Context: an optimization exercise on an open-source flow, tuned for small area. The choices shown serve that exercise and are no tape-out recipe.
At most, simulation tests tie the RTL to the original design; equivalence was not proved.
The series may have gaps, and a smaller design here may also do less where the tests do not look.
No functional check of the RTL was part of runs 3 and 10.
Power and IR drop assume default switching activity.

<file path="flow/config.mk">
export PLATFORM = sky130hd
export DESIGN_NAME = packet_data
export DESIGN_NICKNAME = packet_data
export VERILOG_FILES = /design/flow/design.v
export SDC_FILE = /design/flow/constraint.sdc
export NUM_CORES = 4
export LEC_CHECK = 0
export CAP_MARGIN = 20
export CORE_MARGIN = 2
export CORE_UTILIZATION = 40
export SLEW_MARGIN = 20
</file>
<file path="flow/constraint.sdc">
create_clock -name core_clock -period 10.0 [get_ports {clk}]
set_input_delay 2.0000 -clock core_clock [delete_from_list [all_inputs] [get_ports {clk}]]
set_output_delay 2.0000 -clock core_clock [all_outputs]
set_load 0.01 [all_outputs]
</file>
<file path="flow/design.v">
`timescale 1ns / 1ps
module packet_data #(
    parameter data_width = 8,
    parameter depth = 32
)(
    input wire clk,
    input wire rst,
    input wire [data_width-1:0] s_axis_data,  
    input wire s_axis_valid,
    output reg s_axis_ready,
    input wire s_axis_last,
    input wire [data_width + data_width - 1 : 0] packet_config,
    output reg [data_width-1 : 0] m_axis_data,
    output reg m_axis_valid,
    input wire m_axis_ready,
    output reg m_axis_last,
    output  full,
    output  empty
);
    reg [data_width-1:0] mem_1 [depth-1:0];
    reg [data_width-1:0] mem_2 [depth-1:0];
    reg mem_3 [depth-1:0];
    reg [data_width-1:0] wr_ptr;
    reg [data_width-1:0] rd_ptr;
    reg [data_width:0] wr_ptr2;
    reg m_tvalid;
    assign full = (wr_ptr == depth)?1:0;
    assign empty = (wr_ptr == 0)?1:0;
    wire [data_width-1:0] k;
    wire [data_width-1:0] len;
    assign {k,len} = packet_config ;
    wire [data_width-1:0] result;
    reg [data_width - 1:0] pipe1, pipe2, pipe3;
    integer i;
     always@(posedge clk) begin
       if(rst) begin
         s_axis_ready <= 0;
       end else begin
         s_axis_ready <= 1;
       end
     end
    always @(posedge clk) begin
        if (rst) begin
             wr_ptr <= 0;
             m_tvalid <= 0;
             for(i = 0; i < depth; i = i + 1)
             begin
               mem_1[i] <= 0;
               mem_2[i] <= 0;
               mem_3[i] <= 0;
             end
        end else begin
            if (s_axis_valid && s_axis_ready && ~full) begin
                mem_1[wr_ptr] <= s_axis_data;
                mem_3[wr_ptr] <= s_axis_last;  
                m_tvalid <= s_axis_valid;  
               if (wr_ptr > len - 1 - k) begin
                  mem_2[wr_ptr2] <= s_axis_data;
                  wr_ptr2 <= wr_ptr2 + 1;
                   pipe1 <= result;
                   pipe2 <= pipe1;
                   pipe3 <= pipe2;
                end else begin
                    wr_ptr2 <= 0;
                end
                wr_ptr <= wr_ptr + 1;
            end
            if (s_axis_last) begin
                wr_ptr <= 0;
                m_tvalid <= 0;
            end
        end
    end
    always @(posedge clk ) begin
        if (rst) begin
            m_axis_data <= 8'd0;
            m_axis_valid <= 0;
            m_axis_last <= 0;
            rd_ptr <= 0;
        end else begin
            if (m_axis_ready && ~empty) begin
                if (rd_ptr < depth) begin
                m_axis_data <=   result;
                m_axis_valid <=  1'b1;                
                m_axis_last <= mem_3[rd_ptr];
                rd_ptr <= rd_ptr + 1;
                if (rd_ptr == len - 1) begin               
                    rd_ptr <= 0;
                end
            end else begin
                m_axis_valid <= 0;
                m_axis_data  <= 0;
            end
        end
    end
 end
  assign result = mem_1[rd_ptr] + mem_2[rd_ptr];
endmodule
</file>
<file path="flow/run.sh">
#!/bin/bash
# synth_recipe.tcl (not shown) runs the flow's synth.tcl, then flattens the netlist and writes it again
# the make line also repeats each setting of config.mk as NAME=value (left out here)
make -C /OpenROAD-flow-scripts/flow DESIGN_CONFIG=/design/flow/config.mk WORK_HOME=/design/flow/orfs CLKGATE_MAP_FILE= SYNTH_SCRIPT=/design/flow/synth_recipe.tcl finish
</file>
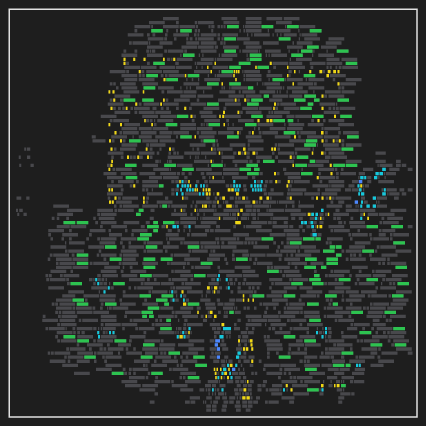
run_1/gates.png
(1.5 px per µm)
Key: aoi and oai cells = cyan [cells 103, most used o21ai_0]; mux cells = green [cells 179, most used mux4_2]; nand cells = yellow [cells 196, most used nand3_1]; non-inverting ao/oa cells = blue [cells 7, most used a21o_1, where bottom center]
leading cell type in the layout, fill and taps excluded: edfxtp_1
proportion of cell area occupied by multi-input gates: 0.328
Cell Count, Final, Fillers Out: 3,077

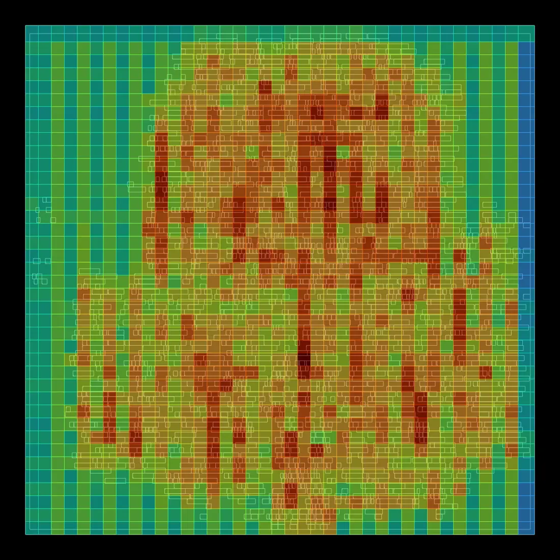
run_1/congestion_map.png
overall track demand over capacity in global routing: 0.221
global-route met1 utilization: 0.314

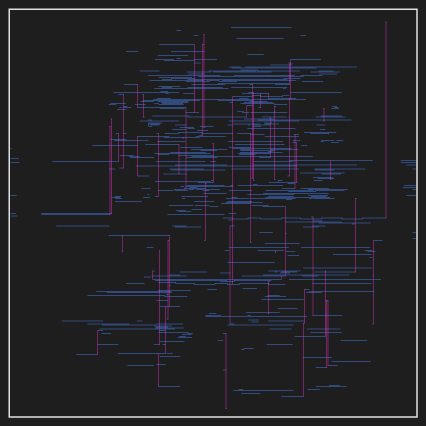
run_1/layers.png
(1.5 px per µm) Two of the layers only.
Key: M4 = magenta [wire length 2,120 µm]; M3 = blue [wire length 7,240 µm]
Routed WL per cell: 26.5 µm
vias post-DR: 18,100
Post-Route WL: 81,400 µm

==> results.toml, run 1 <==
[worst_setup_path]
path_max_fanout = 92
worst_ep_required_time_ps = 10380
r2r_setup_slack_ps = 5330
cp-startpoint = "packet_config[0]"
critical_setup_path_kind = "in -> reg"
worstSetupEndpointType = "flop"
startpoint_type = "primary input"
worst-endpoint-arrival_ps = 7740

[clocking]
clock_insertion_delay_worst_skew_ps = 640
hold_buffers = 0
tritoncts = "yes"
ctsResizeCount = 0
cts.root.buffer_cell = "clkbuf_16"
maximum_buffer_depth_of_the_clock_tree = 3
clk_pin_slew_ps = 60
htree_levels = 2
post_cts_buffers = 0
cts_buffers = 59
cts_num_sinks = 581

[route]
antenna_left = 0
drtPass1Iterations = 5
drtIter0Drc = 2062
route.detailed.drc = 0
drt-vias-per-instance = 5.89

[place]
dpl.hpwl_um = 51000
placedInstanceArea_um2 = 29900
place_ws_ps = 2130
io_buffer_count = 41

[yosys]
synth_seq_cells = 581
synth_xor_xnor_area_share = 0.0209
synthesis.instances = 2106
post_synth_mux_area_share = 0.130
synth_fa_ha_area_frac = 0.0194
post-synth-top-area-fraction = 0.579
synth.area.top_cells = "edfxtp_1 58%, mux4_2 12%, and2_1 6.4%"
syn_nets = 2178
synth_compound_gate_area_share = 0.0223
synthDistinctLibCells = 52
primary_ff_master_synth = "edfxtp_1"
synth-edff-count = 549
postSynthAreaPerCell_um2 = 13.5
synth_top_cell_by_area = "edfxtp_1"
synth-simple-area-share = 0.172
synth_top_family_by_area = "simple AND/OR/NAND/NOR gates"
ys_seq_area_frac = 0.601
yosys_warnings = 1

[sta]
holdWs_ps = 513
finalSetupViolCount = 0
tightest_slew_ps = 1180
tns_ps = 0
post-route-worst-setup-slack_ps = 2650
slew_violations = 0
grt_setup_unrepaired = "false"
final_period_minus_worst_setup_slack_ps = 7350
min_period_over_period = 0.735
final.setup_skew_ps = 39.1
maxSlewHeadroom = 0.209

[floorplan]
floorplan.io_pins = 42
core.rowCount = 97
core_region_area_um2 = 70300
floorplan.initialDensity = 0.405
die_area_um2 = 73400
chipWidth_um = 271

[cells_and_area]
stdcell_area_um2 = 31800
area_growth_pct = 11.6
post_route_cells_drive_above_1_share = 0.169
num-nets-final = 2162

[pwr]
pwr-share-comb = 0.067
clock_network_power_w = 0.00220
pwr.group.combinational_w = 0.000359
power_spent_charging_and_discharging_nets_w = 0.00121
internal_power_w = 0.00411
pwr-share-clk = 0.412
vdd.ir_drop.worst_uv = 128
power.share.sequential = 0.520
p_leak_nw = 10.5
power.switching_fraction = 0.228
power-per-cell-area_nw_per_um2 = 168

[hold_path]
holdCritStartpoint = "m_axis_data[7]"
min-delay-path-class = "reg -> reg"

[global_routing]
grt_start_max_net_pins = 107
vias_in_the_first_global_route = 17900
globalRoute.totalOverflow = 0
grt_first_pass_wirelength_um = 120000
grt_antenna_before_repair = 2

[outcome]
result_of_the_run = "timing/DRC/antenna clean"

[run]
cap_violations = 0
run 1: worst max-delay path, cell delays in order:
cell and delay, ps:
clkdlybuf4s50_1 470, nor3_1 520, nand2_1 140, xnor2_1 260, ha_1 340, a21oi_1 150, nand2_1 60, a21o_1 180
o21ai_0 510, nand3_1 160, ha_1 300, nor4_1 320, nand3_1 170, nor4_1 760, nand2_4 390, buf_4 540
nor4_1 460
run 1: flip-flops by register name (all words and copies together) (netlist names), named ones only:
signal        count
m_axis_data       8
m_axis_last       1
m_axis_valid      1
mem_1           256
mem_2           256
mem_3            32
rd_ptr            8
s_axis_ready      1
wr_ptr            8
wr_ptr2           5
run 1: cell usage after synthesis, drive strengths merged (2+ instances only):
cell type / count
a22oi: 9
and2: 293
o21ai: 63
nor3b: 3
mux2i: 13
nor4: 134
nand2: 65
fa: 2
xnor2: 26
and3: 15
a21oi: 14
a21o: 5
buf: 59
o21bai: 2
ha: 41
or4: 5
mux4: 152
o22ai: 8
clkbuf: 144
nand3: 89
xor2: 42
nor2: 157
or2: 13
or3: 23
nor2b: 6
nand3b: 5
nand4: 33
nor3: 46
mux2: 14
nand2b: 4
inv: 29
edfxtp: 549
dfxtp: 32
run 1: kinds of logic after synthesis:
group,count (synthesis)
and+or+nand+nor,893
DFF,581
buffers and inverters,232
muxes,179
AOI/OAI and AO/OA,110
xor gates and xnor gates,68
adders and majority gates,43
run 1: path summary, 6_finish.rpt:
check              endpoint  cells after the start
min reg2reg  m_axis_data[7]                      2
min          m_axis_data[7]                      2
max            mem_2[18][4]                     17
max reg2reg  m_axis_data[6]                     13
run 1: per-stage QoR:
stage | power, W | utilization | cells
finish | 0.00533 | 0.452 | 3077
CTS | 0.00536 | 0.452 | 3074
global placement | 0.00317 | 0.425 | 2966
global route | 0.00548 | 0.452 | 3076
floorplan | 0.00302 | - | 2106
detailed placement | 0.00318 | 0.425 | 2967
run 1: metal layers:
metal / track usage / vias to the layer above / part of all wire
li1: - / 7931 / -
met1: 0.314 / 9214 / 0.42
met2: 0.343 / 849 / 0.46
met3: 0.0473 / 132 / 0.089
met4: 0.0634 / 2 / 0.026
met5: 0 / - / 0.00016
run 1: area by class of cell:
class	count	area (µm²)
Inverter	29	111
Clock inverter	33	267
Clock buffer	74	1630
Sequential cell	581	17100
Multi-Input combinational cell	1293	10400
Tap cell	940	1180
Antenna cell	1	2.50
Timing Repair Buffer	126	1040
Fill cell	6152	38500
## Run 2: what changed since run 1
==> flow/design.v (replaced) <==
`timescale 1ns / 1ps
module packet_data #(
    parameter data_width = 8,
    parameter depth = 32
)(
    input wire clk,
    input wire rst,
    input wire [data_width-1:0] s_axis_data,
    input wire s_axis_valid,
    output reg s_axis_ready,
    input wire s_axis_last,
    input wire [data_width + data_width - 1 : 0] packet_config,
    output reg [data_width-1 : 0] m_axis_data,
    output reg m_axis_valid,
    input wire m_axis_ready,
    output reg m_axis_last,
    output  full,
    output  empty
);
    wire [7:0] k   = packet_config[15:8];
    wire [7:0] len = packet_config[7:0];
    reg [7:0] mem_1 [0:31];
    reg [7:0] mem_2 [0:30];
    reg       mem_3 [0:31];
    reg [5:0] wr_ptr;
    reg [4:0] wr_ptr2;
    reg [5:0] rd_ptr;
    assign full  = wr_ptr[5];
    assign empty = (wr_ptr == 6'd0);
    wire beat = s_axis_valid & s_axis_ready & ~wr_ptr[5];
    wire [8:0] t = {1'b0, len} + {1'b0, ~k};
    wire hit = t[8] & (t[7:5] == 3'd0) & (wr_ptr[4:0] > t[4:0]);
    always @(posedge clk) begin
        s_axis_ready <= ~rst;
    end
    always @(posedge clk) begin
        if (rst) begin
            wr_ptr <= 6'd0;
        end else if (s_axis_last) begin
            wr_ptr <= 6'd0;
        end else if (beat) begin
            wr_ptr <= wr_ptr + 6'd1;
        end
    end
    always @(posedge clk) begin
        if (!rst && beat) begin
            if (hit) wr_ptr2 <= wr_ptr2 + 5'd1;
            else     wr_ptr2 <= 5'd0;
        end
    end
    wire [7:0] wdata = rst ? 8'd0 : s_axis_data;
    wire       wlast = ~rst & s_axis_last;
    genvar g;
    generate
        for (g = 0; g < 32; g = g + 1) begin : w1
            always @(posedge clk) begin
                if (rst | (beat & (wr_ptr[4:0] == g))) begin
                    mem_1[g] <= wdata;
                    mem_3[g] <= wlast;
                end
            end
        end
        for (g = 0; g < 31; g = g + 1) begin : w2
            always @(posedge clk) begin
                if (rst | (beat & hit & (wr_ptr2 == g))) begin
                    mem_2[g] <= wdata;
                end
            end
        end
    endgenerate
    wire [4:0] ra = rd_ptr[4:0];
    reg [7:0] rd1, rd2;
    reg       rd3;
    integer i;
    always @(*) begin
        rd1 = 8'd0;
        rd2 = 8'd0;
        rd3 = 1'b0;
        for (i = 0; i < 32; i = i + 1) begin
            rd1 = rd1 | (mem_1[i] & {8{ra == i}});
            rd3 = rd3 | (mem_3[i] & (ra == i));
        end
        for (i = 0; i < 31; i = i + 1) begin
            rd2 = rd2 | (mem_2[i] & {8{ra == i}});
        end
    end
    wire [5:0] rd_inc = rd_ptr + 6'd1;
    always @(posedge clk) begin
        if (rst) begin
            m_axis_data  <= 8'd0;
            m_axis_valid <= 1'b0;
            m_axis_last  <= 1'b0;
            rd_ptr       <= 6'd0;
        end else if (m_axis_ready && !empty) begin
            if (!rd_ptr[5]) begin
                m_axis_data  <= rd1 + rd2;
                m_axis_valid <= 1'b1;
                m_axis_last  <= rd3;
                rd_ptr       <= (len == {2'b00, rd_inc}) ? 6'd0 : rd_inc;
            end else begin
                m_axis_valid <= 1'b0;
                m_axis_data  <= 8'd0;
            end
        end
    end
endmodule
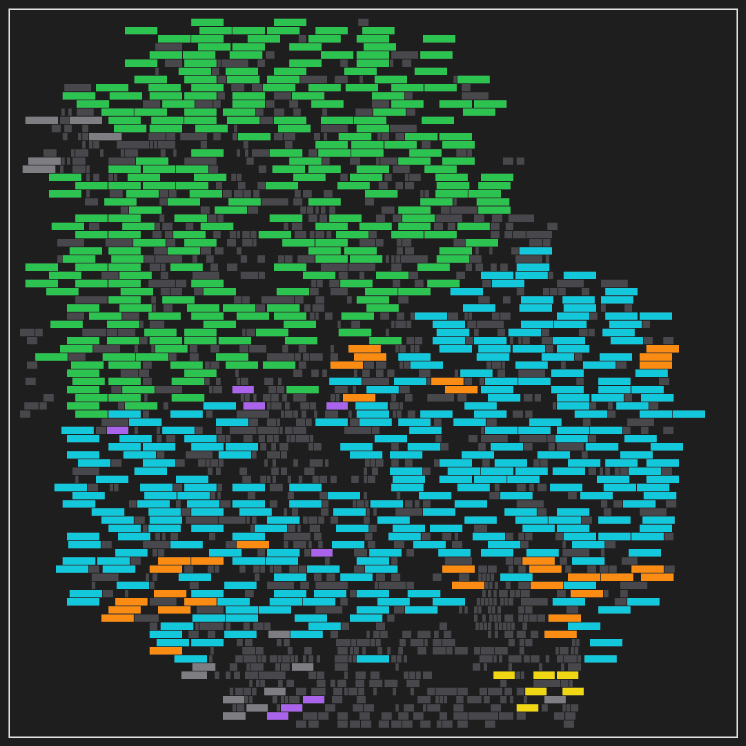
run_2/ff_map.png
(3 px per µm) Other sequential cells in the stronger gray, the rest of the logic in the fainter gray.
Key: wr_ptr = yellow [sequential cells 6, where lower right]; mem_1 = cyan [sequential cells 256]; mem_2 = green [sequential cells 248]; m_axis_data = purple [sequential cells 8]; mem_3 = orange [sequential cells 32]
fraction of area in registers: 0.635
Final Util: 0.468

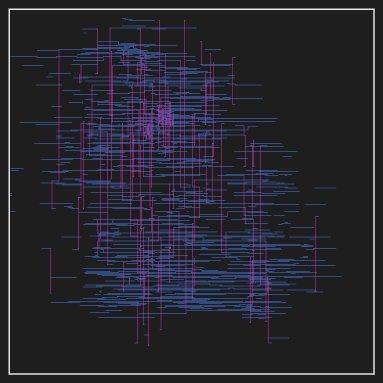
run_2/layers.png
(1.5 px per µm) Two of the layers only.
Key: M4 = magenta [wire length 3,900 µm]; M3 = blue [wire length 11,600 µm]
vias post-DR: 15,200
overall track demand over capacity in global routing: 0.275
Routed WL per cell: 35.0 µm

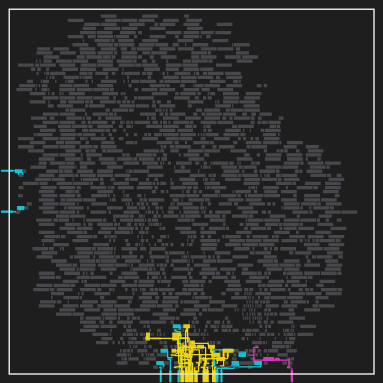
run_2/port_trees.png
(1.5 px per µm)
Key: s_axis_data = cyan [direction input, edge 6 bottom, 2 left, end cells 8, buffers 8, wire 164 µm]; full = magenta [direction output, edge bottom, end cells 1, buffers 1, wire 56.2 µm]; packet_config = yellow [direction input, edge bottom, end cells 26, buffers 16, wire 497 µm]
Top Ports: 42
Port Buf Inserts: 41

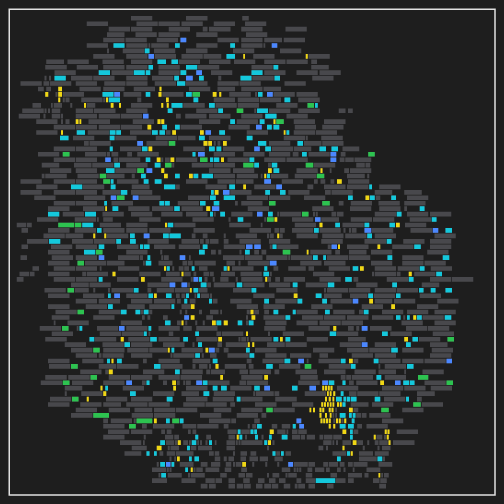
run_2/gates.png
(2 px per µm)
Key: non-inverting ao/oa cells = blue [cells 56, most used a22o_1]; nand cells = yellow [cells 154, most used nand2_1]; aoi and oai cells = cyan [cells 290, most used a22oi_1]; mux cells = green [cells 44, most used mux2i_1]
Cell Count, Final, Fillers Out: 2,337
proportion of cell area occupied by multi-input gates: 0.219

==> run 2 against run 1 <==
  * Sequential cell count decreased by 17
  * First-iteration DRC count increased by 25%
  * Cell area decreased by 17%
  * Highest routed layer unchanged
==> results.toml, run 2 <==
[route]
post_route_wl_um = 81700
drtPass1Iterations = 6
antenna_left = 0
drtIter0Drc = 2576
route.detailed.drc = 0
drt-vias-per-instance = 6.49

[global_routing]
vias_in_the_first_global_route = 14300
grt_first_pass_wirelength_um = 113000
gr-usage-met1 = 0.382
grt.met3_usage = 0.0836
grt_start_max_net_pins = 64
globalRoute.totalOverflow = 0

[yosys]
synth-simple-area-share = 0.0715
yosys.cell_count.top_type = "edfxtp_1"
synth_seq_cells = 564
post-synth-top-area-fraction = 0.716
syn_nets = 1517
synth-edff-count = 541
synth_compound_gate_area_share = 0.117
ys_seq_area_frac = 0.736
synth_commonest_cells = "541 x edfxtp_1, 97 x a22oi_1, 81 x nand2_1"
postSynthAreaPerCell_um2 = 15.7

[worst_setup_path]
timing.critical_path.cells = "clkdlybuf4s50_1 > ha_1 > inv_1 > fa_1 > nor2b_1 > o21ai_0 > a21oi_1 > nand2b_1 > ha_1 > and4_1 > a221oi_1 > o211ai_1 > buf_4 > o41ai_2"
worstSetupEndpointType = "flop"
critPathBufInv = 3
critical_setup_path_kind = "in -> reg"
delay_of_the_slowest_cell_on_the_worst_path_ps = 1030
critical-path-top-delay-family = "compound AO/OA/AOI/OAI gates"
worst-endpoint-arrival_ps = 6000
startpoint_type = "primary input"
crit_slowest_cell = "o41ai_2"
path_max_fanout = 36
worst_ep_required_time_ps = 10230

[cells_and_area]
registers.top_by_ff_count = "mem_1"
largest_register_ffs = 256
stdcell_area_um2 = 26300
area_growth_pct = 16.1
num-nets-final = 1600

[clocking]
htree_levels = 2
maximum_buffer_depth_of_the_clock_tree = 3
post_cts_buffers = 0
clock_insertion_delay_worst_skew_ps = 630
ctsResizeCount = 0
cts_buffers = 57
cts.root.buffer_cell = "clkbuf_16"
tritoncts = "yes"
clk_pin_slew_ps = 60
hold_buffers = 0
cts_num_sinks = 564

[sta]
final_period_minus_worst_setup_slack_ps = 5780
tns_ps = 0
grt_setup_unrepaired = "false"
tightest_slew_ps = 1140
finalSetupViolCount = 0
post-route-worst-setup-slack_ps = 4220
maxSlewHeadroom = 0.239
holdWs_ps = 456
final.setup_skew_ps = 30.8
min_period_over_period = 0.578

[pwr]
vdd.ir_drop.worst_uv = 149
p_leak_nw = 8.81
finalPower_w = 0.00531

[floorplan]
die_area_um2 = 58600
chipWidth_um = 242

[run]
cap_violations = 0

[place]
dpl.hpwl_um = 53000
place_ws_ps = 3500

[outcome]
result_of_the_run = "timing/DRC/antenna clean"
-- run 2: cell types whose count changed in the layout (fill, tap and decap cells not counted), sizes merged, moves of 38 or more --
cell    change
a22o       +38
a22oi      +88
a221oi     +40
mux4      -149
nor2       -82
and2      -290
nor4      -128
nand3      -59
-- run 2: worst register-to-register path, delay by kind of cell, from the launching register on --
| family | cells | cell delay (ps) |
|---|---|---|
| flip-flops | 1 | 790 |
| AO/OA/AOI/OAI | 7 | 1460 |
| buffers and inverters | 2 | 870 |
| AND/OR/NAND/NOR | 5 | 2260 |
| adder cells (fa/ha/maj) | 1 | 330 |
-- run 2: per-layer routing --
metal / part of all wire / routed length [µm]
met3: 0.14 / 11600
met4: 0.048 / 3900
met1: 0.38 / 31300
met5: 0.00016 / 13
met2: 0.43 / 34900
-- run 2: path summary, 6_finish.rpt --
path	from	to	slack, ps	depth (start not counted)
worst max-delay path	packet_config[0]	mem_2[7][5]	4220	14
worst min-delay path	m_axis_valid	m_axis_valid	460	2
worst max register to register	rd_ptr[2]	m_axis_data[6]	4230	15
worst min register to register	m_axis_valid	m_axis_valid	460	2
-- run 2: logic make-up (layout without fill, tap and decap cells) --
kind of cell / count (synthesis) / count (layout)
xor gates and xnor gates: 18 / 18
adders and majority gates: 39 / 39
muxes: 44 / 44
buffers and inverters: 122 / 252
other: 0 / 2
and+or+nand+nor: 316 / 316
AOI/OAI and AO/OA: 346 / 346
DFF: 564 / 564
-- run 2: area by class of cell --
cell class	count	area (µm²)
Antenna cell	2	5.00
Clock buffer	69	1480
Clock inverter	37	383
Fill cell	4829	29900
Inverter	41	154
Multi-Input combinational cell	763	5770
Sequential cell	564	16700
Tap cell	756	946
Timing Repair Buffer	105	886
-- run 2: report_power, final --
group | internal (W) | switching, W
Clock | 0.00124 | 0.000933
Sequential | 0.00279 | 0.0000746
Combinational | 0.0000771 | 0.000202
Total | 0.00411 | 0.00121
-- run 2: per-stage QoR --
step,util,cells
5_1_grt,0.468,2335
6_report,0.468,2337
3_5_place_dp,0.434,2229
4_1_cts,0.467,2335
2_1_floorplan,-,1449
3_3_place_gp,0.434,2229
## Run 3: what changed since run 2
--- a/flow/design.v
+++ b/flow/design.v
@@ -1,4 +1,46 @@
 `timescale 1ns / 1ps
+module pd_dec32 (
+    input  wire [4:0]  a,
+    output wire [31:0] y
+);
+    wire [3:0] lo = 4'b0001 << a[1:0];
+    wire [7:0] hi = 8'b00000001 << a[4:2];
+    genvar g;
+    generate
+        for (g = 0; g < 32; g = g + 1) begin : d
+            assign y[g] = lo[g % 4] & hi[g / 4];
+        end
+    endgenerate
+endmodule
+module pd_wdec32 (
+    input  wire [4:0]  a,
+    input  wire        en,
+    input  wire        rst,
+    output wire [31:0] y
+);
+    wire [3:0] lo = (4'b0001 << a[1:0]) & {4{en}};
+    wire [7:0] hi = 8'b00000001 << a[4:2];
+    genvar g;
+    generate
+        for (g = 0; g < 32; g = g + 1) begin : d
+            assign y[g] = (lo[g % 4] | rst) & (hi[g / 4] | rst);
+        end
+    endgenerate
+endmodule
+module pd_mux32 (
+    input  wire [31:0] d,
+    input  wire [31:0] s,
+    output wire        y
+);
+    assign y = |(d & s);
+endmodule
+module pd_mux31 (
+    input  wire [30:0] d,
+    input  wire [30:0] s,
+    output wire        y
+);
+    assign y = |(d & s);
+endmodule
 module packet_data #(
     parameter data_width = 8,
     parameter depth = 32
@@ -19,9 +61,6 @@
 );
     wire [7:0] k   = packet_config[15:8];
     wire [7:0] len = packet_config[7:0];
-    reg [7:0] mem_1 [0:31];
-    reg [7:0] mem_2 [0:30];
-    reg       mem_3 [0:31];
     reg [5:0] wr_ptr;
     reg [4:0] wr_ptr2;
     reg [5:0] rd_ptr;
@@ -50,40 +89,55 @@
     end
     wire [7:0] wdata = rst ? 8'd0 : s_axis_data;
     wire       wlast = ~rst & s_axis_last;
-    genvar g;
+    wire [31:0] we1, we2;
+    pd_wdec32 u_we1 (.a(wr_ptr[4:0]), .en(beat),       .rst(rst), .y(we1));
+    pd_wdec32 u_we2 (.a(wr_ptr2),     .en(beat & hit), .rst(rst), .y(we2));
+    genvar g, b;
     generate
         for (g = 0; g < 32; g = g + 1) begin : w1
+            reg [7:0] mem_1;
+            reg       mem_3;
             always @(posedge clk) begin
-                if (rst | (beat & (wr_ptr[4:0] == g))) begin
-                    mem_1[g] <= wdata;
-                    mem_3[g] <= wlast;
+                if (we1[g]) begin
+                    mem_1 <= wdata;
+                    mem_3 <= wlast;
                 end
             end
         end
         for (g = 0; g < 31; g = g + 1) begin : w2
+            reg [7:0] mem_2;
             always @(posedge clk) begin
-                if (rst | (beat & hit & (wr_ptr2 == g))) begin
-                    mem_2[g] <= wdata;
+                if (we2[g]) begin
+                    mem_2 <= wdata;
                 end
             end
         end
     endgenerate
-    wire [4:0] ra = rd_ptr[4:0];
-    reg [7:0] rd1, rd2;
-    reg       rd3;
-    integer i;
-    always @(*) begin
-        rd1 = 8'd0;
-        rd2 = 8'd0;
-        rd3 = 1'b0;
-        for (i = 0; i < 32; i = i + 1) begin
-            rd1 = rd1 | (mem_1[i] & {8{ra == i}});
-            rd3 = rd3 | (mem_3[i] & (ra == i));
+    wire [31:0] sel;
+    pd_dec32 u_rsel (.a(rd_ptr[4:0]), .y(sel));
+    wire [7:0] rd1, rd2;
+    wire       rd3;
+    generate
+        for (b = 0; b < 8; b = b + 1) begin : r
+            wire [31:0] c1;
+            wire [30:0] c2;
+            for (g = 0; g < 32; g = g + 1) begin : c
+                assign c1[g] = w1[g].mem_1[b];
+                if (g < 31) begin : c2b
+                    assign c2[g] = w2[g].mem_2[b];
+                end
+            end
+            pd_mux32 u_m1 (.d(c1), .s(sel),       .y(rd1[b]));
+            pd_mux31 u_m2 (.d(c2), .s(sel[30:0]), .y(rd2[b]));
         end
-        for (i = 0; i < 31; i = i + 1) begin
-            rd2 = rd2 | (mem_2[i] & {8{ra == i}});
+    endgenerate
+    wire [31:0] c3;
+    generate
+        for (g = 0; g < 32; g = g + 1) begin : c3b
+            assign c3[g] = w1[g].mem_3;
         end
-    end
+    endgenerate
+    pd_mux32 u_m3 (.d(c3), .s(sel), .y(rd3));
     wire [5:0] rd_inc = rd_ptr + 6'd1;
     always @(posedge clk) begin
         if (rst) begin
--- a/flow/config.mk
+++ b/flow/config.mk
@@ -9,3 +9,4 @@
 export CORE_MARGIN = 2
 export CORE_UTILIZATION = 40
 export SLEW_MARGIN = 20
+export SYNTH_HIERARCHICAL = 1
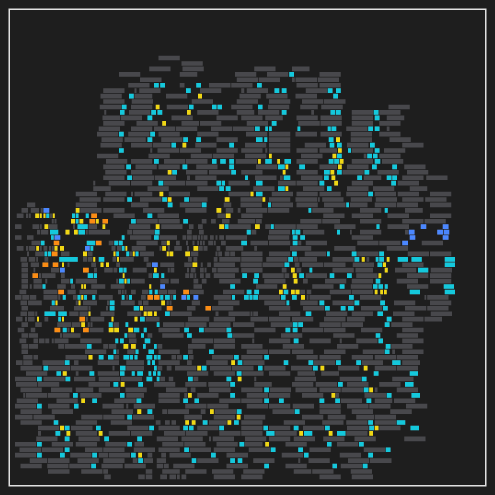
run_3/gates.png
(2 px per µm)
Key: nand cells = yellow [cells 130, most used nand4_1]; non-inverting ao/oa cells = blue [cells 16, most used a22o_1]; aoi and oai cells = cyan [cells 377, most used a22oi_1, where spread over the die]; xor and xnor cells = orange [cells 19, most used xor2_1, where middle left]
Cell Count, Final, Fillers Out: 2,160
proportion of cell area occupied by multi-input gates: 0.200

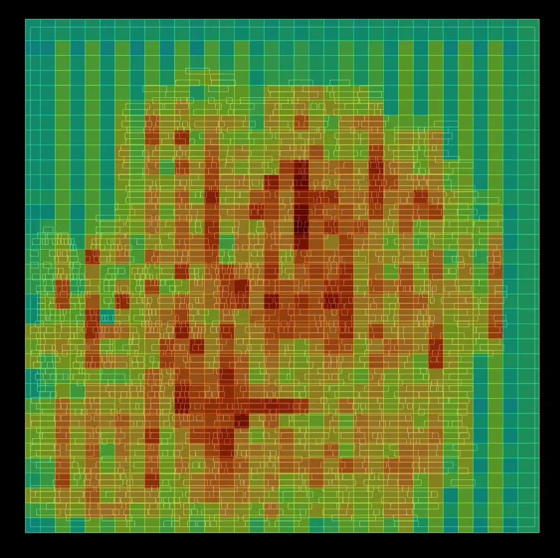
run_3/congestion_map.png
Final Util: 0.467
met2 routing resource usage after global routing: 0.309

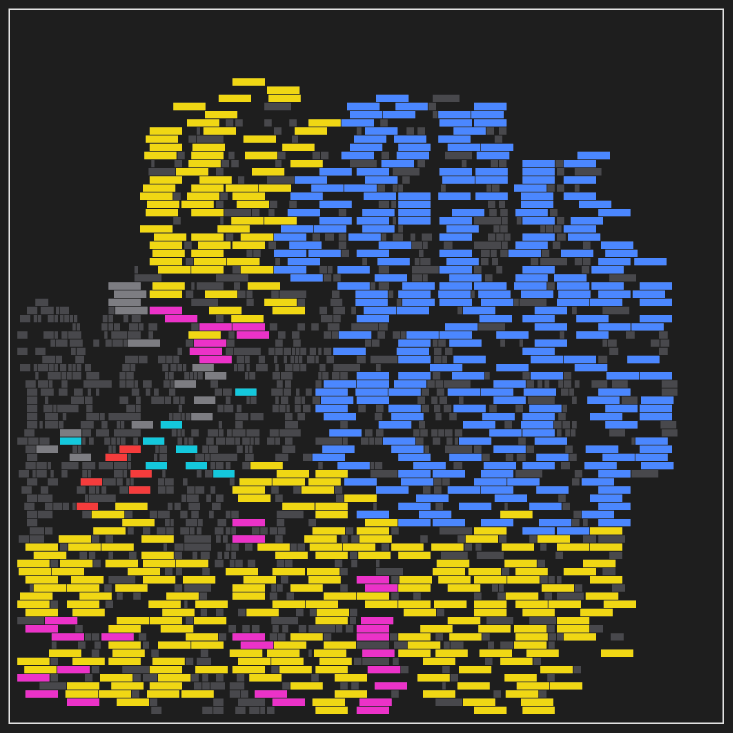
run_3/ff_map.png
(3 px per µm) Other sequential cells in the stronger gray, the rest of the logic in the fainter gray.
Key: w1.mem_1 = yellow [sequential cells 256]; w1.mem_3 = magenta [sequential cells 32]; w2.mem_2 = blue [sequential cells 248]; wr_ptr = red [sequential cells 6]; m_axis_data = cyan [sequential cells 8, where middle left]
fraction of area in registers: 0.664
power drawn by the sequential cells: 0.00282 W
Storage cell area: 16,700 µm²

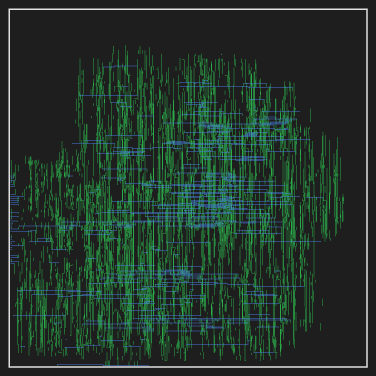
run_3/layers.png
(1.5 px per µm) Two of the layers only.
Key: M2 = green [wire length 25.9 mm]; M3 = blue [wire length 5,090 µm]
Routed WL per cell: 26.7 µm
overall track demand over capacity in global routing: 0.202
Post-Route WL: 57,700 µm
vias post-DR: 13,100

==> run 3 against run 2 <==
  * Register-to-register slack improved by 1100 ps
  * Still clean
  * Critical path depth increased by 2
  * Clock skew increased by 6.3 ps
  * Global-route usage decreased by 7.2 points
  * Total power decreased by 5.7%
  * Utilization decreased by 0.13 points
  * Count of clock-buffer cells in the layout decreased by 7
  * Setup slack got worse by 1300 ps
  * Critical endpoint is now w2[22].mem_2[6]
  * Non-clock buffer count decreased by 20
  * Clock power decreased by 9.2%
==> results.toml, run 3 <==
[cells_and_area]
largest_register_ffs = 256
top_library_cells_by_usage_in_the_layout_fill_and_taps_aside = "541 x edfxtp_1, 233 x a22oi_1, 57 x nand4_1"
layout_commonest_cell = "edfxtp_1"
post_route_cells_drive_above_1_share = 0.144
area_growth_pct = 15.3
num-nets-final = 1472
registers.top_by_ff_count = "w1.mem_1"
stdcell_area_um2 = 25200
multi_input_area_um2 = 5030
final.fill_count = 4552
biggestRegsByFlops = "w1.mem_1 x256, w2.mem_2 x248, w1.mem_3 x32"

[clocking]
hold_buffers = 0
clock_insertion_delay_worst_skew_ps = 620
clk_pin_slew_ps = 60
ctsResizeCount = 0
maximum_buffer_depth_of_the_clock_tree = 3
cts_buffers = 54
post_cts_buffers = 0
cts.root.buffer_cell = "clkbuf_16"
htree_levels = 2
cts_num_sinks = 564
tritoncts = "yes"

[route]
drtPass1Iterations = 7
antenna_left = 0
route.detailed.drc = 0
drt-vias-per-instance = 6.04
drtIter0Drc = 1730

[sta]
maxSlewHeadroom = 0.202
min_period_over_period = 0.711
max_freq_mhz = 141
tns_ps = 0
grt_setup_unrepaired = "false"
tightest_slew_ps = 1190
finalSetupViolCount = 0
hold_viol_final = 0
slew_violations = 0
final_period_minus_worst_setup_slack_ps = 7110
final.setup_skew_ps = 37.1

[global_routing]
grt_antenna_before_repair = 2
grt_first_pass_wirelength_um = 83100
grt_start_max_net_pins = 64
globalRoute.totalOverflow = 0
vias_in_the_first_global_route = 12300

[pwr]
power-per-cell-area_nw_per_um2 = 199
vdd.ir_drop.worst_uv = 161
p_leak_nw = 8.22
finalPower_w = 0.00501

[hold_path]
min-delay-path-class = "reg -> reg"
hold-path-cell-count = 2

[floorplan]
floorplan.io_pins = 42
floorplan.initialDensity = 0.405
core_region_area_um2 = 53900
chipWidth_um = 238
die_h_um = 238
die_area_um2 = 56400
core.rowCount = 85

[yosys]
synthesis.instances = 1294
postSynthAreaPerCell_um2 = 16.9
yosys_warnings = 7
mappedNetlistArea_um2 = 21800
syn_nets = 1349

[worst_setup_path]
worst_ep_required_time_ps = 10230
cell_depth_of_the_worst_setup_path = 16
delay_of_the_slowest_cell_on_the_worst_path_ps = 1090
critical_setup_path_kind = "in -> reg"
startpoint_type = "primary input"
worst-endpoint-arrival_ps = 7330
timing.reg2reg.worst_path_depth = 8
crit_slowest_cell = "o21ai_0"
timing.critical_path.cells = "clkdlybuf4s50_1 > ha_1 > inv_1 > fa_1 > nor2b_1 > o21ai_0 > a21oi_1 > nand2b_1 > ha_1 > and3_1 > and3_1 > a311oi_4 > nand2_2 > a2111oi_2 > nand3b_1 > o21ai_0"
worstSetupEndpointType = "flop"
critPathBufInv = 2
critical-path-top-delay-family = "compound AO/OA/AOI/OAI gates"
path_max_fanout = 8

[outcome]
result_of_the_run = "timing/DRC/antenna clean"

[place]
dpl.hpwl_um = 37100
dp.cells = 2056
gp_routability_congestion = 0.876
io_buffer_count = 41
placedInstanceArea_um2 = 23400

[run]
cap_violations = 0
[run 3: worst reg2reg max path, cell delays in order (launching register included)]
cell	delay, ps
dfxtp_1	620
ha_1	330
and3_1	180
and3_1	210
a311oi_4	320
nand2_2	110
a2111oi_2	730
nand3b_1	700
o21ai_0	1090
[run 3: path summary, 6_finish.rpt]
check,from,to,slack [ps]
max,packet_config[0],w2[22].mem_2[6],2890
min,m_axis_valid,m_axis_valid,470
max reg2reg,wr_ptr[3],w2[22].mem_2[5],5330
min reg2reg,m_axis_valid,m_axis_valid,470
[run 3: layout make-up]
cell class              count  area share
inverters                  23     0.00343
diodes                      1   0.0000995
flip-flops and latches    564       0.664
clock inverters            40      0.0119
repair buffers             85      0.0292
well taps                 696      0.0346
multi-input cells         689       0.200
clock buffers              62      0.0566
[run 3: routing by layer]
| layer | global-route usage | wire (µm) |
|---|---|---|
| met1 | 0.292 | 24700 |
| met2 | 0.309 | 25900 |
| met5 | 0 | 0 |
| met3 | 0.0376 | 5090 |
| met4 | 0.0711 | 2020 |
[run 3: power breakdown]
part / switching, W / internal (W)
sequential: 0.0000498 / 0.00277
combinational: 0.000161 / 0.0000587
clock: 0.000873 / 0.00110
[run 3: metrics by stage]
| step | setup slack (ps) | hold slack [ps] |
|---|---|---|
| finish | 2890 | 474 |
| global route | 2640 | 501 |
| CTS | 3020 | 477 |
| detailed placement | 2370 | 461 |
| global placement | 2530 | 460 |
| floorplan | 4110 | 481 |
--- run 4 (changed files replaced; the others as in run 3) ---
==> flow/design.v <==
`timescale 1ns / 1ps
module pd_fa (input wire a, b, c, output wire s, co);
    assign s  = a ^ b ^ c;
    assign co = (a & b) | (a & c) | (b & c);
endmodule
module pd_ha (input wire a, b, output wire s, co);
    assign s  = a ^ b;
    assign co = a & b;
endmodule
module pd_maj3 (input wire a, b, c, output wire y);
    assign y = (a & b) | (a & c) | (b & c);
endmodule
module pd_nor2 (input wire a, b, output wire y);
    assign y = ~(a | b);
endmodule
module pd_aoi222 (input wire a1, a2, b1, b2, c1, c2, output wire y);
    assign y = ~(a1 & a2 | b1 & b2 | c1 & c2);
endmodule
module pd_aoi22 (input wire a1, a2, b1, b2, output wire y);
    assign y = ~(a1 & a2 | b1 & b2);
endmodule
module pd_nand2 (input wire a, b, output wire y);
    assign y = ~(a & b);
endmodule
module pd_nand11 (input wire [10:0] a, output wire y);
    assign y = ~&a;
endmodule
module pd_predec (
    input  wire [4:0] a,
    output wire [3:0] nlo,
    output wire [7:0] nhi
);
    assign nlo = ~(4'b0001 << a[1:0]);
    assign nhi = ~(8'b00000001 << a[4:2]);
endmodule
module pd_wpredec (
    input  wire [4:0] a,
    input  wire       en,
    input  wire       rst,
    output wire [3:0] nlo,
    output wire [7:0] nhi
);
    assign nlo = ~(((4'b0001 << a[1:0]) & {4{en}}) | {4{rst}});
    assign nhi = ~((8'b00000001 << a[4:2]) | {8{rst}});
endmodule
module pd_dec32 (
    input  wire [3:0]  nlo,
    input  wire [7:0]  nhi,
    output wire [31:0] y
);
    genvar g;
    generate
        for (g = 0; g < 32; g = g + 1) begin : d
            pd_nor2 u (.a(nlo[g % 4]), .b(nhi[g / 4]), .y(y[g]));
        end
    endgenerate
endmodule
module pd_mux32 #(parameter N = 32) (
    input  wire [31:0] d,
    input  wire [31:0] s,
    output wire        y
);
    wire [10:0] n;
    genvar g;
    generate
        for (g = 0; g < 10; g = g + 1) begin : a
            pd_aoi222 u (.a1(d[3*g]), .a2(s[3*g]), .b1(d[3*g+1]), .b2(s[3*g+1]),
                         .c1(d[3*g+2]), .c2(s[3*g+2]), .y(n[g]));
        end
        if (N == 32) begin : f32
            pd_aoi22 u (.a1(d[30]), .a2(s[30]), .b1(d[31]), .b2(s[31]), .y(n[10]));
        end else begin : f31
            pd_nand2 u (.a(d[30]), .b(s[30]), .y(n[10]));
        end
    endgenerate
    pd_nand11 u_o (.a(n), .y(y));
endmodule
module pd_add8 (
    input  wire [7:0] a,
    input  wire [7:0] b,
    output wire [7:0] y
);
    wire [8:1] c;
    pd_ha u0 (.a(a[0]), .b(b[0]), .s(y[0]), .co(c[1]));
    genvar i;
    generate
        for (i = 1; i < 8; i = i + 1) begin : f
            pd_fa u (.a(a[i]), .b(b[i]), .c(c[i]), .s(y[i]), .co(c[i+1]));
        end
    endgenerate
endmodule
module pd_hit (
    input  wire [4:0] w,
    input  wire [7:0] len,
    input  wire [7:0] k,
    output wire       y
);
    wire [7:0] u;
    wire [8:1] d;
    assign u[0] = len[0] ^ k[0];
    assign d[1] = ~len[0] | k[0];
    genvar i;
    generate
        for (i = 1; i < 8; i = i + 1) begin : f
            pd_fa u_fa (.a(~len[i]), .b(k[i]), .c(d[i]), .s(u[i]), .co(d[i+1]));
        end
    endgenerate
    wire [5:1] e;
    assign e[1] = w[0] & u[0];
    generate
        for (i = 1; i < 5; i = i + 1) begin : g
            pd_maj3 u_mj (.a(w[i]), .b(u[i]), .c(e[i]), .y(e[i+1]));
        end
    endgenerate
    assign y = ~d[8] & u[7] & u[6] & u[5] & e[5];
endmodule
module packet_data #(
    parameter data_width = 8,
    parameter depth = 32
)(
    input wire clk,
    input wire rst,
    input wire [data_width-1:0] s_axis_data,
    input wire s_axis_valid,
    output reg s_axis_ready,
    input wire s_axis_last,
    input wire [data_width + data_width - 1 : 0] packet_config,
    output reg [data_width-1 : 0] m_axis_data,
    output reg m_axis_valid,
    input wire m_axis_ready,
    output reg m_axis_last,
    output  full,
    output  empty
);
    wire [7:0] k   = packet_config[15:8];
    wire [7:0] len = packet_config[7:0];
    reg [5:0] wr_ptr;
    reg [4:0] wr_ptr2;      
    reg [5:0] rd_ptr;
    assign full  = wr_ptr[5];
    assign empty = (wr_ptr == 6'd0);
    wire beat = s_axis_valid & s_axis_ready & ~wr_ptr[5];
    wire hit;
    pd_hit u_hit (.w(wr_ptr[4:0]), .len(len), .k(k), .y(hit));
    always @(posedge clk) begin
        s_axis_ready <= ~rst;
    end
    wire [5:0] wr_inc;
    wire [5:1] wc;
    assign wr_inc[0] = ~wr_ptr[0];
    assign wc[1] = wr_ptr[0];
    genvar g, b;
    generate
        for (g = 1; g < 5; g = g + 1) begin : wi
            pd_ha u (.a(wr_ptr[g]), .b(wc[g]), .s(wr_inc[g]), .co(wc[g+1]));
        end
    endgenerate
    assign wr_inc[5] = wc[5];
    always @(posedge clk) begin
        if (rst) begin
            wr_ptr <= 6'd0;
        end else if (s_axis_last) begin
            wr_ptr <= 6'd0;
        end else if (beat) begin
            wr_ptr <= wr_inc;
        end
    end
    always @(posedge clk) begin
        if (!rst && beat) begin
            if (hit) wr_ptr2 <= {wr_ptr2[3:0], ~(wr_ptr2[4] ^ wr_ptr2[2])};
            else     wr_ptr2 <= 5'd0;
        end
    end
    wire [7:0] wdata = rst ? 8'd0 : s_axis_data;
    wire       wlast = ~rst & s_axis_last;
    wire [3:0] wlo1, wlo2;
    wire [7:0] whi1, whi2;
    wire [31:0] we1, we2;
    pd_wpredec u_wp1 (.a(wr_ptr[4:0]), .en(beat),       .rst(rst), .nlo(wlo1), .nhi(whi1));
    pd_wpredec u_wp2 (.a(wr_ptr2),     .en(beat & hit), .rst(rst), .nlo(wlo2), .nhi(whi2));
    pd_dec32   u_we1 (.nlo(wlo1), .nhi(whi1), .y(we1));
    pd_dec32   u_we2 (.nlo(wlo2), .nhi(whi2), .y(we2));
    function [4:0] lfsr_state(input integer n);
        integer j;
        reg [4:0] s;
        begin
            s = 5'd0;
            for (j = 0; j < n; j = j + 1)
                s = {s[3:0], ~(s[4] ^ s[2])};
            lfsr_state = s;
        end
    endfunction
    generate
        for (g = 0; g < 32; g = g + 1) begin : w1
            reg [7:0] mem_1;
            reg       mem_3;
            always @(posedge clk) begin
                if (we1[g]) begin
                    mem_1 <= wdata;
                    mem_3 <= wlast;
                end
            end
        end
        for (g = 0; g < 31; g = g + 1) begin : w2
            localparam [4:0] ST = lfsr_state(g);
            reg [7:0] mem_2;
            always @(posedge clk) begin
                if (we2[ST]) begin
                    mem_2 <= wdata;
                end
            end
        end
    endgenerate
    wire [3:0] rlo;
    wire [7:0] rhi;
    wire [31:0] sel;
    pd_predec u_rp   (.a(rd_ptr[4:0]), .nlo(rlo), .nhi(rhi));
    pd_dec32  u_rsel (.nlo(rlo), .nhi(rhi), .y(sel));
    wire [7:0] rd1, rd2;
    wire       rd3;
    generate
        for (b = 0; b < 8; b = b + 1) begin : r
            wire [31:0] c1;
            wire [30:0] c2;
            for (g = 0; g < 32; g = g + 1) begin : c
                assign c1[g] = w1[g].mem_1[b];
                if (g < 31) begin : c2b
                    assign c2[g] = w2[g].mem_2[b];
                end
            end
            pd_mux32          u_m1 (.d(c1),         .s(sel), .y(rd1[b]));
            pd_mux32 #(.N(31)) u_m2 (.d({1'b0, c2}), .s(sel), .y(rd2[b]));
        end
    endgenerate
    wire [31:0] c3;
    generate
        for (g = 0; g < 32; g = g + 1) begin : c3b
            assign c3[g] = w1[g].mem_3;
        end
    endgenerate
    pd_mux32 u_m3 (.d(c3), .s(sel), .y(rd3));
    wire [7:0] sum;
    pd_add8 u_add (.a(rd1), .b(rd2), .y(sum));
    wire [5:0] rd_inc;
    wire [5:1] rc;
    assign rd_inc[0] = ~rd_ptr[0];
    assign rc[1] = rd_ptr[0];
    generate
        for (g = 1; g < 5; g = g + 1) begin : ri
            pd_ha u (.a(rd_ptr[g]), .b(rc[g]), .s(rd_inc[g]), .co(rc[g+1]));
        end
    endgenerate
    assign rd_inc[5] = rc[5];
    always @(posedge clk) begin
        if (rst) begin
            m_axis_data  <= 8'd0;
            m_axis_valid <= 1'b0;
            m_axis_last  <= 1'b0;
            rd_ptr       <= 6'd0;
        end else if (m_axis_ready && !empty) begin
            if (!rd_ptr[5]) begin
                m_axis_data  <= sum;
                m_axis_valid <= 1'b1;
                m_axis_last  <= rd3;
                rd_ptr       <= (len == {2'b00, rd_inc}) ? 6'd0 : rd_inc;
            end else begin
                m_axis_valid <= 1'b0;
                m_axis_data  <= 8'd0;
            end
        end
    end
endmodule
==> flow/config.mk <==
export PLATFORM = sky130hd
export DESIGN_NAME = packet_data
export DESIGN_NICKNAME = packet_data
export VERILOG_FILES = /design/flow/design.v
export SDC_FILE = /design/flow/constraint.sdc
export NUM_CORES = 4
export LEC_CHECK = 0
export CAP_MARGIN = 20
export CORE_MARGIN = 2
export CORE_UTILIZATION = 40
export CTS_BUF_LIST = sky130_fd_sc_hd__clkbuf_2 sky130_fd_sc_hd__clkbuf_4 sky130_fd_sc_hd__clkbuf_8
export CTS_CLUSTER_SIZE = 30
export SLEW_MARGIN = 20
export SYNTH_HIERARCHICAL = 1
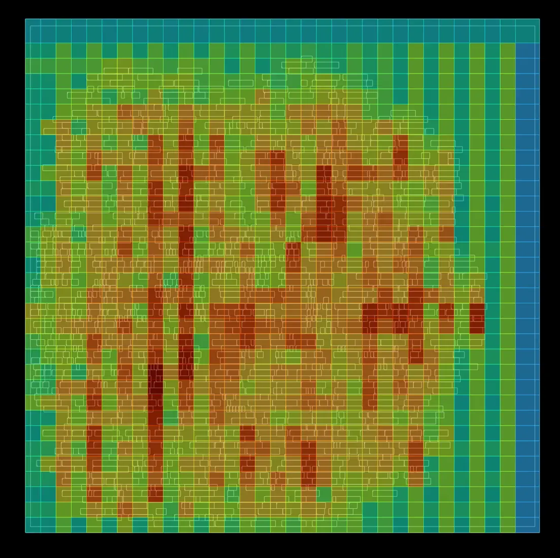
run_4/congestion_map.png
Final Util: 0.471
global-route met1 utilization: 0.287
Routed WL per cell: 26.8 µm
met2 routing resource usage after global routing: 0.315

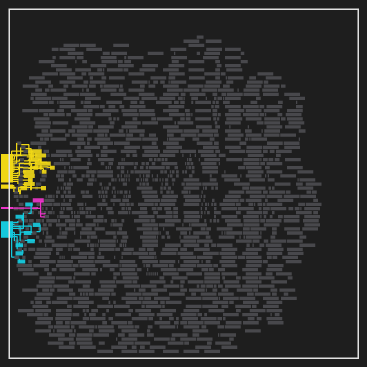
run_4/port_trees.png
(1.5 px per µm)
Key: full = magenta [direction output, edge left, end cells 1, buffers 1, wire 41.1 µm]; s_axis_data = cyan [direction input, edge left, end cells 8, buffers 8, wire 151 µm]; packet_config = yellow [direction input, edge left, end cells 23, buffers 16, wire 295 µm]

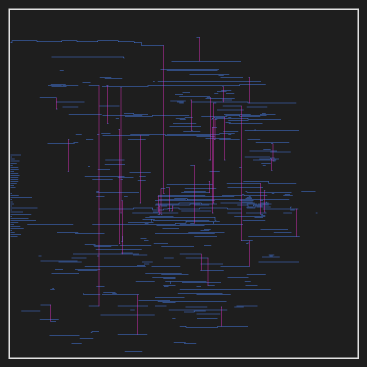
run_4/layers.png
(1.5 px per µm) Two of the layers only.
Key: M3 = blue [wire length 4,710 µm]; M4 = magenta [wire length 1,170 µm]
vias post-DR: 12,100
Post-Route WL: 54,000 µm
overall track demand over capacity in global routing: 0.201

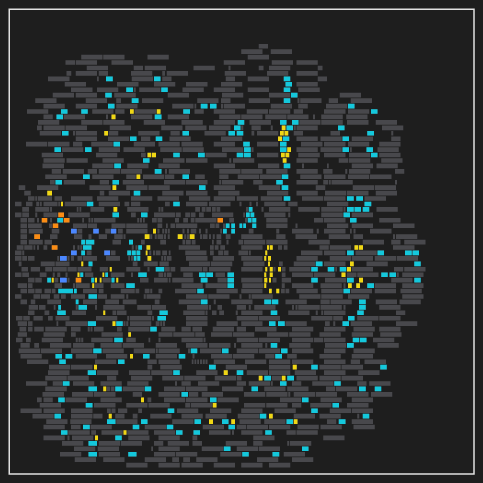
run_4/gates.png
(2 px per µm)
Key: aoi and oai cells = cyan [cells 221, most used a222oi_1]; xor and xnor cells = orange [cells 8, most used xnor2_1, where middle left]; non-inverting ao/oa cells = blue [cells 7, most used a31o_2, where middle left]; nand cells = yellow [cells 78, most used nand4_1]
proportion of cell area occupied by multi-input gates: 0.164
Cell Count, Final, Fillers Out: 2,019

==> run 4 against run 3 <==
  * Die area decreased by 4.9%
  * Area after synthesis decreased by 5.0%
  * Largest power group unchanged
  * Via count decreased by 7.0%
  * Cell count decreased by 6.5%
==> results.toml, run 4 <==
[sta]
min_period_over_period = 0.707
tns_ps = 0
tightest_slew_ps = 1180
final.setup_skew_ps = 27.7
hold_viol_final = 0
maxSlewHeadroom = 0.211
finalSetupViolCount = 0
final_period_minus_worst_setup_slack_ps = 7070
grt_setup_unrepaired = "false"
holdWs_ps = 505

[cells_and_area]
largest_register_ffs = 256
biggestRegsByFlops = "w1.mem_1 x256, w2.mem_2 x248, w1.mem_3 x32"
multi_input_area_um2 = 3950
layout_commonest_cell = "edfxtp_1"
top_library_cells_by_usage_in_the_layout_fill_and_taps_aside = "541 x edfxtp_1, 170 x a222oi_1, 108 x nor2_1"
seq_area_um2 = 16700
post_route_cells_drive_above_1_share = 0.167
num-nets-final = 1318
final.fill_count = 4415
area_growth_pct = 16.6
registers.top_by_ff_count = "w1.mem_1"

[place]
dpl.hpwl_um = 32900
dp.cells = 1855
gp_routability_congestion = 0.819
io_buffer_count = 41

[hold_path]
min-delay-path-class = "reg -> reg"
holdCritStartpoint = "m_axis_last"

[worst_setup_path]
crit_slowest_cell = "nor2_1"
timing.critical_path.cells = "clkdlybuf4s50_1 > ha_1 > inv_1 > fa_1 > fa_1 > fa_1 > fa_1 > fa_1 > fa_1 > fa_1 > nand3b_1 > nor2_1 > and2_1 > a31oi_1 > nor2_1"
worstSetupEndpointType = "flop"
worst_path_most_repeated_cell = "fa_1"
critPathBufInv = 2
worst-endpoint-arrival_ps = 7370
startpoint_type = "primary input"
cp-startpoint = "packet_config[0]"
path_max_fanout = 8
worst_ep_required_time_ps = 10290
delay_of_the_slowest_cell_on_the_worst_path_ps = 690
worstReg2RegStart = "rd_ptr[4]"

[floorplan]
core_region_area_um2 = 51300
floorplan.initialDensity = 0.404
chipWidth_um = 232
core.rowCount = 83
floorplan.io_pins = 42
die_area_um2 = 53700
die_h_um = 232

[run]
cap_violations = 0

[global_routing]
grt_antenna_before_repair = 2
grt_first_pass_wirelength_um = 78300
grt_start_max_net_pins = 64
vias_in_the_first_global_route = 11800
globalRoute.totalOverflow = 0

[clocking]
clock_insertion_delay_worst_skew_ps = 670
hold_buffers = 0
maximum_buffer_depth_of_the_clock_tree = 3
clk_pin_slew_ps = 60
ctsResizeCount = 0
post_cts_buffers = 0
htree_levels = 3
tritoncts = "yes"
cts_num_sinks = 564
cts_buffers = 87
cts.root.buffer_cell = "clkbuf_8"

[pwr]
vdd.ir_drop.worst_uv = 122
p_leak_nw = 8.03
power-per-cell-area_nw_per_um2 = 205

[route]
drt-vias-per-instance = 6.01
route.detailed.drc = 0
drtIter0Drc = 2028

[yosys]
mappedNetlistArea_um2 = 20700
synthesis.instances = 1099
syn_nets = 1152
postSynthAreaPerCell_um2 = 18.9
yosys_warnings = 7

[outcome]
result_of_the_run = "timing/DRC/antenna clean"
## run 4: final cells by class
type                            instances  share of cell area
Timing Repair Buffer                   87              0.0311
Antenna cell                            1            0.000104
Clock inverter                         47              0.0159
Sequential cell                       564               0.691
Multi-Input combinational cell        502               0.164
Clock buffer                          115              0.0595
Inverter                               23             0.00357
Tap cell                              680              0.0352
## run 4: per-stage QoR
| stage | utilization | worst slack [ps] | total power (W) | area (µm²) |
|---|---|---|---|---|
| after detailed placement | 0.435 | 2270 | 0.00302 | 22300 |
| after floorplan | - | 3640 | 0.00291 | 20700 |
| after global routing | 0.471 | 2620 | 0.00512 | 24200 |
| after global placement | 0.435 | 2380 | 0.00301 | 22300 |
| final | 0.471 | 2930 | 0.00496 | 24200 |
| after CTS | 0.471 | 2990 | 0.00500 | 24200 |
## run 4: where the power goes
group | internal, W | switching, W
clock network | 0.00112 | 0.000872
logic | 0.0000458 | 0.000147
registers | 0.00274 | 0.0000399
total | 0.00390 | 0.00106
## run 4: final timing paths
check	cells past startpoint	slack, ps	endpoint
setup / recovery	15	2930	w2[3].mem_2[5]
hold / removal	2	510	m_axis_last
setup reg to reg	16	4110	m_axis_data[7]
hold reg to reg	2	510	m_axis_last
## run 4: tightest hold or removal path: stages, from the launching register on
cell and delay, ps:
dfxtp_1 320, o21ai_0 70, a21oi_1 60
## run 4: routing by layer
metal / share of wire / track usage
met1: 0.43 / 0.287
met2: 0.47 / 0.315
met3: 0.087 / 0.0378
met4: 0.022 / 0.0625
met5: 0.00015 / 0
## Run 5: what changed since run 4
--- a/flow/config.mk
+++ b/flow/config.mk
@@ -8,7 +8,6 @@
 export CAP_MARGIN = 20
 export CORE_MARGIN = 2
 export CORE_UTILIZATION = 40
-export CTS_BUF_LIST = sky130_fd_sc_hd__clkbuf_2 sky130_fd_sc_hd__clkbuf_4 sky130_fd_sc_hd__clkbuf_8
-export CTS_CLUSTER_SIZE = 30
+export CTS_BUF_LIST = sky130_fd_sc_hd__clkbuf_4
 export SLEW_MARGIN = 20
 export SYNTH_HIERARCHICAL = 1
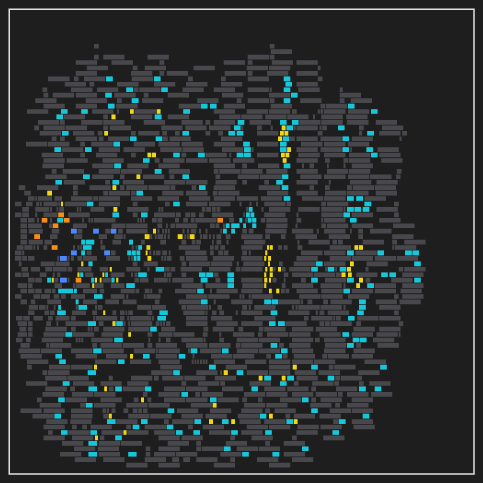
run_5/gates.png
(2 px per µm)
Key: aoi and oai cells = cyan [cells 221, most used a222oi_1]; nand cells = yellow [cells 78, most used nand4_1]; xor and xnor cells = orange [cells 8, most used xnor2_1, where middle left]; non-inverting ao/oa cells = blue [cells 7, most used a31o_2, where middle left]
Cell Count, Final, Fillers Out: 2,091
proportion of cell area occupied by multi-input gates: 0.165

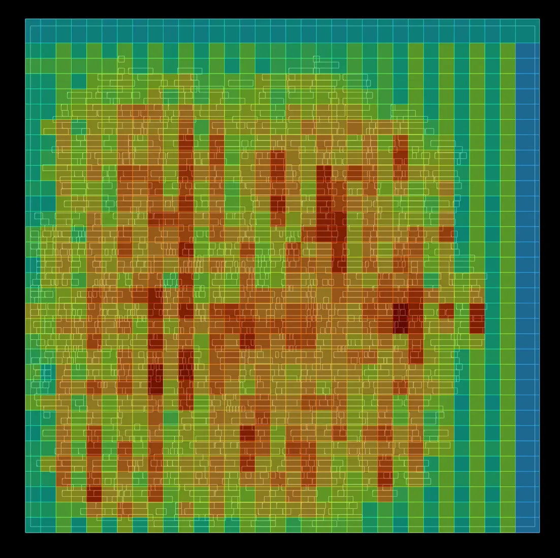
run_5/congestion_map.png
overall track demand over capacity in global routing: 0.203
gr busiest metal: met2
global-route met1 utilization: 0.283
Final Util: 0.469
Routed WL per cell: 25.9 µm

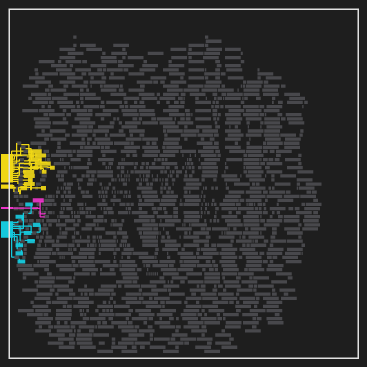
run_5/port_trees.png
(1.5 px per µm)
Key: s_axis_data = cyan [direction input, edge left, end cells 8, buffers 8, wire 152 µm]; full = magenta [direction output, edge left, end cells 1, buffers 1, wire 42.5 µm]; packet_config = yellow [direction input, edge left, end cells 23, buffers 16, wire 295 µm]

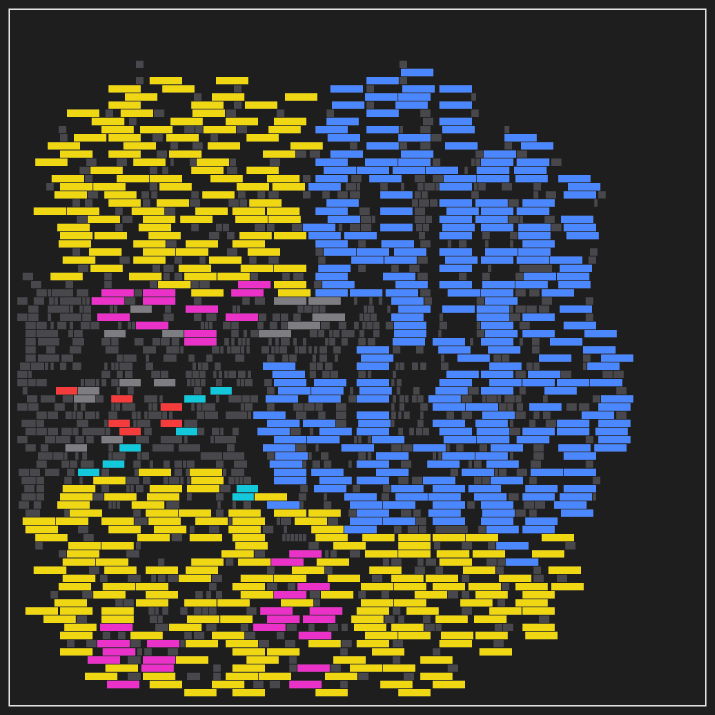
run_5/ff_map.png
(3 px per µm) Other sequential cells in the stronger gray, the rest of the logic in the fainter gray.
Key: w2.mem_2 = blue [sequential cells 248]; w1.mem_3 = magenta [sequential cells 32]; w1.mem_1 = yellow [sequential cells 256]; m_axis_data = cyan [sequential cells 8]; wr_ptr = red [sequential cells 6, where middle left]
fraction of area in registers: 0.695
power drawn by the sequential cells: 0.00278 W

==> run 5 against run 4 <==
  * Still clean on timing, DRC and antenna
  * Register-to-register slack barely moved
  * Sequential power barely moved
  * Critical path depth rose by 1
  * Sequential cell count did not move
  * Routed wire length rose by 0.22%
  * Utilization fell by 0.25 points
  * Count of clock-buffer cells in the layout rose by 80
  * Highest routed layer is now met4
==> results.toml, run 5 <==
[yosys]
yosys_warnings = 7
syn_nets = 1152
mappedNetlistArea_um2 = 20700
postSynthAreaPerCell_um2 = 18.9
synthesis.instances = 1099

[clocking]
cts.root.buffer_cell = "clkbuf_4"
cts_buffers = 140
maximum_buffer_depth_of_the_clock_tree = 3
hold_buffers = 0
tritoncts = "yes"
cts_num_sinks = 564
htree_levels = 4
clock_insertion_delay_worst_skew_ps = 860
ctsResizeCount = 0
post_cts_buffers = 0
clk_pin_slew_ps = 70

[hold_path]
holdCritStartpoint = "m_axis_last"
hold-path-cell-count = 2
worst_hold_path.endpoint = "m_axis_last"
min-delay-path-class = "reg -> reg"

[worst_setup_path]
worst-endpoint-arrival_ps = 7400
r2r_setup_slack_ps = 4110
worstReg2RegStart = "rd_ptr[0]"
startpoint_type = "primary input"
path_max_fanout = 8
worstSetupEndpointType = "flop"
worst_ep_required_time_ps = 10470
critical_path.reg2reg.endpoint = "m_axis_data[7]"
timing.reg2reg.worst_path_depth = 16
timing.critical_path.cells = "clkdlybuf4s50_1 > ha_1 > inv_1 > fa_1 > fa_1 > fa_1 > fa_1 > fa_1 > fa_1 > fa_1 > nand3b_1 > nor2_1 > and2_1 > a31oi_1 > buf_4 > nor2_1"
crit_slowest_cell = "nor2_1"
worst_path_most_repeated_cell = "fa_1"
delay_of_the_slowest_cell_on_the_worst_path_ps = 530

[global_routing]
vias_in_the_first_global_route = 12400
grt_antenna_before_repair = 1
grt_start_max_net_pins = 64
globalRoute.totalOverflow = 0
grt_first_pass_wirelength_um = 78700

[place]
dp.cells = 1855
dpl.hpwl_um = 32900
io_buffer_count = 41
gp_routability_congestion = 0.819

[route]
route.detailed.drc = 0
drtIter0Drc = 2014
drt-vias-per-instance = 5.91
post_route_wl_um = 54200
dr_total_vias = 12400

[cells_and_area]
layout_commonest_cell = "edfxtp_1"
num-nets-final = 1371
seq_area_um2 = 16700
final.fill_count = 4474
largest_register_ffs = 256
biggestRegsByFlops = "w1.mem_1 x256, w2.mem_2 x248, w1.mem_3 x32"
area_growth_pct = 16.0
top_library_cells_by_usage_in_the_layout_fill_and_taps_aside = "541 x edfxtp_1, 196 x clkbuf_4, 170 x a222oi_1"
registers.top_by_ff_count = "w1.mem_1"
multi_input_area_um2 = 3960
post_route_cells_drive_above_1_share = 0.218

[pwr]
p_leak_nw = 8.10
power-per-cell-area_nw_per_um2 = 199
vdd.ir_drop.worst_uv = 88.4

[outcome]
result_of_the_run = "timing/DRC/antenna clean"

[sta]
grt_setup_unrepaired = "false"
final_period_minus_worst_setup_slack_ps = 6930
max_freq_mhz = 144
min_period_over_period = 0.693
tns_ps = 0
maxSlewHeadroom = 0.176
hold_viol_final = 0
tightest_slew_ps = 1230
final.setup_skew_ps = 29.9
finalSetupViolCount = 0

[floorplan]
core.rowCount = 83
core_region_area_um2 = 51300
die_area_um2 = 53700
chipWidth_um = 232
die_h_um = 232
floorplan.initialDensity = 0.404
floorplan.io_pins = 42

[run]
cap_violations = 0
## run 5: cell type report
class	count	share of cell area
diodes	1	0.000104
clock buffers	195	0.0609
clock inverters	39	0.00942
inverters	23	0.00359
multi-input cells	502	0.165
flip-flops and latches	564	0.695
well taps	680	0.0354
repair buffers	87	0.0312
## run 5: power by group
group          switching (W)  internal (W)
combinational       0.000147     0.0000459
clock               0.000872      0.000950
sequential         0.0000395       0.00274
total                0.00106       0.00373
## run 5: worst max-delay path by stage
stage                     start               to  slack [ps]  cells after the start
6_report       packet_config[0]  w2[25].mem_2[4]        3070                     16
5_1_grt        packet_config[0]  w2[22].mem_2[3]        2830                     16
4_1_cts        packet_config[0]   w2[3].mem_2[3]        3210                     15
3_5_place_dp   packet_config[0]   w2[3].mem_2[4]        2270                     15
3_3_place_gp   packet_config[0]  w2[15].mem_2[0]        2380                     15
2_1_floorplan  packet_config[8]  w2[11].mem_2[0]        3640                     15
## run 5: stage by stage
stage           util  setup slack, ps  hold slack (ps)  area, µm²  power, W
4_1_cts        0.468             3210              512      24000   0.00484
2_1_floorplan      -             3640              482      20700   0.00291
6_report       0.469             3070              512      24000   0.00479
3_5_place_dp   0.435             2270              495      22300   0.00302
3_3_place_gp   0.435             2380              504      22300   0.00301
5_1_grt        0.469             2830              547      24000   0.00498
## run 5: per-layer routing
metal / part of all wire / up-vias / GRT usage
li1: - / 5326 / -
met1: 0.41 / 6234 / 0.283
met2: 0.47 / 709 / 0.313
met3: 0.094 / 95 / 0.0390
met4: 0.028 / 0 / 0.0863
met5: 0 / - / 0
## run 5: critical path: cells and delay by family
| kind | cells | cell delay (ps) |
|---|---|---|
| AND/OR/NAND/NOR | 4 | 1290 |
| adder cells (fa/ha/maj) | 8 | 3000 |
| buffers and inverters | 3 | 820 |
| AO/OA/AOI/OAI | 1 | 280 |
## Run 6: what changed since run 5
==> flow/flow/run.sh (new file) <==
#!/bin/bash
# The standard layout (standard.sh), with a smaller clock tree (larger
# sink clusters, no dummy loads) and the smallest buffer on the ports.
set -u
export CTS_ARGS="-sink_clustering_enable -repair_clock_nets -dont_use_dummy_load -buf_list {sky130_fd_sc_hd__clkbuf_4 sky130_fd_sc_hd__clkbuf_8 sky130_fd_sc_hd__clkbuf_16} -sink_clustering_buffer sky130_fd_sc_hd__clkbuf_16 -sink_buffer_max_cap_derate 1.0 -sink_clustering_size 26 -sink_clustering_max_diameter 100"
export BUFFER_PORTS_ARGS="-buffer_cell sky130_fd_sc_hd__buf_1"
bash standard.sh > standard.log 2>&1
==> flow/standard.sh (new file) <==
#!/bin/bash
# synth_recipe.tcl (not shown) runs the flow's synth.tcl, then flattens the netlist and writes it again
# the make line also repeats each setting of config.mk as NAME=value (left out here)
make -C /OpenROAD-flow-scripts/flow DESIGN_CONFIG=/design/flow/config.mk WORK_HOME=/design/flow/orfs CLKGATE_MAP_FILE= SYNTH_SCRIPT=/design/flow/synth_recipe.tcl "${@:-finish}"
--- a/flow/config.mk
+++ b/flow/config.mk
@@ -8,6 +8,5 @@
 export CAP_MARGIN = 20
 export CORE_MARGIN = 2
 export CORE_UTILIZATION = 40
-export CTS_BUF_LIST = sky130_fd_sc_hd__clkbuf_4
 export SLEW_MARGIN = 20
 export SYNTH_HIERARCHICAL = 1
removed: flow/run.sh
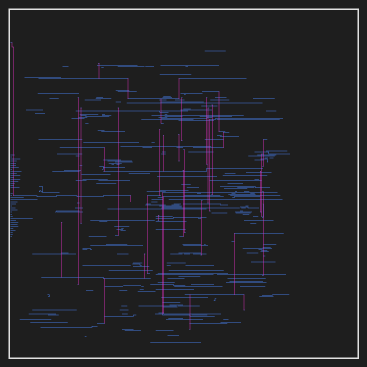
run_6/layers.png
(1.5 px per µm) Two of the layers only.
Key: M4 = magenta [wire length 1,490 µm]; M3 = blue [wire length 4,540 µm]
Post-Route WL: 52,600 µm
overall track demand over capacity in global routing: 0.194

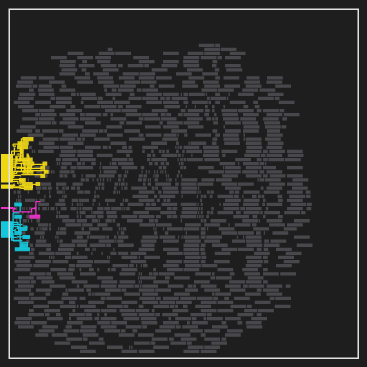
run_6/port_trees.png
(1.5 px per µm)
Key: full = magenta [direction output, edge left, end cells 1, buffers 1, wire 39.5 µm]; s_axis_data = cyan [direction input, edge left, end cells 8, buffers 8, wire 133 µm]; packet_config = yellow [direction input, edge left, end cells 23, buffers 16, wire 292 µm]

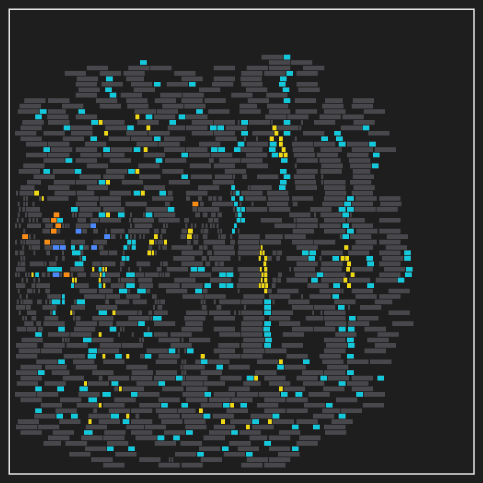
run_6/gates.png
(2 px per µm)
Key: nand cells = yellow [cells 78, most used nand4_1]; xor and xnor cells = orange [cells 8, most used xnor2_1, where middle left]; aoi and oai cells = cyan [cells 221, most used a222oi_1]; non-inverting ao/oa cells = blue [cells 7, most used a31o_2, where middle left]
proportion of cell area occupied by multi-input gates: 0.174
Cell Count, Final, Fillers Out: 1,881

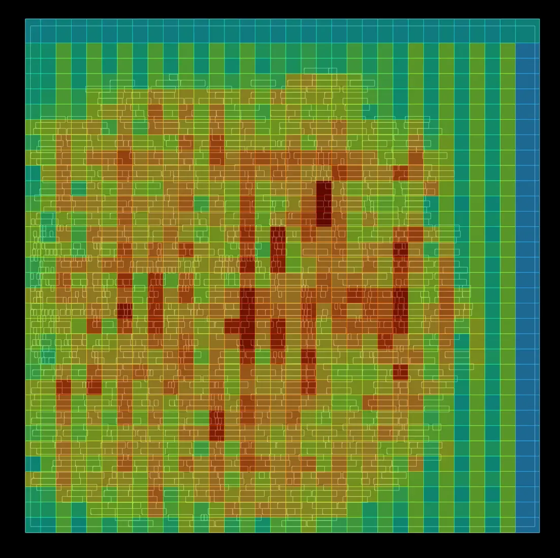
run_6/congestion_map.png
met3 usage: 0.0221
met2 routing resource usage after global routing: 0.304

==> run 6 against run 5 <==
  * Sequential share of layout area rose by 4.3 points
  * Cell count is 10% lower
  * Critical path depth stayed put
  * Routed wire length down 2.9%
  * Sequential cell count is the same
  * Critical path type unchanged
  * Area after synthesis unchanged
  * Register-to-register slack got worse by 70 ps
  * Count of clock-buffer cells in the layout fell by 170
  * Total power decreased by 16%
  * Die area unchanged
  * Still clean on timing, DRC and antenna
  * Fmax is 6.1% higher
  * Combinational power down 5%
==> results.toml, run 6 <==
[yosys]
synthesis.instances = 1099
syn_nets = 1152
mappedNetlistArea_um2 = 20700

[global_routing]
grt_antenna_before_repair = 1
vias_in_the_first_global_route = 11200
globalRoute.totalOverflow = 0
grt_start_max_net_pins = 64
grt_first_pass_wirelength_um = 76100

[sta]
final_period_minus_worst_setup_slack_ps = 6530
tightest_slew_ps = 1210
maxSlewHeadroom = 0.187
hold_viol_final = 0
min_period_over_period = 0.653

[pwr]
power.share.sequential = 0.691
pwr-share-comb = 0.046
internal_power_w = 0.00317
power.switching_fraction = 0.210
vdd.ir_drop.worst_uv = 116
power-per-cell-area_nw_per_um2 = 177

[worst_setup_path]
worst-endpoint-arrival_ps = 7040
worstSetupEndpointType = "flop"
path_max_fanout = 8
delay_of_the_slowest_cell_on_the_worst_path_ps = 580
startpoint_type = "primary input"
r2r_setup_slack_ps = 4040
timing.reg2reg.worst_path_depth = 16
worst_ep_required_time_ps = 10510

[route]
drt-vias-per-instance = 6.23
route.detailed.drc = 0

[place]
dp.cells = 1854
dpl.hpwl_um = 33600

[cells_and_area]
layout_commonest_cell = "edfxtp_1"
biggestRegsByFlops = "w1.mem_1 x256, w2.mem_2 x248, w1.mem_3 x32"
num-nets-final = 1254
largest_register_ffs = 256
top_library_cells_by_usage_in_the_layout_fill_and_taps_aside = "541 x edfxtp_1, 170 x a222oi_1, 108 x nor2_1"
registers.top_by_ff_count = "w1.mem_1"
post_route_cells_drive_above_1_share = 0.0951

[floorplan]
floorplan.initialDensity = 0.404
die_area_um2 = 53700

[clocking]
hold_buffers = 0

[hold_path]
min-delay-path-class = "reg -> reg"
holdCritStartpoint = "m_axis_last"
hold-path-cell-count = 2

[outcome]
result_of_the_run = "timing/DRC/antenna clean"
## run 6: worst max-delay path by stage
stage                     start         endpoint  slack (ps)  depth (start not counted)
2_1_floorplan  packet_config[8]  w2[11].mem_2[0]        3640                         15
3_3_place_gp   packet_config[0]  w2[10].mem_2[6]        2770                         16
3_5_place_dp   packet_config[0]  w2[18].mem_2[3]        2610                         16
4_1_cts        packet_config[0]  w2[18].mem_2[7]        3560                         16
5_1_grt        packet_config[0]  w2[18].mem_2[7]        3260                         16
6_report       packet_config[0]  w2[18].mem_2[7]        3470                         16
## run 6: power groups by stage
| stage | sequential, W | combinational, W | clock [W] |
|---|---|---|---|
| 6_report | 0.00277 | 0.000184 | 0.00105 |
| 5_1_grt | 0.00278 | 0.000199 | 0.00116 |
| 4_1_cts | 0.00277 | 0.000185 | 0.00108 |
| 2_1_floorplan | 0.00281 | 0.000100 | 0 |
| 3_5_place_dp | 0.00282 | 0.000185 | 0 |
| 3_3_place_gp | 0.00282 | 0.000180 | 0 |
## run 6: stage by stage
stage               power (W)  setup slack, ps
floorplan             0.00291             3640
global placement      0.00300             2770
detailed placement    0.00301             2610
CTS                   0.00403             3560
global route          0.00414             3260
finish                0.00401             3470
## run 6: cell type report
type                            count  area share
Sequential cell                   564       0.737
Multi-Input combinational cell    502       0.174
Tap cell                          680      0.0375
Clock buffer                       25      0.0253
Timing Repair Buffer               85      0.0214
Inverter                           23     0.00381
Antenna cell                        2    0.000221
## run 6: layer usage
layer,up-vias,GRT usage,share of wire
li1,4953,-,-
met1,6032,0.287,0.42
met2,656,0.304,0.46
met3,79,0.0221,0.086
met4,2,0.0571,0.028
met5,-,0,0.00025
## run 6: worst max-delay path, delay by kind of cell
kind            cells  cell delay, ps
fa+ha+maj           8            3040
buf+inv             3             450
simple gates        4            1280
compound gates      1             290
## Run 7: what changed since run 6
--- a/flow/config.mk
+++ b/flow/config.mk
@@ -7,6 +7,7 @@
 export LEC_CHECK = 0
 export CAP_MARGIN = 20
 export CORE_MARGIN = 2
-export CORE_UTILIZATION = 40
+export CORE_UTILIZATION = 60
+export GPL_TIMING_DRIVEN = 0
 export SLEW_MARGIN = 20
 export SYNTH_HIERARCHICAL = 1
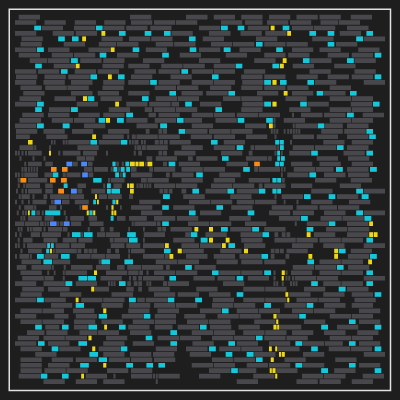
run_7/gates.png
(2 px per µm)
Key: nand cells = yellow [cells 78, most used nand4_1]; xor and xnor cells = orange [cells 8, most used xnor2_1, where middle left]; aoi and oai cells = cyan [cells 221, most used a222oi_1, where spread over the die]; non-inverting ao/oa cells = blue [cells 7, most used a31o_2, where middle left]
proportion of cell area occupied by multi-input gates: 0.179
Cell Count, Final, Fillers Out: 1,639

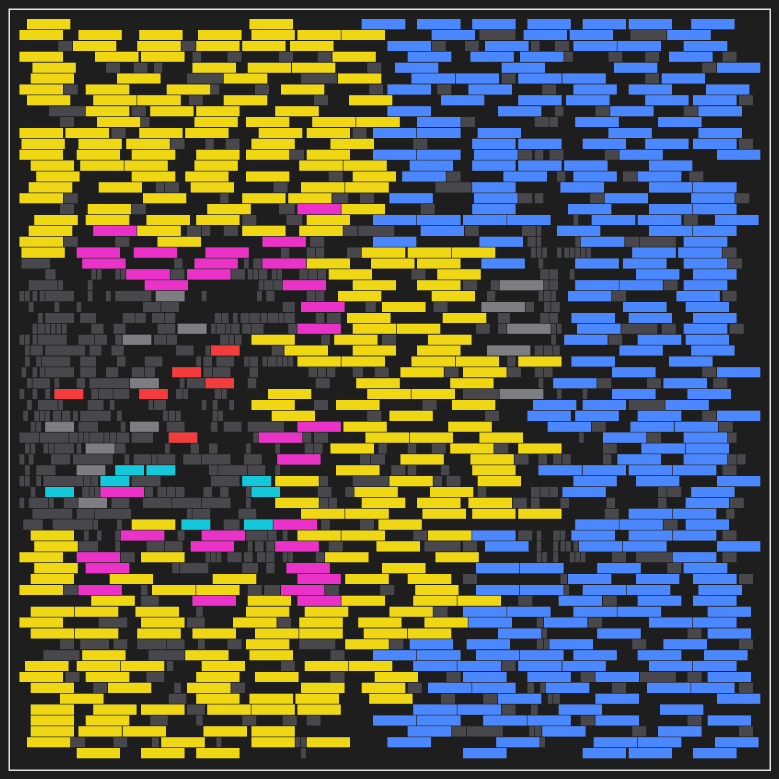
run_7/ff_map.png
(4 px per µm) Other sequential cells in the stronger gray, the rest of the logic in the fainter gray.
Key: w1.mem_1 = yellow [sequential cells 256]; m_axis_data = cyan [sequential cells 8]; w1.mem_3 = magenta [sequential cells 32]; wr_ptr = red [sequential cells 6, where middle left]; w2.mem_2 = blue [sequential cells 248]
Another 14 sequential cells are not colored.
power drawn by the sequential cells: 0.00276 W
fraction of area in registers: 0.741

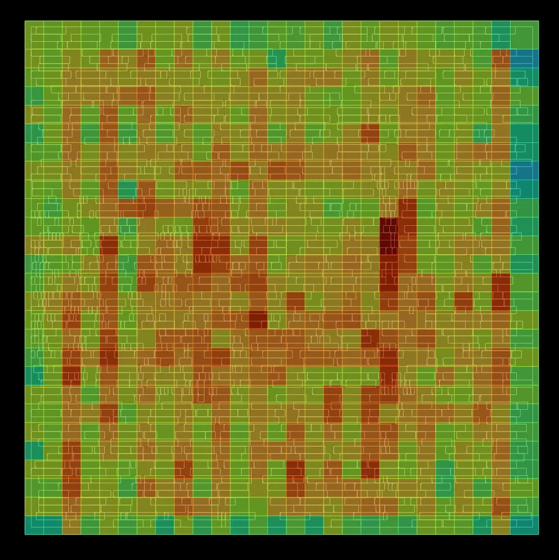
run_7/congestion_map.png
Final Util: 0.657
Routed WL per cell: 29.8 µm

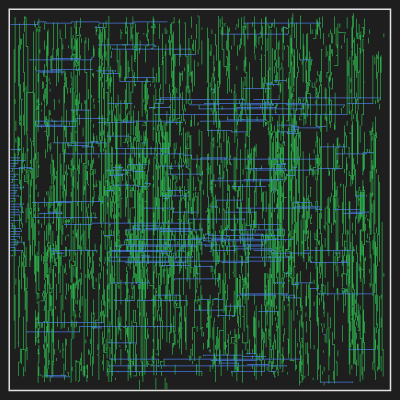
run_7/layers.png
(2 px per µm) Two of the layers only.
Key: M3 = blue [wire length 3,730 µm]; M2 = green [wire length 23.4 mm]
vias post-DR: 11,400
overall track demand over capacity in global routing: 0.270

==> run 7 against run 6 <==
  * Via count is 2.8% lower
  * Sequential share of layout area grew 0.43 points
  * Largest power group unchanged
  * Critical endpoint is now w2[12].mem_2[6]
  * First-iteration DRC count down 18%
  * Setup slack got worse by 270 ps
  * Largest cell class unchanged
  * Sequential power hardly changed
  * Worst hold slack better by 6.3 ps
  * Clock skew is 38 ps higher
  * Still clean
==> results.toml, run 7 <==
[outcome]
result_of_the_run = "timing/DRC/antenna clean"

[yosys]
mappedNetlistArea_um2 = 20700
syn_nets = 1152
synthesis.instances = 1099
yosys_warnings = 7
postSynthAreaPerCell_um2 = 18.9

[worst_setup_path]
worstReg2RegStart = "rd_ptr[0]"
worst_path_most_repeated_cell = "fa_1"
worst_ep_required_time_ps = 10450
critical-path-top-delay-family = "adder cells"
critical_path.reg2reg.endpoint = "m_axis_data[7]"
worstSetupEndpointType = "flop"
path_max_fanout = 8
r2r_setup_slack_ps = 3750
startpoint_type = "primary input"
timing.reg2reg.worst_path_depth = 16
critPathBufInv = 2
worst-endpoint-arrival_ps = 7260
delay_of_the_slowest_cell_on_the_worst_path_ps = 740
timing.critical_path.cells = "buf_1 > ha_1 > inv_1 > fa_1 > fa_1 > fa_1 > fa_1 > fa_1 > fa_1 > fa_1 > nand3b_1 > nor2_1 > and2_1 > a31oi_1 > nor2_1"

[floorplan]
floorplan.io_pins = 42
core_region_area_um2 = 34300
floorplan.initialDensity = 0.604
die_area_um2 = 36000
core.rowCount = 68

[clocking]
cts_num_sinks = 564
clock_insertion_delay_worst_skew_ps = 880
ctsResizeCount = 0
cts.root.buffer_cell = "clkbuf_4"
htree_levels = 1
post_cts_buffers = 0
maximum_buffer_depth_of_the_clock_tree = 3
hold_buffers = 0
tritoncts = "yes"
clk_pin_slew_ps = 110

[pwr]
power-per-cell-area_nw_per_um2 = 178
power.share.sequential = 0.691
vdd.ir_drop.worst_uv = 176
pwr-share-clk = 0.262
p_leak_nw = 7.21
pwr-share-comb = 0.047
internal_power_w = 0.00317
power.switching_fraction = 0.207
power_spent_charging_and_discharging_nets_w = 0.000829

[cells_and_area]
biggestRegsByFlops = "w1.mem_1 x256, w2.mem_2 x248, w1.mem_3 x32"
multi_input_area_um2 = 4030
area_growth_pct = 8.71
registers.top_by_ff_count = "w1.mem_1"
final.fill_count = 2352
layout_commonest_cell = "edfxtp_1"
seq_area_um2 = 16700
num-nets-final = 1238
top_library_cells_by_usage_in_the_layout_fill_and_taps_aside = "541 x edfxtp_1, 170 x a222oi_1, 80 x nor2_1"
post_route_cells_drive_above_1_share = 0.101
largest_register_ffs = 256

[global_routing]
grt_first_pass_wirelength_um = 70700
vias_in_the_first_global_route = 10700
grt_antenna_before_repair = 2
globalRoute.totalOverflow = 0
grt_start_max_net_pins = 37

[sta]
max_freq_mhz = 147
min_period_over_period = 0.680
final_period_minus_worst_setup_slack_ps = 6800
tns_ps = 0
tightest_slew_ps = 1180
final.setup_skew_ps = 70.8
hold_viol_final = 0
finalSetupViolCount = 0
maxSlewHeadroom = 0.211

[route]
drt-vias-per-instance = 6.95
post_route_wl_um = 48900
route.detailed.drc = 0

[place]
dp.cells = 1613
gp_routability_congestion = 0.848
dpl.hpwl_um = 32700

[hold_path]
min-delay-path-class = "reg -> reg"
holdCritStartpoint = "m_axis_last"
hold-path-cell-count = 2

[run]
cap_violations = 0
-- run 7: worst max-delay path by stage --
stage	endpoint	startpoint	cells past startpoint	slack (ps)
finish	w2[12].mem_2[6]	packet_config[0]	15	3200
global route	w2[28].mem_2[6]	packet_config[0]	15	2990
CTS	w2[28].mem_2[2]	packet_config[0]	15	3310
detailed placement	w2[28].mem_2[0]	packet_config[0]	15	2410
global placement	w2[12].mem_2[0]	packet_config[0]	15	2500
floorplan	w2[11].mem_2[0]	packet_config[8]	15	3640
-- run 7: worst min-delay path, cell delays in order, from the launching register on --
cell     delay, ps
dfxtp_1        340
o21ai_0         70
a21oi_1         60
-- run 7: through the flow --
step / setup slack, ps / util / instance area (µm²) / power (W) / hold WS [ps]
5_1_grt: 2990 / 0.657 / 22500 / 0.00412 / 554
3_3_place_gp: 2500 / 0.626 / 21400 / 0.00299 / 481
4_1_cts: 3310 / 0.657 / 22500 / 0.00402 / 509
2_1_floorplan: 3640 / - / 20700 / 0.00291 / 482
6_report: 3200 / 0.657 / 22500 / 0.00400 / 514
3_5_place_dp: 2410 / 0.640 / 21900 / 0.00301 / 492
-- run 7: power groups by stage --
stage	Sequential, W	Clock, W	Combinational [W]
5_1_grt	0.00278	0.00114	0.000203
2_1_floorplan	0.00281	0	0.000100
3_3_place_gp	0.00282	0	0.000169
3_5_place_dp	0.00282	0	0.000188
4_1_cts	0.00276	0.00107	0.000189
6_report	0.00276	0.00105	0.000188
-- run 7: routing by layer --
metal  part of all wire  up-vias  routed length, µm  global-route usage
li1                   -     4932                  -                   -
met4              0.018        0                870              0.0519
met5                  0        -                  0                   0
met1               0.43     5906              20900               0.416
met2               0.48      506              23400               0.430
met3              0.076       48               3730              0.0260
-- run 7: cell type report --
cell class,instances,share of cell area
buffer,10,0.00278
sequential,564,0.741
multi-input combinational,502,0.179
antenna,1,0.000111
clock buffer,25,0.0254
tap,455,0.0253
inverter,23,0.00383
timing repair buffer,59,0.0223
## Run 8: what changed since run 7
--- a/flow/config.mk
+++ b/flow/config.mk
@@ -8,6 +8,5 @@
 export CAP_MARGIN = 20
 export CORE_MARGIN = 2
 export CORE_UTILIZATION = 60
-export GPL_TIMING_DRIVEN = 0
 export SLEW_MARGIN = 20
 export SYNTH_HIERARCHICAL = 1
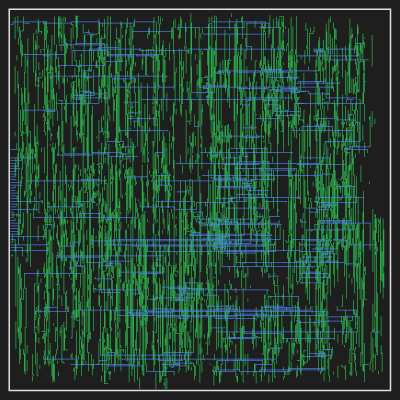
run_8/layers.png
(2 px per µm) Two of the layers only.
Key: M3 = blue [wire length 5,290 µm]; M2 = green [wire length 24.3 mm]
Post-Route WL: 52,600 µm
overall track demand over capacity in global routing: 0.292
Routed WL per cell: 31.8 µm

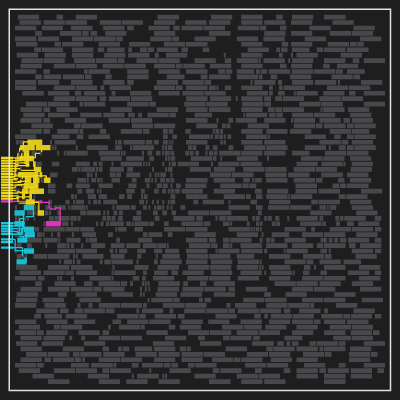
run_8/port_trees.png
(2 px per µm)
Key: full = magenta [direction output, edge left, end cells 1, buffers 1, wire 39.3 µm]; s_axis_data = cyan [direction input, edge left, end cells 8, buffers 8, wire 115 µm]; packet_config = yellow [direction input, edge left, end cells 23, buffers 16, wire 231 µm]

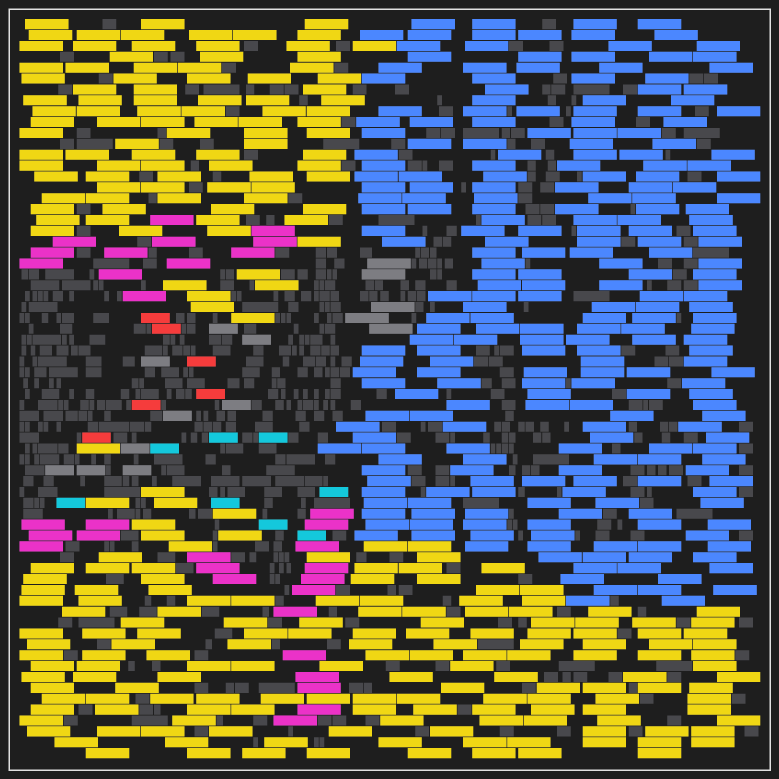
run_8/ff_map.png
(4 px per µm) Other sequential cells in the stronger gray, the rest of the logic in the fainter gray.
Key: wr_ptr = red [sequential cells 6, where middle left]; w1.mem_1 = yellow [sequential cells 256, where spread over the die]; w1.mem_3 = magenta [sequential cells 32]; w2.mem_2 = blue [sequential cells 248]; m_axis_data = cyan [sequential cells 8]
Another 14 sequential cells are not colored.
Final Util: 0.653
fraction of area in registers: 0.746

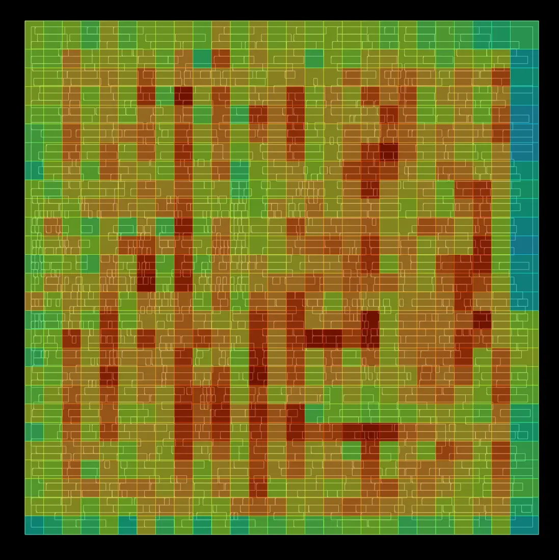
run_8/congestion_map.png
met3 usage: 0.0553
met2 routing resource usage after global routing: 0.445
global-route met1 utilization: 0.437

==> run 8 against run 7 <==
  * Still clean
  * Sequential cell count unchanged
  * Setup slack improved by 300 ps
  * Routed wire length increased by 7.7%
  * Non-clock buffer count increased by 17
  * Global-route usage increased by 2.2 points
  * Area after synthesis unchanged
  * Clock skew decreased by 13 ps
  * Via count increased by 2.9%
  * Sequential share of layout area increased by 0.48 points
  * Combinational power about the same
  * Worst hold slack improved by 3.4 ps
  * Critical endpoint is now w2[8].mem_2[7]
  * Largest cell class unchanged
  * Largest power group unchanged
==> results.toml, run 8 <==
[global_routing]
grt_antenna_before_repair = 2
grt_first_pass_wirelength_um = 74900
globalRoute.totalOverflow = 0
vias_in_the_first_global_route = 11000
grt_start_max_net_pins = 64

[clocking]
clk_pin_slew_ps = 100
cts.root.buffer_cell = "clkbuf_4"
ctsResizeCount = 0
hold_buffers = 0
tritoncts = "yes"
htree_levels = 1
post_cts_buffers = 0
cts_num_sinks = 564
maximum_buffer_depth_of_the_clock_tree = 3
cts_buffers = 25
clock_insertion_delay_worst_skew_ps = 880

[sta]
tightest_slew_ps = 1250
tns_ps = 0
maxSlewHeadroom = 0.160
finalSetupViolCount = 0
max_freq_mhz = 154
final.setup_skew_ps = 57.3
slew_violations = 0
hold_viol_final = 0
grt_setup_unrepaired = "false"
min_period_over_period = 0.650
final_period_minus_worst_setup_slack_ps = 6500
holdWs_ps = 517

[yosys]
syn_nets = 1152
yosys_warnings = 7
mappedNetlistArea_um2 = 20700
postSynthAreaPerCell_um2 = 18.9
synthesis.instances = 1099

[cells_and_area]
layout_commonest_cell = "edfxtp_1"
stdcell_area_um2 = 22400
area_growth_pct = 8.00
registers.top_by_ff_count = "w1.mem_1"
post_route_cells_drive_above_1_share = 0.0967
num-nets-final = 1255
largest_register_ffs = 256
biggestRegsByFlops = "w1.mem_1 x256, w2.mem_2 x248, w1.mem_3 x32"
top_library_cells_by_usage_in_the_layout_fill_and_taps_aside = "541 x edfxtp_1, 170 x a222oi_1, 105 x nor2_1"

[floorplan]
chipWidth_um = 190
core.rowCount = 68
core_region_area_um2 = 34300
floorplan.io_pins = 42
floorplan.initialDensity = 0.604
die_area_um2 = 36000
die_h_um = 190

[route]
drtPass1Iterations = 13
antenna_left = 0
drt-vias-per-instance = 7.08
route.detailed.drc = 0
drtIter0Drc = 2262
dr_total_vias = 11700

[worst_setup_path]
worst_path_most_repeated_cell = "fa_1"
worstSetupEndpointType = "flop"
timing.critical_path.cells = "buf_1 > ha_1 > inv_1 > fa_1 > fa_1 > fa_1 > fa_1 > fa_1 > fa_1 > fa_1 > nand3b_1 > nor2_1 > and2_1 > a31oi_1 > nor2_1"
worst_ep_required_time_ps = 10470
crit_slowest_cell = "nor2_1"
startpoint_type = "primary input"
path_max_fanout = 8
worst-endpoint-arrival_ps = 6970
delay_of_the_slowest_cell_on_the_worst_path_ps = 660
critPathBufInv = 2
critical-path-top-delay-family = "adder cells"
critical_setup_path_kind = "in -> reg"

[run]
cap_violations = 0

[outcome]
result_of_the_run = "timing/DRC/antenna clean"

[place]
gp_routability_congestion = 0.875
placedInstanceArea_um2 = 21800
dpl.hpwl_um = 33000
io_buffer_count = 41

[pwr]
vdd.ir_drop.worst_uv = 127
p_leak_nw = 7.27
finalPower_w = 0.00400
power-per-cell-area_nw_per_um2 = 179

[hold_path]
min-delay-path-class = "reg -> reg"
run 8: cell types whose count changed in the layout (fill, tap and decap cells not counted), sizes merged:
cell / change
clkbuf: -4
buf: +21
run 8: area by class of cell:
| class | count | area [µm²] |
|---|---|---|
| Multi-Input combinational cell | 502 | 3950 |
| Inverter | 23 | 86.3 |
| Timing Repair Buffer | 86 | 493 |
| Tap cell | 455 | 569 |
| Fill cell | 2397 | 11900 |
| Clock buffer | 25 | 573 |
| Antenna cell | 1 | 2.50 |
| Sequential cell | 564 | 16700 |
run 8: metrics by stage:
stage / worst slack, ps / std cells
final: 3500 / 1656
after global routing: 3310 / 1656
after CTS: 3610 / 1654
after detailed placement: 2690 / 1629
after global placement: 2830 / 1629
after floorplan: 3640 / 1099
run 8: worst paths after layout:
path,slack (ps),depth (start not counted),to,startpoint
setup / recovery,3500,15,w2[8].mem_2[7],packet_config[0]
hold reg to reg,520,2,m_axis_last,m_axis_last
setup reg to reg,4120,16,m_axis_data[7],rd_ptr[4]
hold / removal,520,2,m_axis_last,m_axis_last
run 8: layer usage:
layer	share of wire	global-route usage	wire length, µm
met4	0.033	0.0886	1740
met2	0.46	0.445	24300
met1	0.40	0.437	21200
met3	0.10	0.0553	5290
met5	0	0	0
run 8: worst reg2reg max path, cell delays in order, from the launching register on:
cell	delay (ps)
dfxtp_1	500
nand3b_1	230
nor2_1	70
buf_4	220
a222oi_1	640
nand4_1	400
or3_1	490
ha_1	230
fa_1	380
fa_1	390
fa_1	380
fa_1	380
fa_1	390
fa_1	390
fa_1	450
a22oi_2	150
nor2_1	50
run 8: power by group:
part | switching (W) | internal, W | leakage, nW
sequential | 0.0000396 | 0.00273 | 5.32
combinational | 0.000148 | 0.0000369 | 1.67
clock | 0.000649 | 0.000399 | 0.285
## Run 9: what changed since run 8
--- a/flow/config.mk
+++ b/flow/config.mk
@@ -5,8 +5,8 @@
 export SDC_FILE = /design/flow/constraint.sdc
 export NUM_CORES = 4
 export LEC_CHECK = 0
-export CAP_MARGIN = 20
+export CAP_MARGIN = 0
 export CORE_MARGIN = 2
 export CORE_UTILIZATION = 60
-export SLEW_MARGIN = 20
+export SLEW_MARGIN = 0
 export SYNTH_HIERARCHICAL = 1
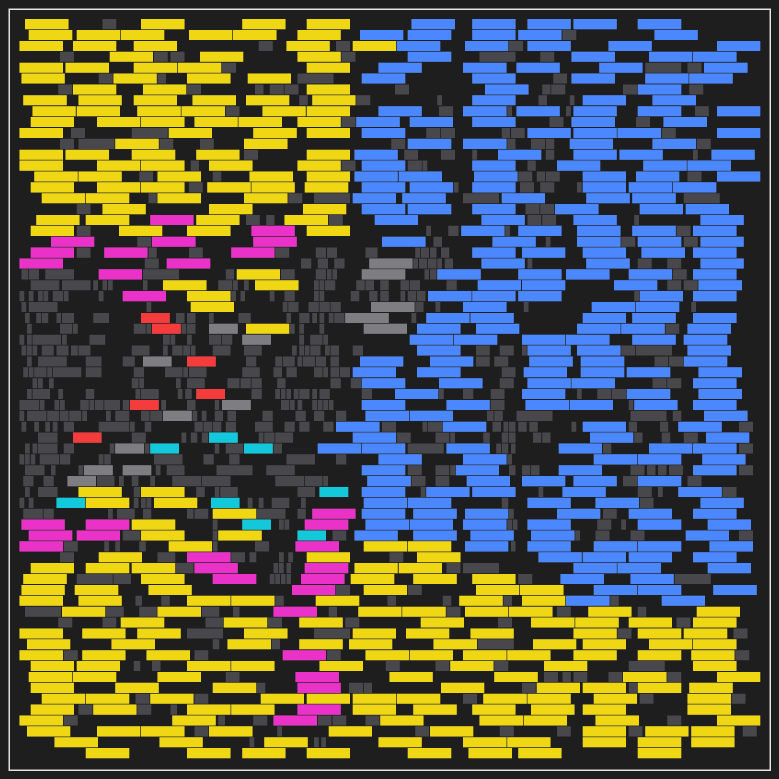
run_9/ff_map.png
(4 px per µm) Other sequential cells in the stronger gray, the rest of the logic in the fainter gray.
Key: wr_ptr = red [sequential cells 6, where middle left]; w1.mem_3 = magenta [sequential cells 32]; w2.mem_2 = blue [sequential cells 248]; w1.mem_1 = yellow [sequential cells 256, where spread over the die]; m_axis_data = cyan [sequential cells 8]
Final Util: 0.652
fraction of area in registers: 0.747

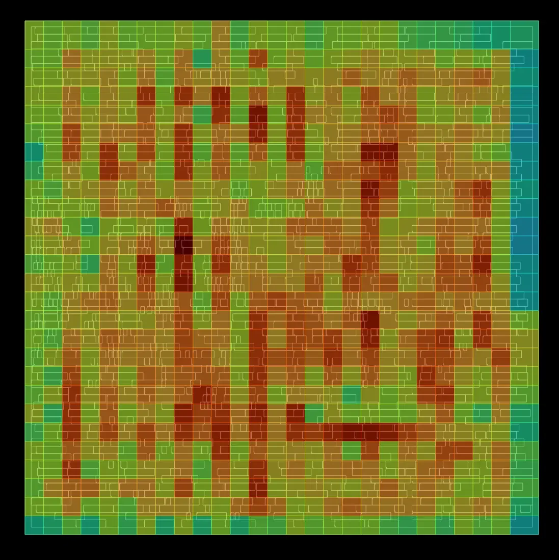
run_9/congestion_map.png
met3 usage: 0.0585
Routed WL per cell: 31.5 µm
met2 routing resource usage after global routing: 0.435

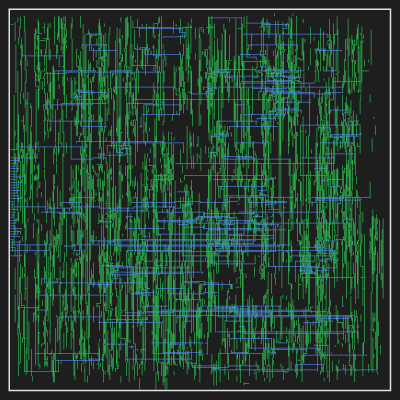
run_9/layers.png
(2 px per µm) Two of the layers only.
Key: M2 = green [wire length 23.6 mm]; M3 = blue [wire length 5,260 µm]
Post-Route WL: 52,200 µm
vias post-DR: 11,700

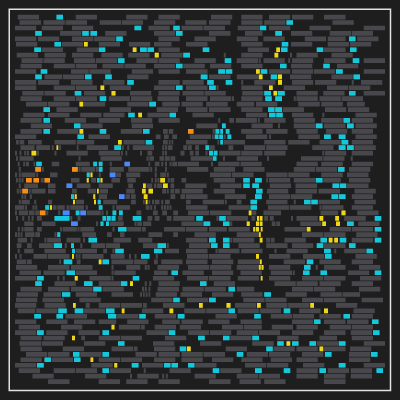
run_9/gates.png
(2 px per µm)
Key: xor and xnor cells = orange [cells 8, most used xnor2_1, where middle left]; aoi and oai cells = cyan [cells 221, most used a222oi_1, where spread over the die]; non-inverting ao/oa cells = blue [cells 7, most used a31o_2, where middle left]; nand cells = yellow [cells 78, most used nand4_1, where spread over the die]
proportion of cell area occupied by multi-input gates: 0.176
Cell Count, Final, Fillers Out: 1,655

==> run 9 against run 8 <==
  * Critical endpoint is now w2[6].mem_2[1]
  * Sequential share of layout area up 0.067 points
  * Critical path type unchanged
  * Clock skew up 33 ps
  * Global-route usage about the same
  * Sequential power about the same
==> results.toml, run 9 <==
[outcome]
result_of_the_run = "timing/DRC/antenna clean"

[global_routing]
grt_start_max_net_pins = 64
grt_antenna_before_repair = 2
grt_first_pass_wirelength_um = 74800

[floorplan]
die_h_um = 190
core.rowCount = 68
core_region_area_um2 = 34300
die_area_um2 = 36000
floorplan.io_pins = 42

[clocking]
tritoncts = "yes"
cts_num_sinks = 564
hold_buffers = 0
cts.root.buffer_cell = "clkbuf_4"
clk_pin_slew_ps = 110
maximum_buffer_depth_of_the_clock_tree = 3
clock_insertion_delay_worst_skew_ps = 870

[hold_path]
min-delay-path-class = "reg -> reg"

[worst_setup_path]
worst-endpoint-arrival_ps = 6960
timing.reg2reg.worst_path_depth = 16
path_max_fanout = 8
cp-startpoint = "packet_config[0]"
worst_ep_required_time_ps = 10440
worst_setup_path_endpoint = "w2[6].mem_2[1]"

[place]
dp.cells = 1629
io_buffer_count = 41

[run]
cap_violations = 0

[pwr]
power-per-cell-area_nw_per_um2 = 178
p_leak_nw = 7.26

[cells_and_area]
registers.top_by_ff_count = "w1.mem_1"
layout_commonest_cell = "edfxtp_1"
largest_register_ffs = 256

[route]
drtIter0Drc = 2123

[yosys]
postSynthAreaPerCell_um2 = 18.9
mappedNetlistArea_um2 = 20700
yosys_warnings = 7

[sta]
min_period_over_period = 0.652
max_freq_mhz = 153
maxSlewHeadroom = 0.126
finalSetupViolCount = 0
tightest_slew_ps = 1310
-- run 9: area by class of cell --
class	instances	area, µm²	area share
Antenna cell	1	2.50	0.000112
Clock buffer	25	573	0.0256
Sequential cell	564	16700	0.747
Timing Repair Buffer	85	485	0.0217
Tap cell	455	569	0.0255
Inverter	23	86.3	0.00386
Multi-Input combinational cell	502	3940	0.176
-- run 9: where the power goes --
group          switching [W]  total [W]  internal, W
clock               0.000635    0.00103     0.000399
combinational       0.000147   0.000184    0.0000365
sequential         0.0000394    0.00277      0.00273
total               0.000821    0.00399      0.00317
-- run 9: through the flow --
stage	power (W)	hold slack, ps	cell area, µm²	setup WS (ps)
floorplan	0.00291	482	20700	3640
global placement	0.00300	469	21800	2830
detailed placement	0.00301	487	21800	2700
CTS	0.00401	511	22400	3590
global route	0.00410	521	22400	3350
finish	0.00399	508	22400	3480
-- run 9: metal layers --
metal	wire, µm	track usage	vias to the layer above
met5	0	0	-
met4	2020	0.100	0
met3	5260	0.0585	94
met2	23600	0.435	708
met1	21200	0.438	5916
li1	-	-	4955
-- run 9: worst min path at each step --
stage,end,slack (ps),cells past startpoint
floorplan,rd_ptr[5],480,1
global placement,m_axis_last,470,2
detailed placement,m_axis_last,490,2
CTS,m_axis_last,510,2
global route,m_axis_last,520,2
finish,m_axis_last,510,2
-- run 9: worst max-delay path: stages --
cell,delay (ps)
buf_1,130
ha_1,160
inv_1,50
fa_1,370
fa_1,390
fa_1,420
fa_1,390
fa_1,390
fa_1,400
fa_1,490
nand3b_1,90
nor2_1,370
and2_1,270
a31oi_1,270
buf_4,260
nor2_1,520
## Run 10: what changed since run 9
--- a/flow/design.v
+++ b/flow/design.v
@@ -13,6 +13,9 @@
 module pd_nor2 (input wire a, b, output wire y);
     assign y = ~(a | b);
 endmodule
+module pd_and2 (input wire a, b, output wire y);
+    assign y = a & b;
+endmodule
 module pd_aoi222 (input wire a1, a2, b1, b2, c1, c2, output wire y);
     assign y = ~(a1 & a2 | b1 & b2 | c1 & c2);
 endmodule
@@ -27,11 +30,11 @@
 endmodule
 module pd_predec (
     input  wire [4:0] a,
-    output wire [3:0] nlo,
-    output wire [7:0] nhi
-);
-    assign nlo = ~(4'b0001 << a[1:0]);
-    assign nhi = ~(8'b00000001 << a[4:2]);
+    output wire [3:0] lo,
+    output wire [7:0] hi
+);
+    assign lo = 4'b0001 << a[1:0];
+    assign hi = 8'b00000001 << a[4:2];
 endmodule
 module pd_wpredec (
     input  wire [4:0] a,
@@ -42,6 +45,18 @@
 );
     assign nlo = ~(((4'b0001 << a[1:0]) & {4{en}}) | {4{rst}});
     assign nhi = ~((8'b00000001 << a[4:2]) | {8{rst}});
+endmodule
+module pd_rdec32 (
+    input  wire [3:0]  lo,
+    input  wire [7:0]  hi,
+    output wire [31:0] y
+);
+    genvar g;
+    generate
+        for (g = 0; g < 32; g = g + 1) begin : d
+            pd_and2 u (.a(lo[g % 4]), .b(hi[g / 4]), .y(y[g]));
+        end
+    endgenerate
 endmodule
 module pd_dec32 (
     input  wire [3:0]  nlo,
@@ -214,8 +229,8 @@
     wire [3:0] rlo;
     wire [7:0] rhi;
     wire [31:0] sel;
-    pd_predec u_rp   (.a(rd_ptr[4:0]), .nlo(rlo), .nhi(rhi));
-    pd_dec32  u_rsel (.nlo(rlo), .nhi(rhi), .y(sel));
+    pd_predec u_rp   (.a(rd_ptr[4:0]), .lo(rlo), .hi(rhi));
+    pd_rdec32 u_rsel (.lo(rlo), .hi(rhi), .y(sel));
     wire [7:0] rd1, rd2;
     wire       rd3;
     generate
--- a/flow/config.mk
+++ b/flow/config.mk
@@ -5,8 +5,8 @@
 export SDC_FILE = /design/flow/constraint.sdc
 export NUM_CORES = 4
 export LEC_CHECK = 0
-export CAP_MARGIN = 0
+export CAP_MARGIN = 20
 export CORE_MARGIN = 2
 export CORE_UTILIZATION = 60
-export SLEW_MARGIN = 0
+export SLEW_MARGIN = 20
 export SYNTH_HIERARCHICAL = 1
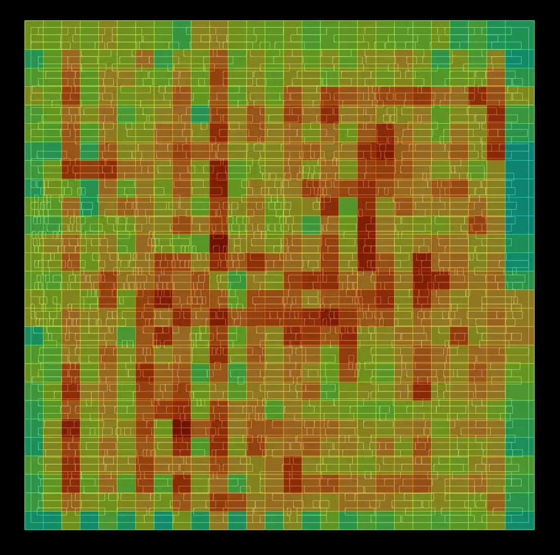
run_10/congestion_map.png
met3 usage: 0.0593
Final Util: 0.649
Routed WL per cell: 32.0 µm
gr busiest metal: met1
met2 routing resource usage after global routing: 0.435

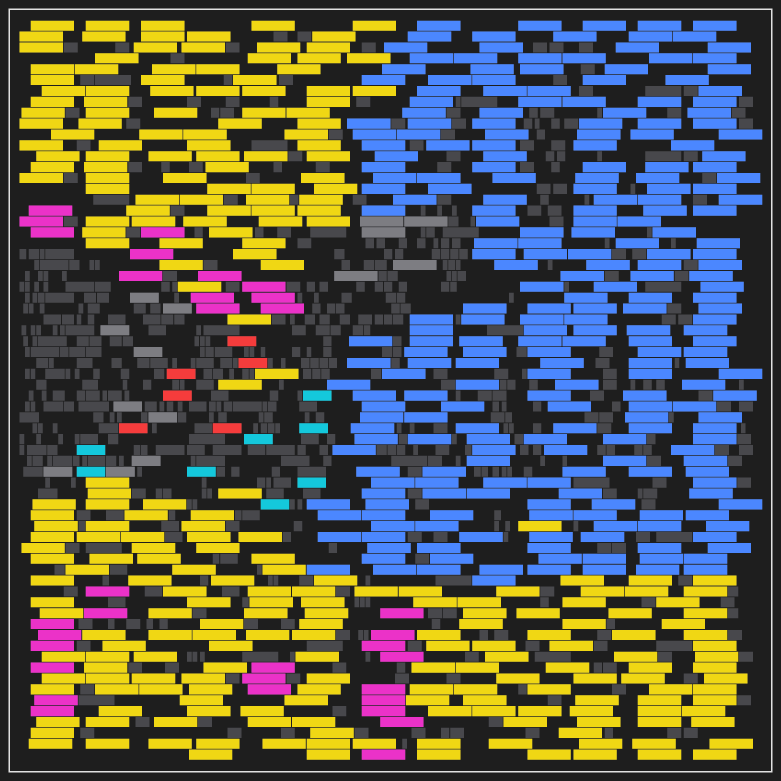
run_10/ff_map.png
(4 px per µm) Other sequential cells in the stronger gray, the rest of the logic in the fainter gray.
Key: wr_ptr = red [sequential cells 6, where middle left]; w1.mem_1 = yellow [sequential cells 256, where spread over the die]; w2.mem_2 = blue [sequential cells 248]; w1.mem_3 = magenta [sequential cells 32]; m_axis_data = cyan [sequential cells 8]
Another 14 sequential cells are not colored.
fraction of area in registers: 0.749
power drawn by the sequential cells: 0.00277 W

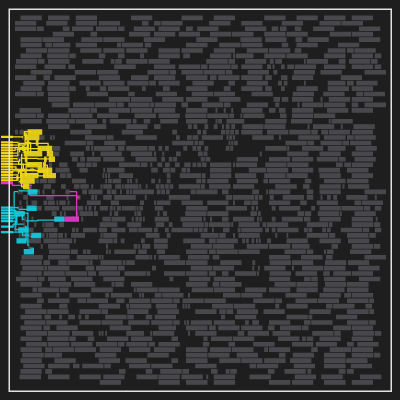
run_10/port_trees.png
(2 px per µm)
Key: s_axis_data = cyan [direction input, edge left, end cells 8, buffers 8, wire 158 µm]; full = magenta [direction output, edge left, end cells 1, buffers 1, wire 58.2 µm]; packet_config = yellow [direction input, edge left, end cells 23, buffers 16, wire 275 µm]

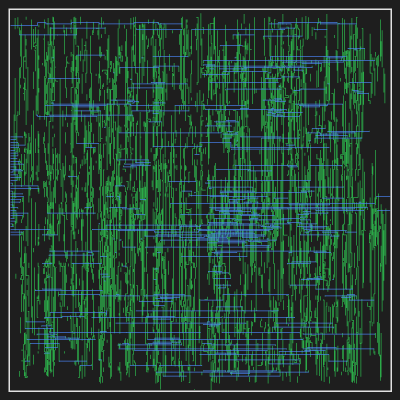
run_10/layers.png
(2 px per µm) Two of the layers only.
Key: M2 = green [wire length 23.6 mm]; M3 = blue [wire length 5,610 µm]
vias post-DR: 11,500
overall track demand over capacity in global routing: 0.291
Post-Route WL: 52,400 µm

==> run 10 against run 9 <==
  * Still clean
  * Sequential power hardly changed
  * Fmax fell by 1.1%
  * Cell count shrank 1.3%
  * Die area rose by 0.40%
  * First-iteration DRC count down 5.8%
  * Utilization down 0.35 points
  * Setup slack worse by 69 ps
  * Combinational power about the same
  * Critical path depth is 1 lower
  * Global-route usage fell by 0.099 points
  * Register-to-register slack lost 210 ps
  * Critical path type unchanged
  * Critical endpoint is now w2[17].mem_2[4]
  * Highest routed layer unchanged
==> results.toml, run 10 <==
[clocking]
hold_buffers = 0
cts_num_sinks = 564
cts.root.buffer_cell = "clkbuf_4"
maximum_buffer_depth_of_the_clock_tree = 3
post_cts_buffers = 0
clock_insertion_delay_worst_skew_ps = 820
clk_pin_slew_ps = 100
tritoncts = "yes"

[global_routing]
grt_start_max_net_pins = 64
grt_antenna_before_repair = 1
grt_first_pass_wirelength_um = 74600
vias_in_the_first_global_route = 11000

[route]
drtIter0Drc = 1999
drt-vias-per-instance = 7.07
route.detailed.drc = 0

[yosys]
postSynthAreaPerCell_um2 = 18.9
yosys_warnings = 7
synthesis.instances = 1099
mappedNetlistArea_um2 = 20800

[sta]
final.setup_skew_ps = 21.0
min_period_over_period = 0.659
grt_setup_unrepaired = "false"
hold_viol_final = 0
tns_ps = 0
tightest_slew_ps = 1250
post-route-worst-setup-slack_ps = 3410
finalSetupViolCount = 0
max_freq_mhz = 152
slew_violations = 0
maxSlewHeadroom = 0.165

[run]
cap_violations = 0

[outcome]
result_of_the_run = "timing/DRC/antenna clean"

[pwr]
pwr-share-comb = 0.046
power.share.sequential = 0.695
power-per-cell-area_nw_per_um2 = 179
finalPower_w = 0.00399
internal_power_w = 0.00317
power_spent_charging_and_discharging_nets_w = 0.000819
power.switching_fraction = 0.206
vdd.ir_drop.worst_uv = 136
p_leak_nw = 7.22
pwr-share-clk = 0.259

[cells_and_area]
biggestRegsByFlops = "w1.mem_1 x256, w2.mem_2 x248, w1.mem_3 x32"
registers.top_by_ff_count = "w1.mem_1"
layout_commonest_cell = "edfxtp_1"
largest_register_ffs = 256
stdcell_count = 1634
top_library_cells_by_usage_in_the_layout_fill_and_taps_aside = "541 x edfxtp_1, 170 x a222oi_1, 79 x nor2_1"
final.fill_count = 2413
num-nets-final = 1233
post_route_cells_drive_above_1_share = 0.0798
stdcell_area_um2 = 22300

[worst_setup_path]
worst_ep_required_time_ps = 10460
worst-endpoint-arrival_ps = 7040
path_max_fanout = 8
critical_setup_path_kind = "in -> reg"

[floorplan]
floorplan.io_pins = 42
core.rowCount = 68
die_h_um = 190
die_area_um2 = 36200
floorplan.initialDensity = 0.605
core_region_area_um2 = 34400

[place]
gp_routability_congestion = 0.880
place_ws_ps = 2640
dp.cells = 1608
io_buffer_count = 41
placedInstanceArea_um2 = 21700

[hold_path]
min-delay-path-class = "reg -> reg"
==> run 10: changes by cell type in the layout (fill, tap and decap cells not counted), moves of 2 or more <==
cell      previous run  this run
and2_1               6        39
nor2_1             108        79
buf_4               44        23
and3b_2              0         3
nand3b_1             4         1
nor3b_1              4         7
or3b_1               3         0
a31oi_1             21        19
a31oi_2              0         2
nand2b_1             2         0
nor2_2               3         1
nor2b_1              1         3
==> run 10: critical path: stages <==
cell	delay, ps
buf_1	120
ha_1	160
inv_1	50
fa_1	370
fa_1	410
fa_1	400
fa_1	390
fa_1	400
fa_1	400
fa_1	490
nand3b_1	70
nor2_1	370
and2_1	270
a31oi_1	440
nor2_1	700
==> run 10: stage by stage <==
step | util | hold WS [ps]
finish | 0.649 | 488
global route | 0.649 | 511
CTS | 0.648 | 488
detailed placement | 0.632 | 472
global placement | 0.632 | 466
floorplan | - | 482
==> run 10: path summary, 6_finish.rpt <==
kind                            cells after the start              end        startpoint  slack (ps)
worst max-delay path                               15  w2[17].mem_2[4]  packet_config[0]        3410
worst min-delay path                                2      m_axis_last       m_axis_last         490
worst max register to register                     16   m_axis_data[7]         rd_ptr[0]        3940
worst min register to register                      2      m_axis_last       m_axis_last         490
==> run 10: layout make-up <==
cell class                 instances  area [µm²]  share of cell area
antenna                            1        2.50            0.000112
clock buffer                      25         573              0.0257
inverter                          23        86.3             0.00387
multi-input combinational        502        4030               0.181
sequential                       564       16700               0.749
tap                              455         569              0.0255
timing repair buffer              64         328              0.0147
==> run 10: routing by layer <==
metal	wire, µm	vias to the layer above	share of wire	track usage
met5	0	-	0	0
met4	1640	0	0.031	0.0897
met3	5610	78	0.11	0.0593
met2	23600	685	0.45	0.435
met1	21500	5865	0.41	0.439
li1	-	4919	-	-
==> run 10: power groups by stage <==
stage               clock (W)  combinational [W]  sequential [W]
floorplan                   0           0.000100         0.00281
global placement            0           0.000181         0.00282
detailed placement          0           0.000183         0.00282
CTS                   0.00105           0.000183         0.00277
global route          0.00112           0.000198         0.00278
finish                0.00103           0.000183         0.00277
## Run 11: what changed since run 10
--- a/flow/design.v
+++ b/flow/design.v
@@ -19,13 +19,13 @@
 module pd_aoi222 (input wire a1, a2, b1, b2, c1, c2, output wire y);
     assign y = ~(a1 & a2 | b1 & b2 | c1 & c2);
 endmodule
-module pd_aoi22 (input wire a1, a2, b1, b2, output wire y);
-    assign y = ~(a1 & a2 | b1 & b2);
-endmodule
 module pd_nand2 (input wire a, b, output wire y);
     assign y = ~(a & b);
 endmodule
 module pd_nand11 (input wire [10:0] a, output wire y);
+    assign y = ~&a;
+endmodule
+module pd_nand12 (input wire [11:0] a, output wire y);
     assign y = ~&a;
 endmodule
 module pd_predec (
@@ -75,20 +75,21 @@
     input  wire [31:0] s,
     output wire        y
 );
-    wire [10:0] n;
+    wire [11:0] n;
     genvar g;
     generate
         for (g = 0; g < 10; g = g + 1) begin : a
             pd_aoi222 u (.a1(d[3*g]), .a2(s[3*g]), .b1(d[3*g+1]), .b2(s[3*g+1]),
                          .c1(d[3*g+2]), .c2(s[3*g+2]), .y(n[g]));
         end
+        pd_nand2 u30 (.a(d[30]), .b(s[30]), .y(n[10]));
         if (N == 32) begin : f32
-            pd_aoi22 u (.a1(d[30]), .a2(s[30]), .b1(d[31]), .b2(s[31]), .y(n[10]));
+            pd_nand2 u31 (.a(d[31]), .b(s[31]), .y(n[11]));
+            pd_nand12 u_o (.a(n), .y(y));
         end else begin : f31
-            pd_nand2 u (.a(d[30]), .b(s[30]), .y(n[10]));
-        end
-    endgenerate
-    pd_nand11 u_o (.a(n), .y(y));
+            pd_nand11 u_o (.a(n[10:0]), .y(y));
+        end
+    endgenerate
 endmodule
 module pd_add8 (
     input  wire [7:0] a,
==> flow/flow/run.sh (replaced) <==
#!/bin/bash
# The standard layout (standard.sh), with a smaller clock tree (larger
# sink clusters of clkbuf_8 leaves, no dummy loads) and the smallest buffer
# on the ports.
set -u
export CTS_ARGS="-sink_clustering_enable -repair_clock_nets -dont_use_dummy_load -buf_list {sky130_fd_sc_hd__clkbuf_4 sky130_fd_sc_hd__clkbuf_8} -sink_clustering_buffer sky130_fd_sc_hd__clkbuf_8 -sink_buffer_max_cap_derate 1.0 -sink_clustering_size 18 -sink_clustering_max_diameter 100"
export BUFFER_PORTS_ARGS="-buffer_cell sky130_fd_sc_hd__buf_1"
bash standard.sh > standard.log 2>&1
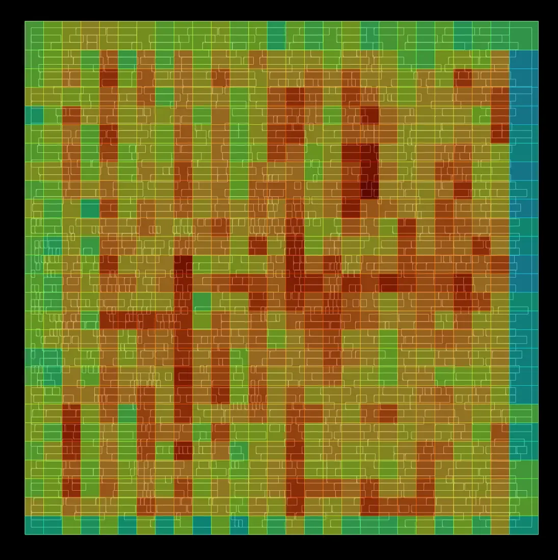
run_11/congestion_map.png
Final Util: 0.647
Routed WL per cell: 31.8 µm
met2 routing resource usage after global routing: 0.437
overall track demand over capacity in global routing: 0.296

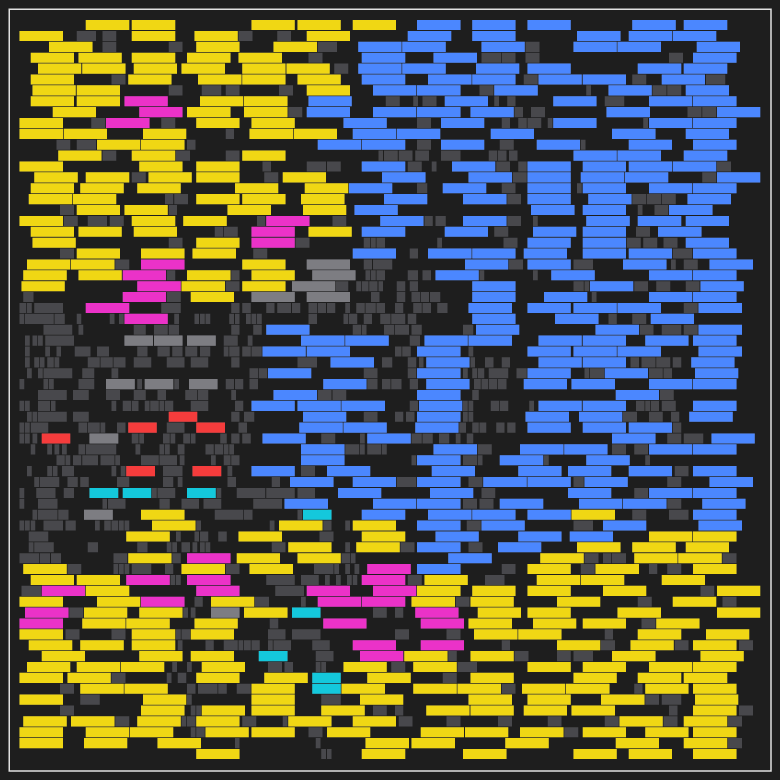
run_11/ff_map.png
(4 px per µm) Other sequential cells in the stronger gray, the rest of the logic in the fainter gray.
Key: w2.mem_2 = blue [sequential cells 248]; m_axis_data = cyan [sequential cells 8]; w1.mem_3 = magenta [sequential cells 32]; w1.mem_1 = yellow [sequential cells 256, where spread over the die]; wr_ptr = red [sequential cells 6, where middle left]
Another 14 sequential cells are not colored.
fraction of area in registers: 0.753

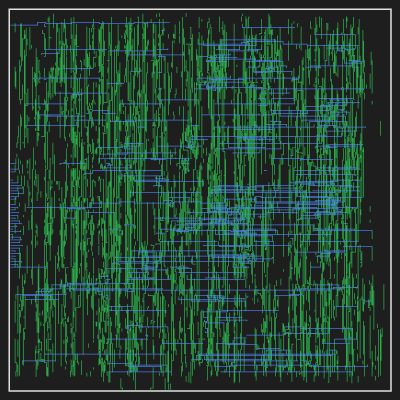
run_11/layers.png
(2 px per µm) Two of the layers only.
Key: M3 = blue [wire length 5,860 µm]; M2 = green [wire length 23.7 mm]
Post-Route WL: 52,700 µm
vias post-DR: 11,800

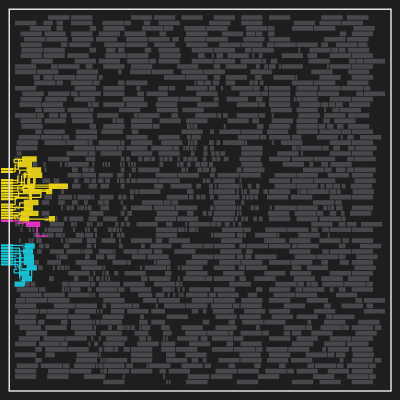
run_11/port_trees.png
(2 px per µm)
Key: s_axis_data = cyan [direction input, edge left, end cells 8, buffers 8, wire 120 µm]; packet_config = yellow [direction input, edge left, end cells 23, buffers 16, wire 259 µm]; full = magenta [direction output, edge left, end cells 1, buffers 1, wire 30.1 µm]

==> run 11 against run 10 <==
  * Fmax about the same
  * Setup slack lost 5.2 ps
  * Critical path depth did not move
  * Area after synthesis shrank 0.16%
  * Sequential power hardly changed
  * Still clean on timing, DRC and antenna
  * Count of clock-buffer cells in the layout is 12 higher
==> results.toml, run 11 <==
[clocking]
post_cts_buffers = 0
cts_num_sinks = 564
clk_pin_slew_ps = 120
cts.root.buffer_cell = "clkbuf_4"
maximum_buffer_depth_of_the_clock_tree = 3
clock_insertion_delay_worst_skew_ps = 760
tritoncts = "yes"
htree_levels = 2
hold_buffers = 0
cts_buffers = 37

[cells_and_area]
top_library_cells_by_usage_in_the_layout_fill_and_taps_aside = "541 x edfxtp_1, 170 x a222oi_1, 78 x nor2_1"
largest_register_ffs = 256
post_route_cells_drive_above_1_share = 0.0824
layout_commonest_cell = "edfxtp_1"
num-nets-final = 1257
registers.top_by_ff_count = "w1.mem_1"
biggestRegsByFlops = "w1.mem_1 x256, w2.mem_2 x248, w1.mem_3 x32"

[sta]
hold_viol_final = 0
max_freq_mhz = 152
maxSlewHeadroom = 0.164
tightest_slew_ps = 1250
final.setup_skew_ps = 70.0
grt_setup_unrepaired = "false"
min_period_over_period = 0.659
finalSetupViolCount = 0
tns_ps = 0
final_period_minus_worst_setup_slack_ps = 6590
slew_violations = 0

[route]
drt-vias-per-instance = 7.10
antenna_left = 0
drtIter0Drc = 1925
route.detailed.drc = 0

[yosys]
mappedNetlistArea_um2 = 20800
synthesis.instances = 1108
yosys_warnings = 7
syn_nets = 1161
postSynthAreaPerCell_um2 = 18.8

[floorplan]
chipWidth_um = 190
core.rowCount = 68
die_area_um2 = 36100
floorplan.io_pins = 42
die_h_um = 190
core_region_area_um2 = 34300
floorplan.initialDensity = 0.606

[run]
cap_violations = 0

[pwr]
pwr-share-clk = 0.245
vdd.ir_drop.worst_uv = 130
power.switching_fraction = 0.214
internal_power_w = 0.00308
power.share.sequential = 0.708
power-per-cell-area_nw_per_um2 = 177
pwr-share-comb = 0.047
power_spent_charging_and_discharging_nets_w = 0.000838
p_leak_nw = 7.19

[place]
dpl.hpwl_um = 32900
gp_routability_congestion = 0.824
io_buffer_count = 41

[global_routing]
grt_antenna_before_repair = 2
globalRoute.totalOverflow = 0
grt_first_pass_wirelength_um = 75700
vias_in_the_first_global_route = 11100
grt_start_max_net_pins = 64

[worst_setup_path]
critical_setup_path_kind = "in -> reg"
path_max_fanout = 8
timing.critical_path.cells = "buf_1 > ha_1 > inv_1 > fa_1 > fa_1 > fa_1 > fa_1 > fa_1 > fa_1 > fa_1 > nand3b_1 > nor2_1 > and2_1 > a31oi_1 > nor2_1"
startpoint_type = "primary input"
crit_slowest_cell = "nor2_1"
delay_of_the_slowest_cell_on_the_worst_path_ps = 720
worst_path_most_repeated_cell = "fa_1"
worst_ep_required_time_ps = 10360
worst-endpoint-arrival_ps = 6950

[hold_path]
min-delay-path-class = "reg -> reg"

[outcome]
result_of_the_run = "timing/DRC/antenna clean"
-- run 11: layout make-up --
cell class | instances | area [µm²]
diodes | 1 | 2.50
clock buffers | 37 | 478
fillers | 2348 | 12100
inverters | 23 | 86.3
multi-input cells | 511 | 3990
flip-flops and latches | 564 | 16700
well taps | 455 | 569
repair buffers | 67 | 350
-- run 11: power by group through the flow --
stage               registers (W)  logic [W]  clock network, W
finish                    0.00277   0.000186          0.000959
global route              0.00278   0.000200           0.00105
CTS                       0.00277   0.000186          0.000974
detailed placement        0.00282   0.000186                 0
global placement          0.00282   0.000183                 0
floorplan                 0.00281   0.000100                 0
-- run 11: worst paths after layout --
check                   startpoint              to  slack (ps)  cells past startpoint
setup / recovery  packet_config[0]  w2[0].mem_2[7]        3410                     15
hold / removal         m_axis_last     m_axis_last         490                      2
setup reg to reg         rd_ptr[2]  m_axis_data[7]        4070                     15
hold reg to reg        m_axis_last     m_axis_last         490                      2
-- run 11: stage by stage --
stage / setup slack (ps) / power (W) / instances / hold WS [ps] / area, µm²
final: 3410 / 0.00392 / 1658 / 492 / 22200
after global routing: 3250 / 0.00403 / 1658 / 540 / 22200
after CTS: 3520 / 0.00393 / 1657 / 490 / 22200
after detailed placement: 2730 / 0.00301 / 1620 / 468 / 21700
after global placement: 2810 / 0.00300 / 1620 / 471 / 21700
after floorplan: 3640 / 0.00291 / 1108 / 482 / 20800
-- run 11: per-layer routing --
metal  GRT usage  up-vias  share of wire
met5           0        -              0
met3      0.0552       83           0.11
li1            -     4957              -
met2       0.437      791           0.45
met1       0.454     5936           0.41
met4      0.0948        0          0.031
-- run 11: worst max-delay path, delay by kind of cell --
family          cells  cell delay (ps)
compound gates      1              410
fa+ha+maj           8             2970
buf+inv             2              180
simple gates        4             1380

-- static timing again, ports no longer ideal --
The flow's constraints put no driver on any port. The routed layouts listed below were extracted and timed again, unchanged, in two steps. Step 1, drivers: a clkbuf_16 drives clk and a buf_2 each remaining input, both assumed. Step 2 also shifts input and output timing later by t, the mid clock arrival at the registers, as if the neighbouring blocks saw the same clock. a / b / c = no drivers / after step 1 / after step 2; a / b = the first two.
run | shift t [ns] | setup WS [ns] | cell pins on the clock port's net
run 1 | 0.689 | 2.647 / 2.688 / 1.999 | 1
run 2 | 0.676 | 4.224 / 4.232 / 3.586 | 1
run 3 | 0.654 | 2.893 / 2.925 / 2.271 | 1
run 4 | 0.705 | 2.926 / 2.955 / 2.250 | 1
run 5 | 0.895 | 3.069 / 3.099 / 2.205 | 1
run 6 | 0.917 | 3.468 / 3.498 / 2.581 | 1
run 7 | 0.893 | 3.196 / 3.223 / 2.330 | 1
run 8 | 0.900 | 3.498 / 3.525 / 2.625 | 1
run 9 | 0.879 | 3.483 / 3.509 / 2.631 | 1
run 10 | 0.867 | 3.414 / 3.443 / 2.577 | 1
run 11 | 0.750 | 3.409 / 3.432 / 2.682 | 1
After both steps every run listed still meets setup and hold. The setup slack of run 6, which loses most, moves by +0.030 ns with the drivers and by -0.887 ns with both steps.
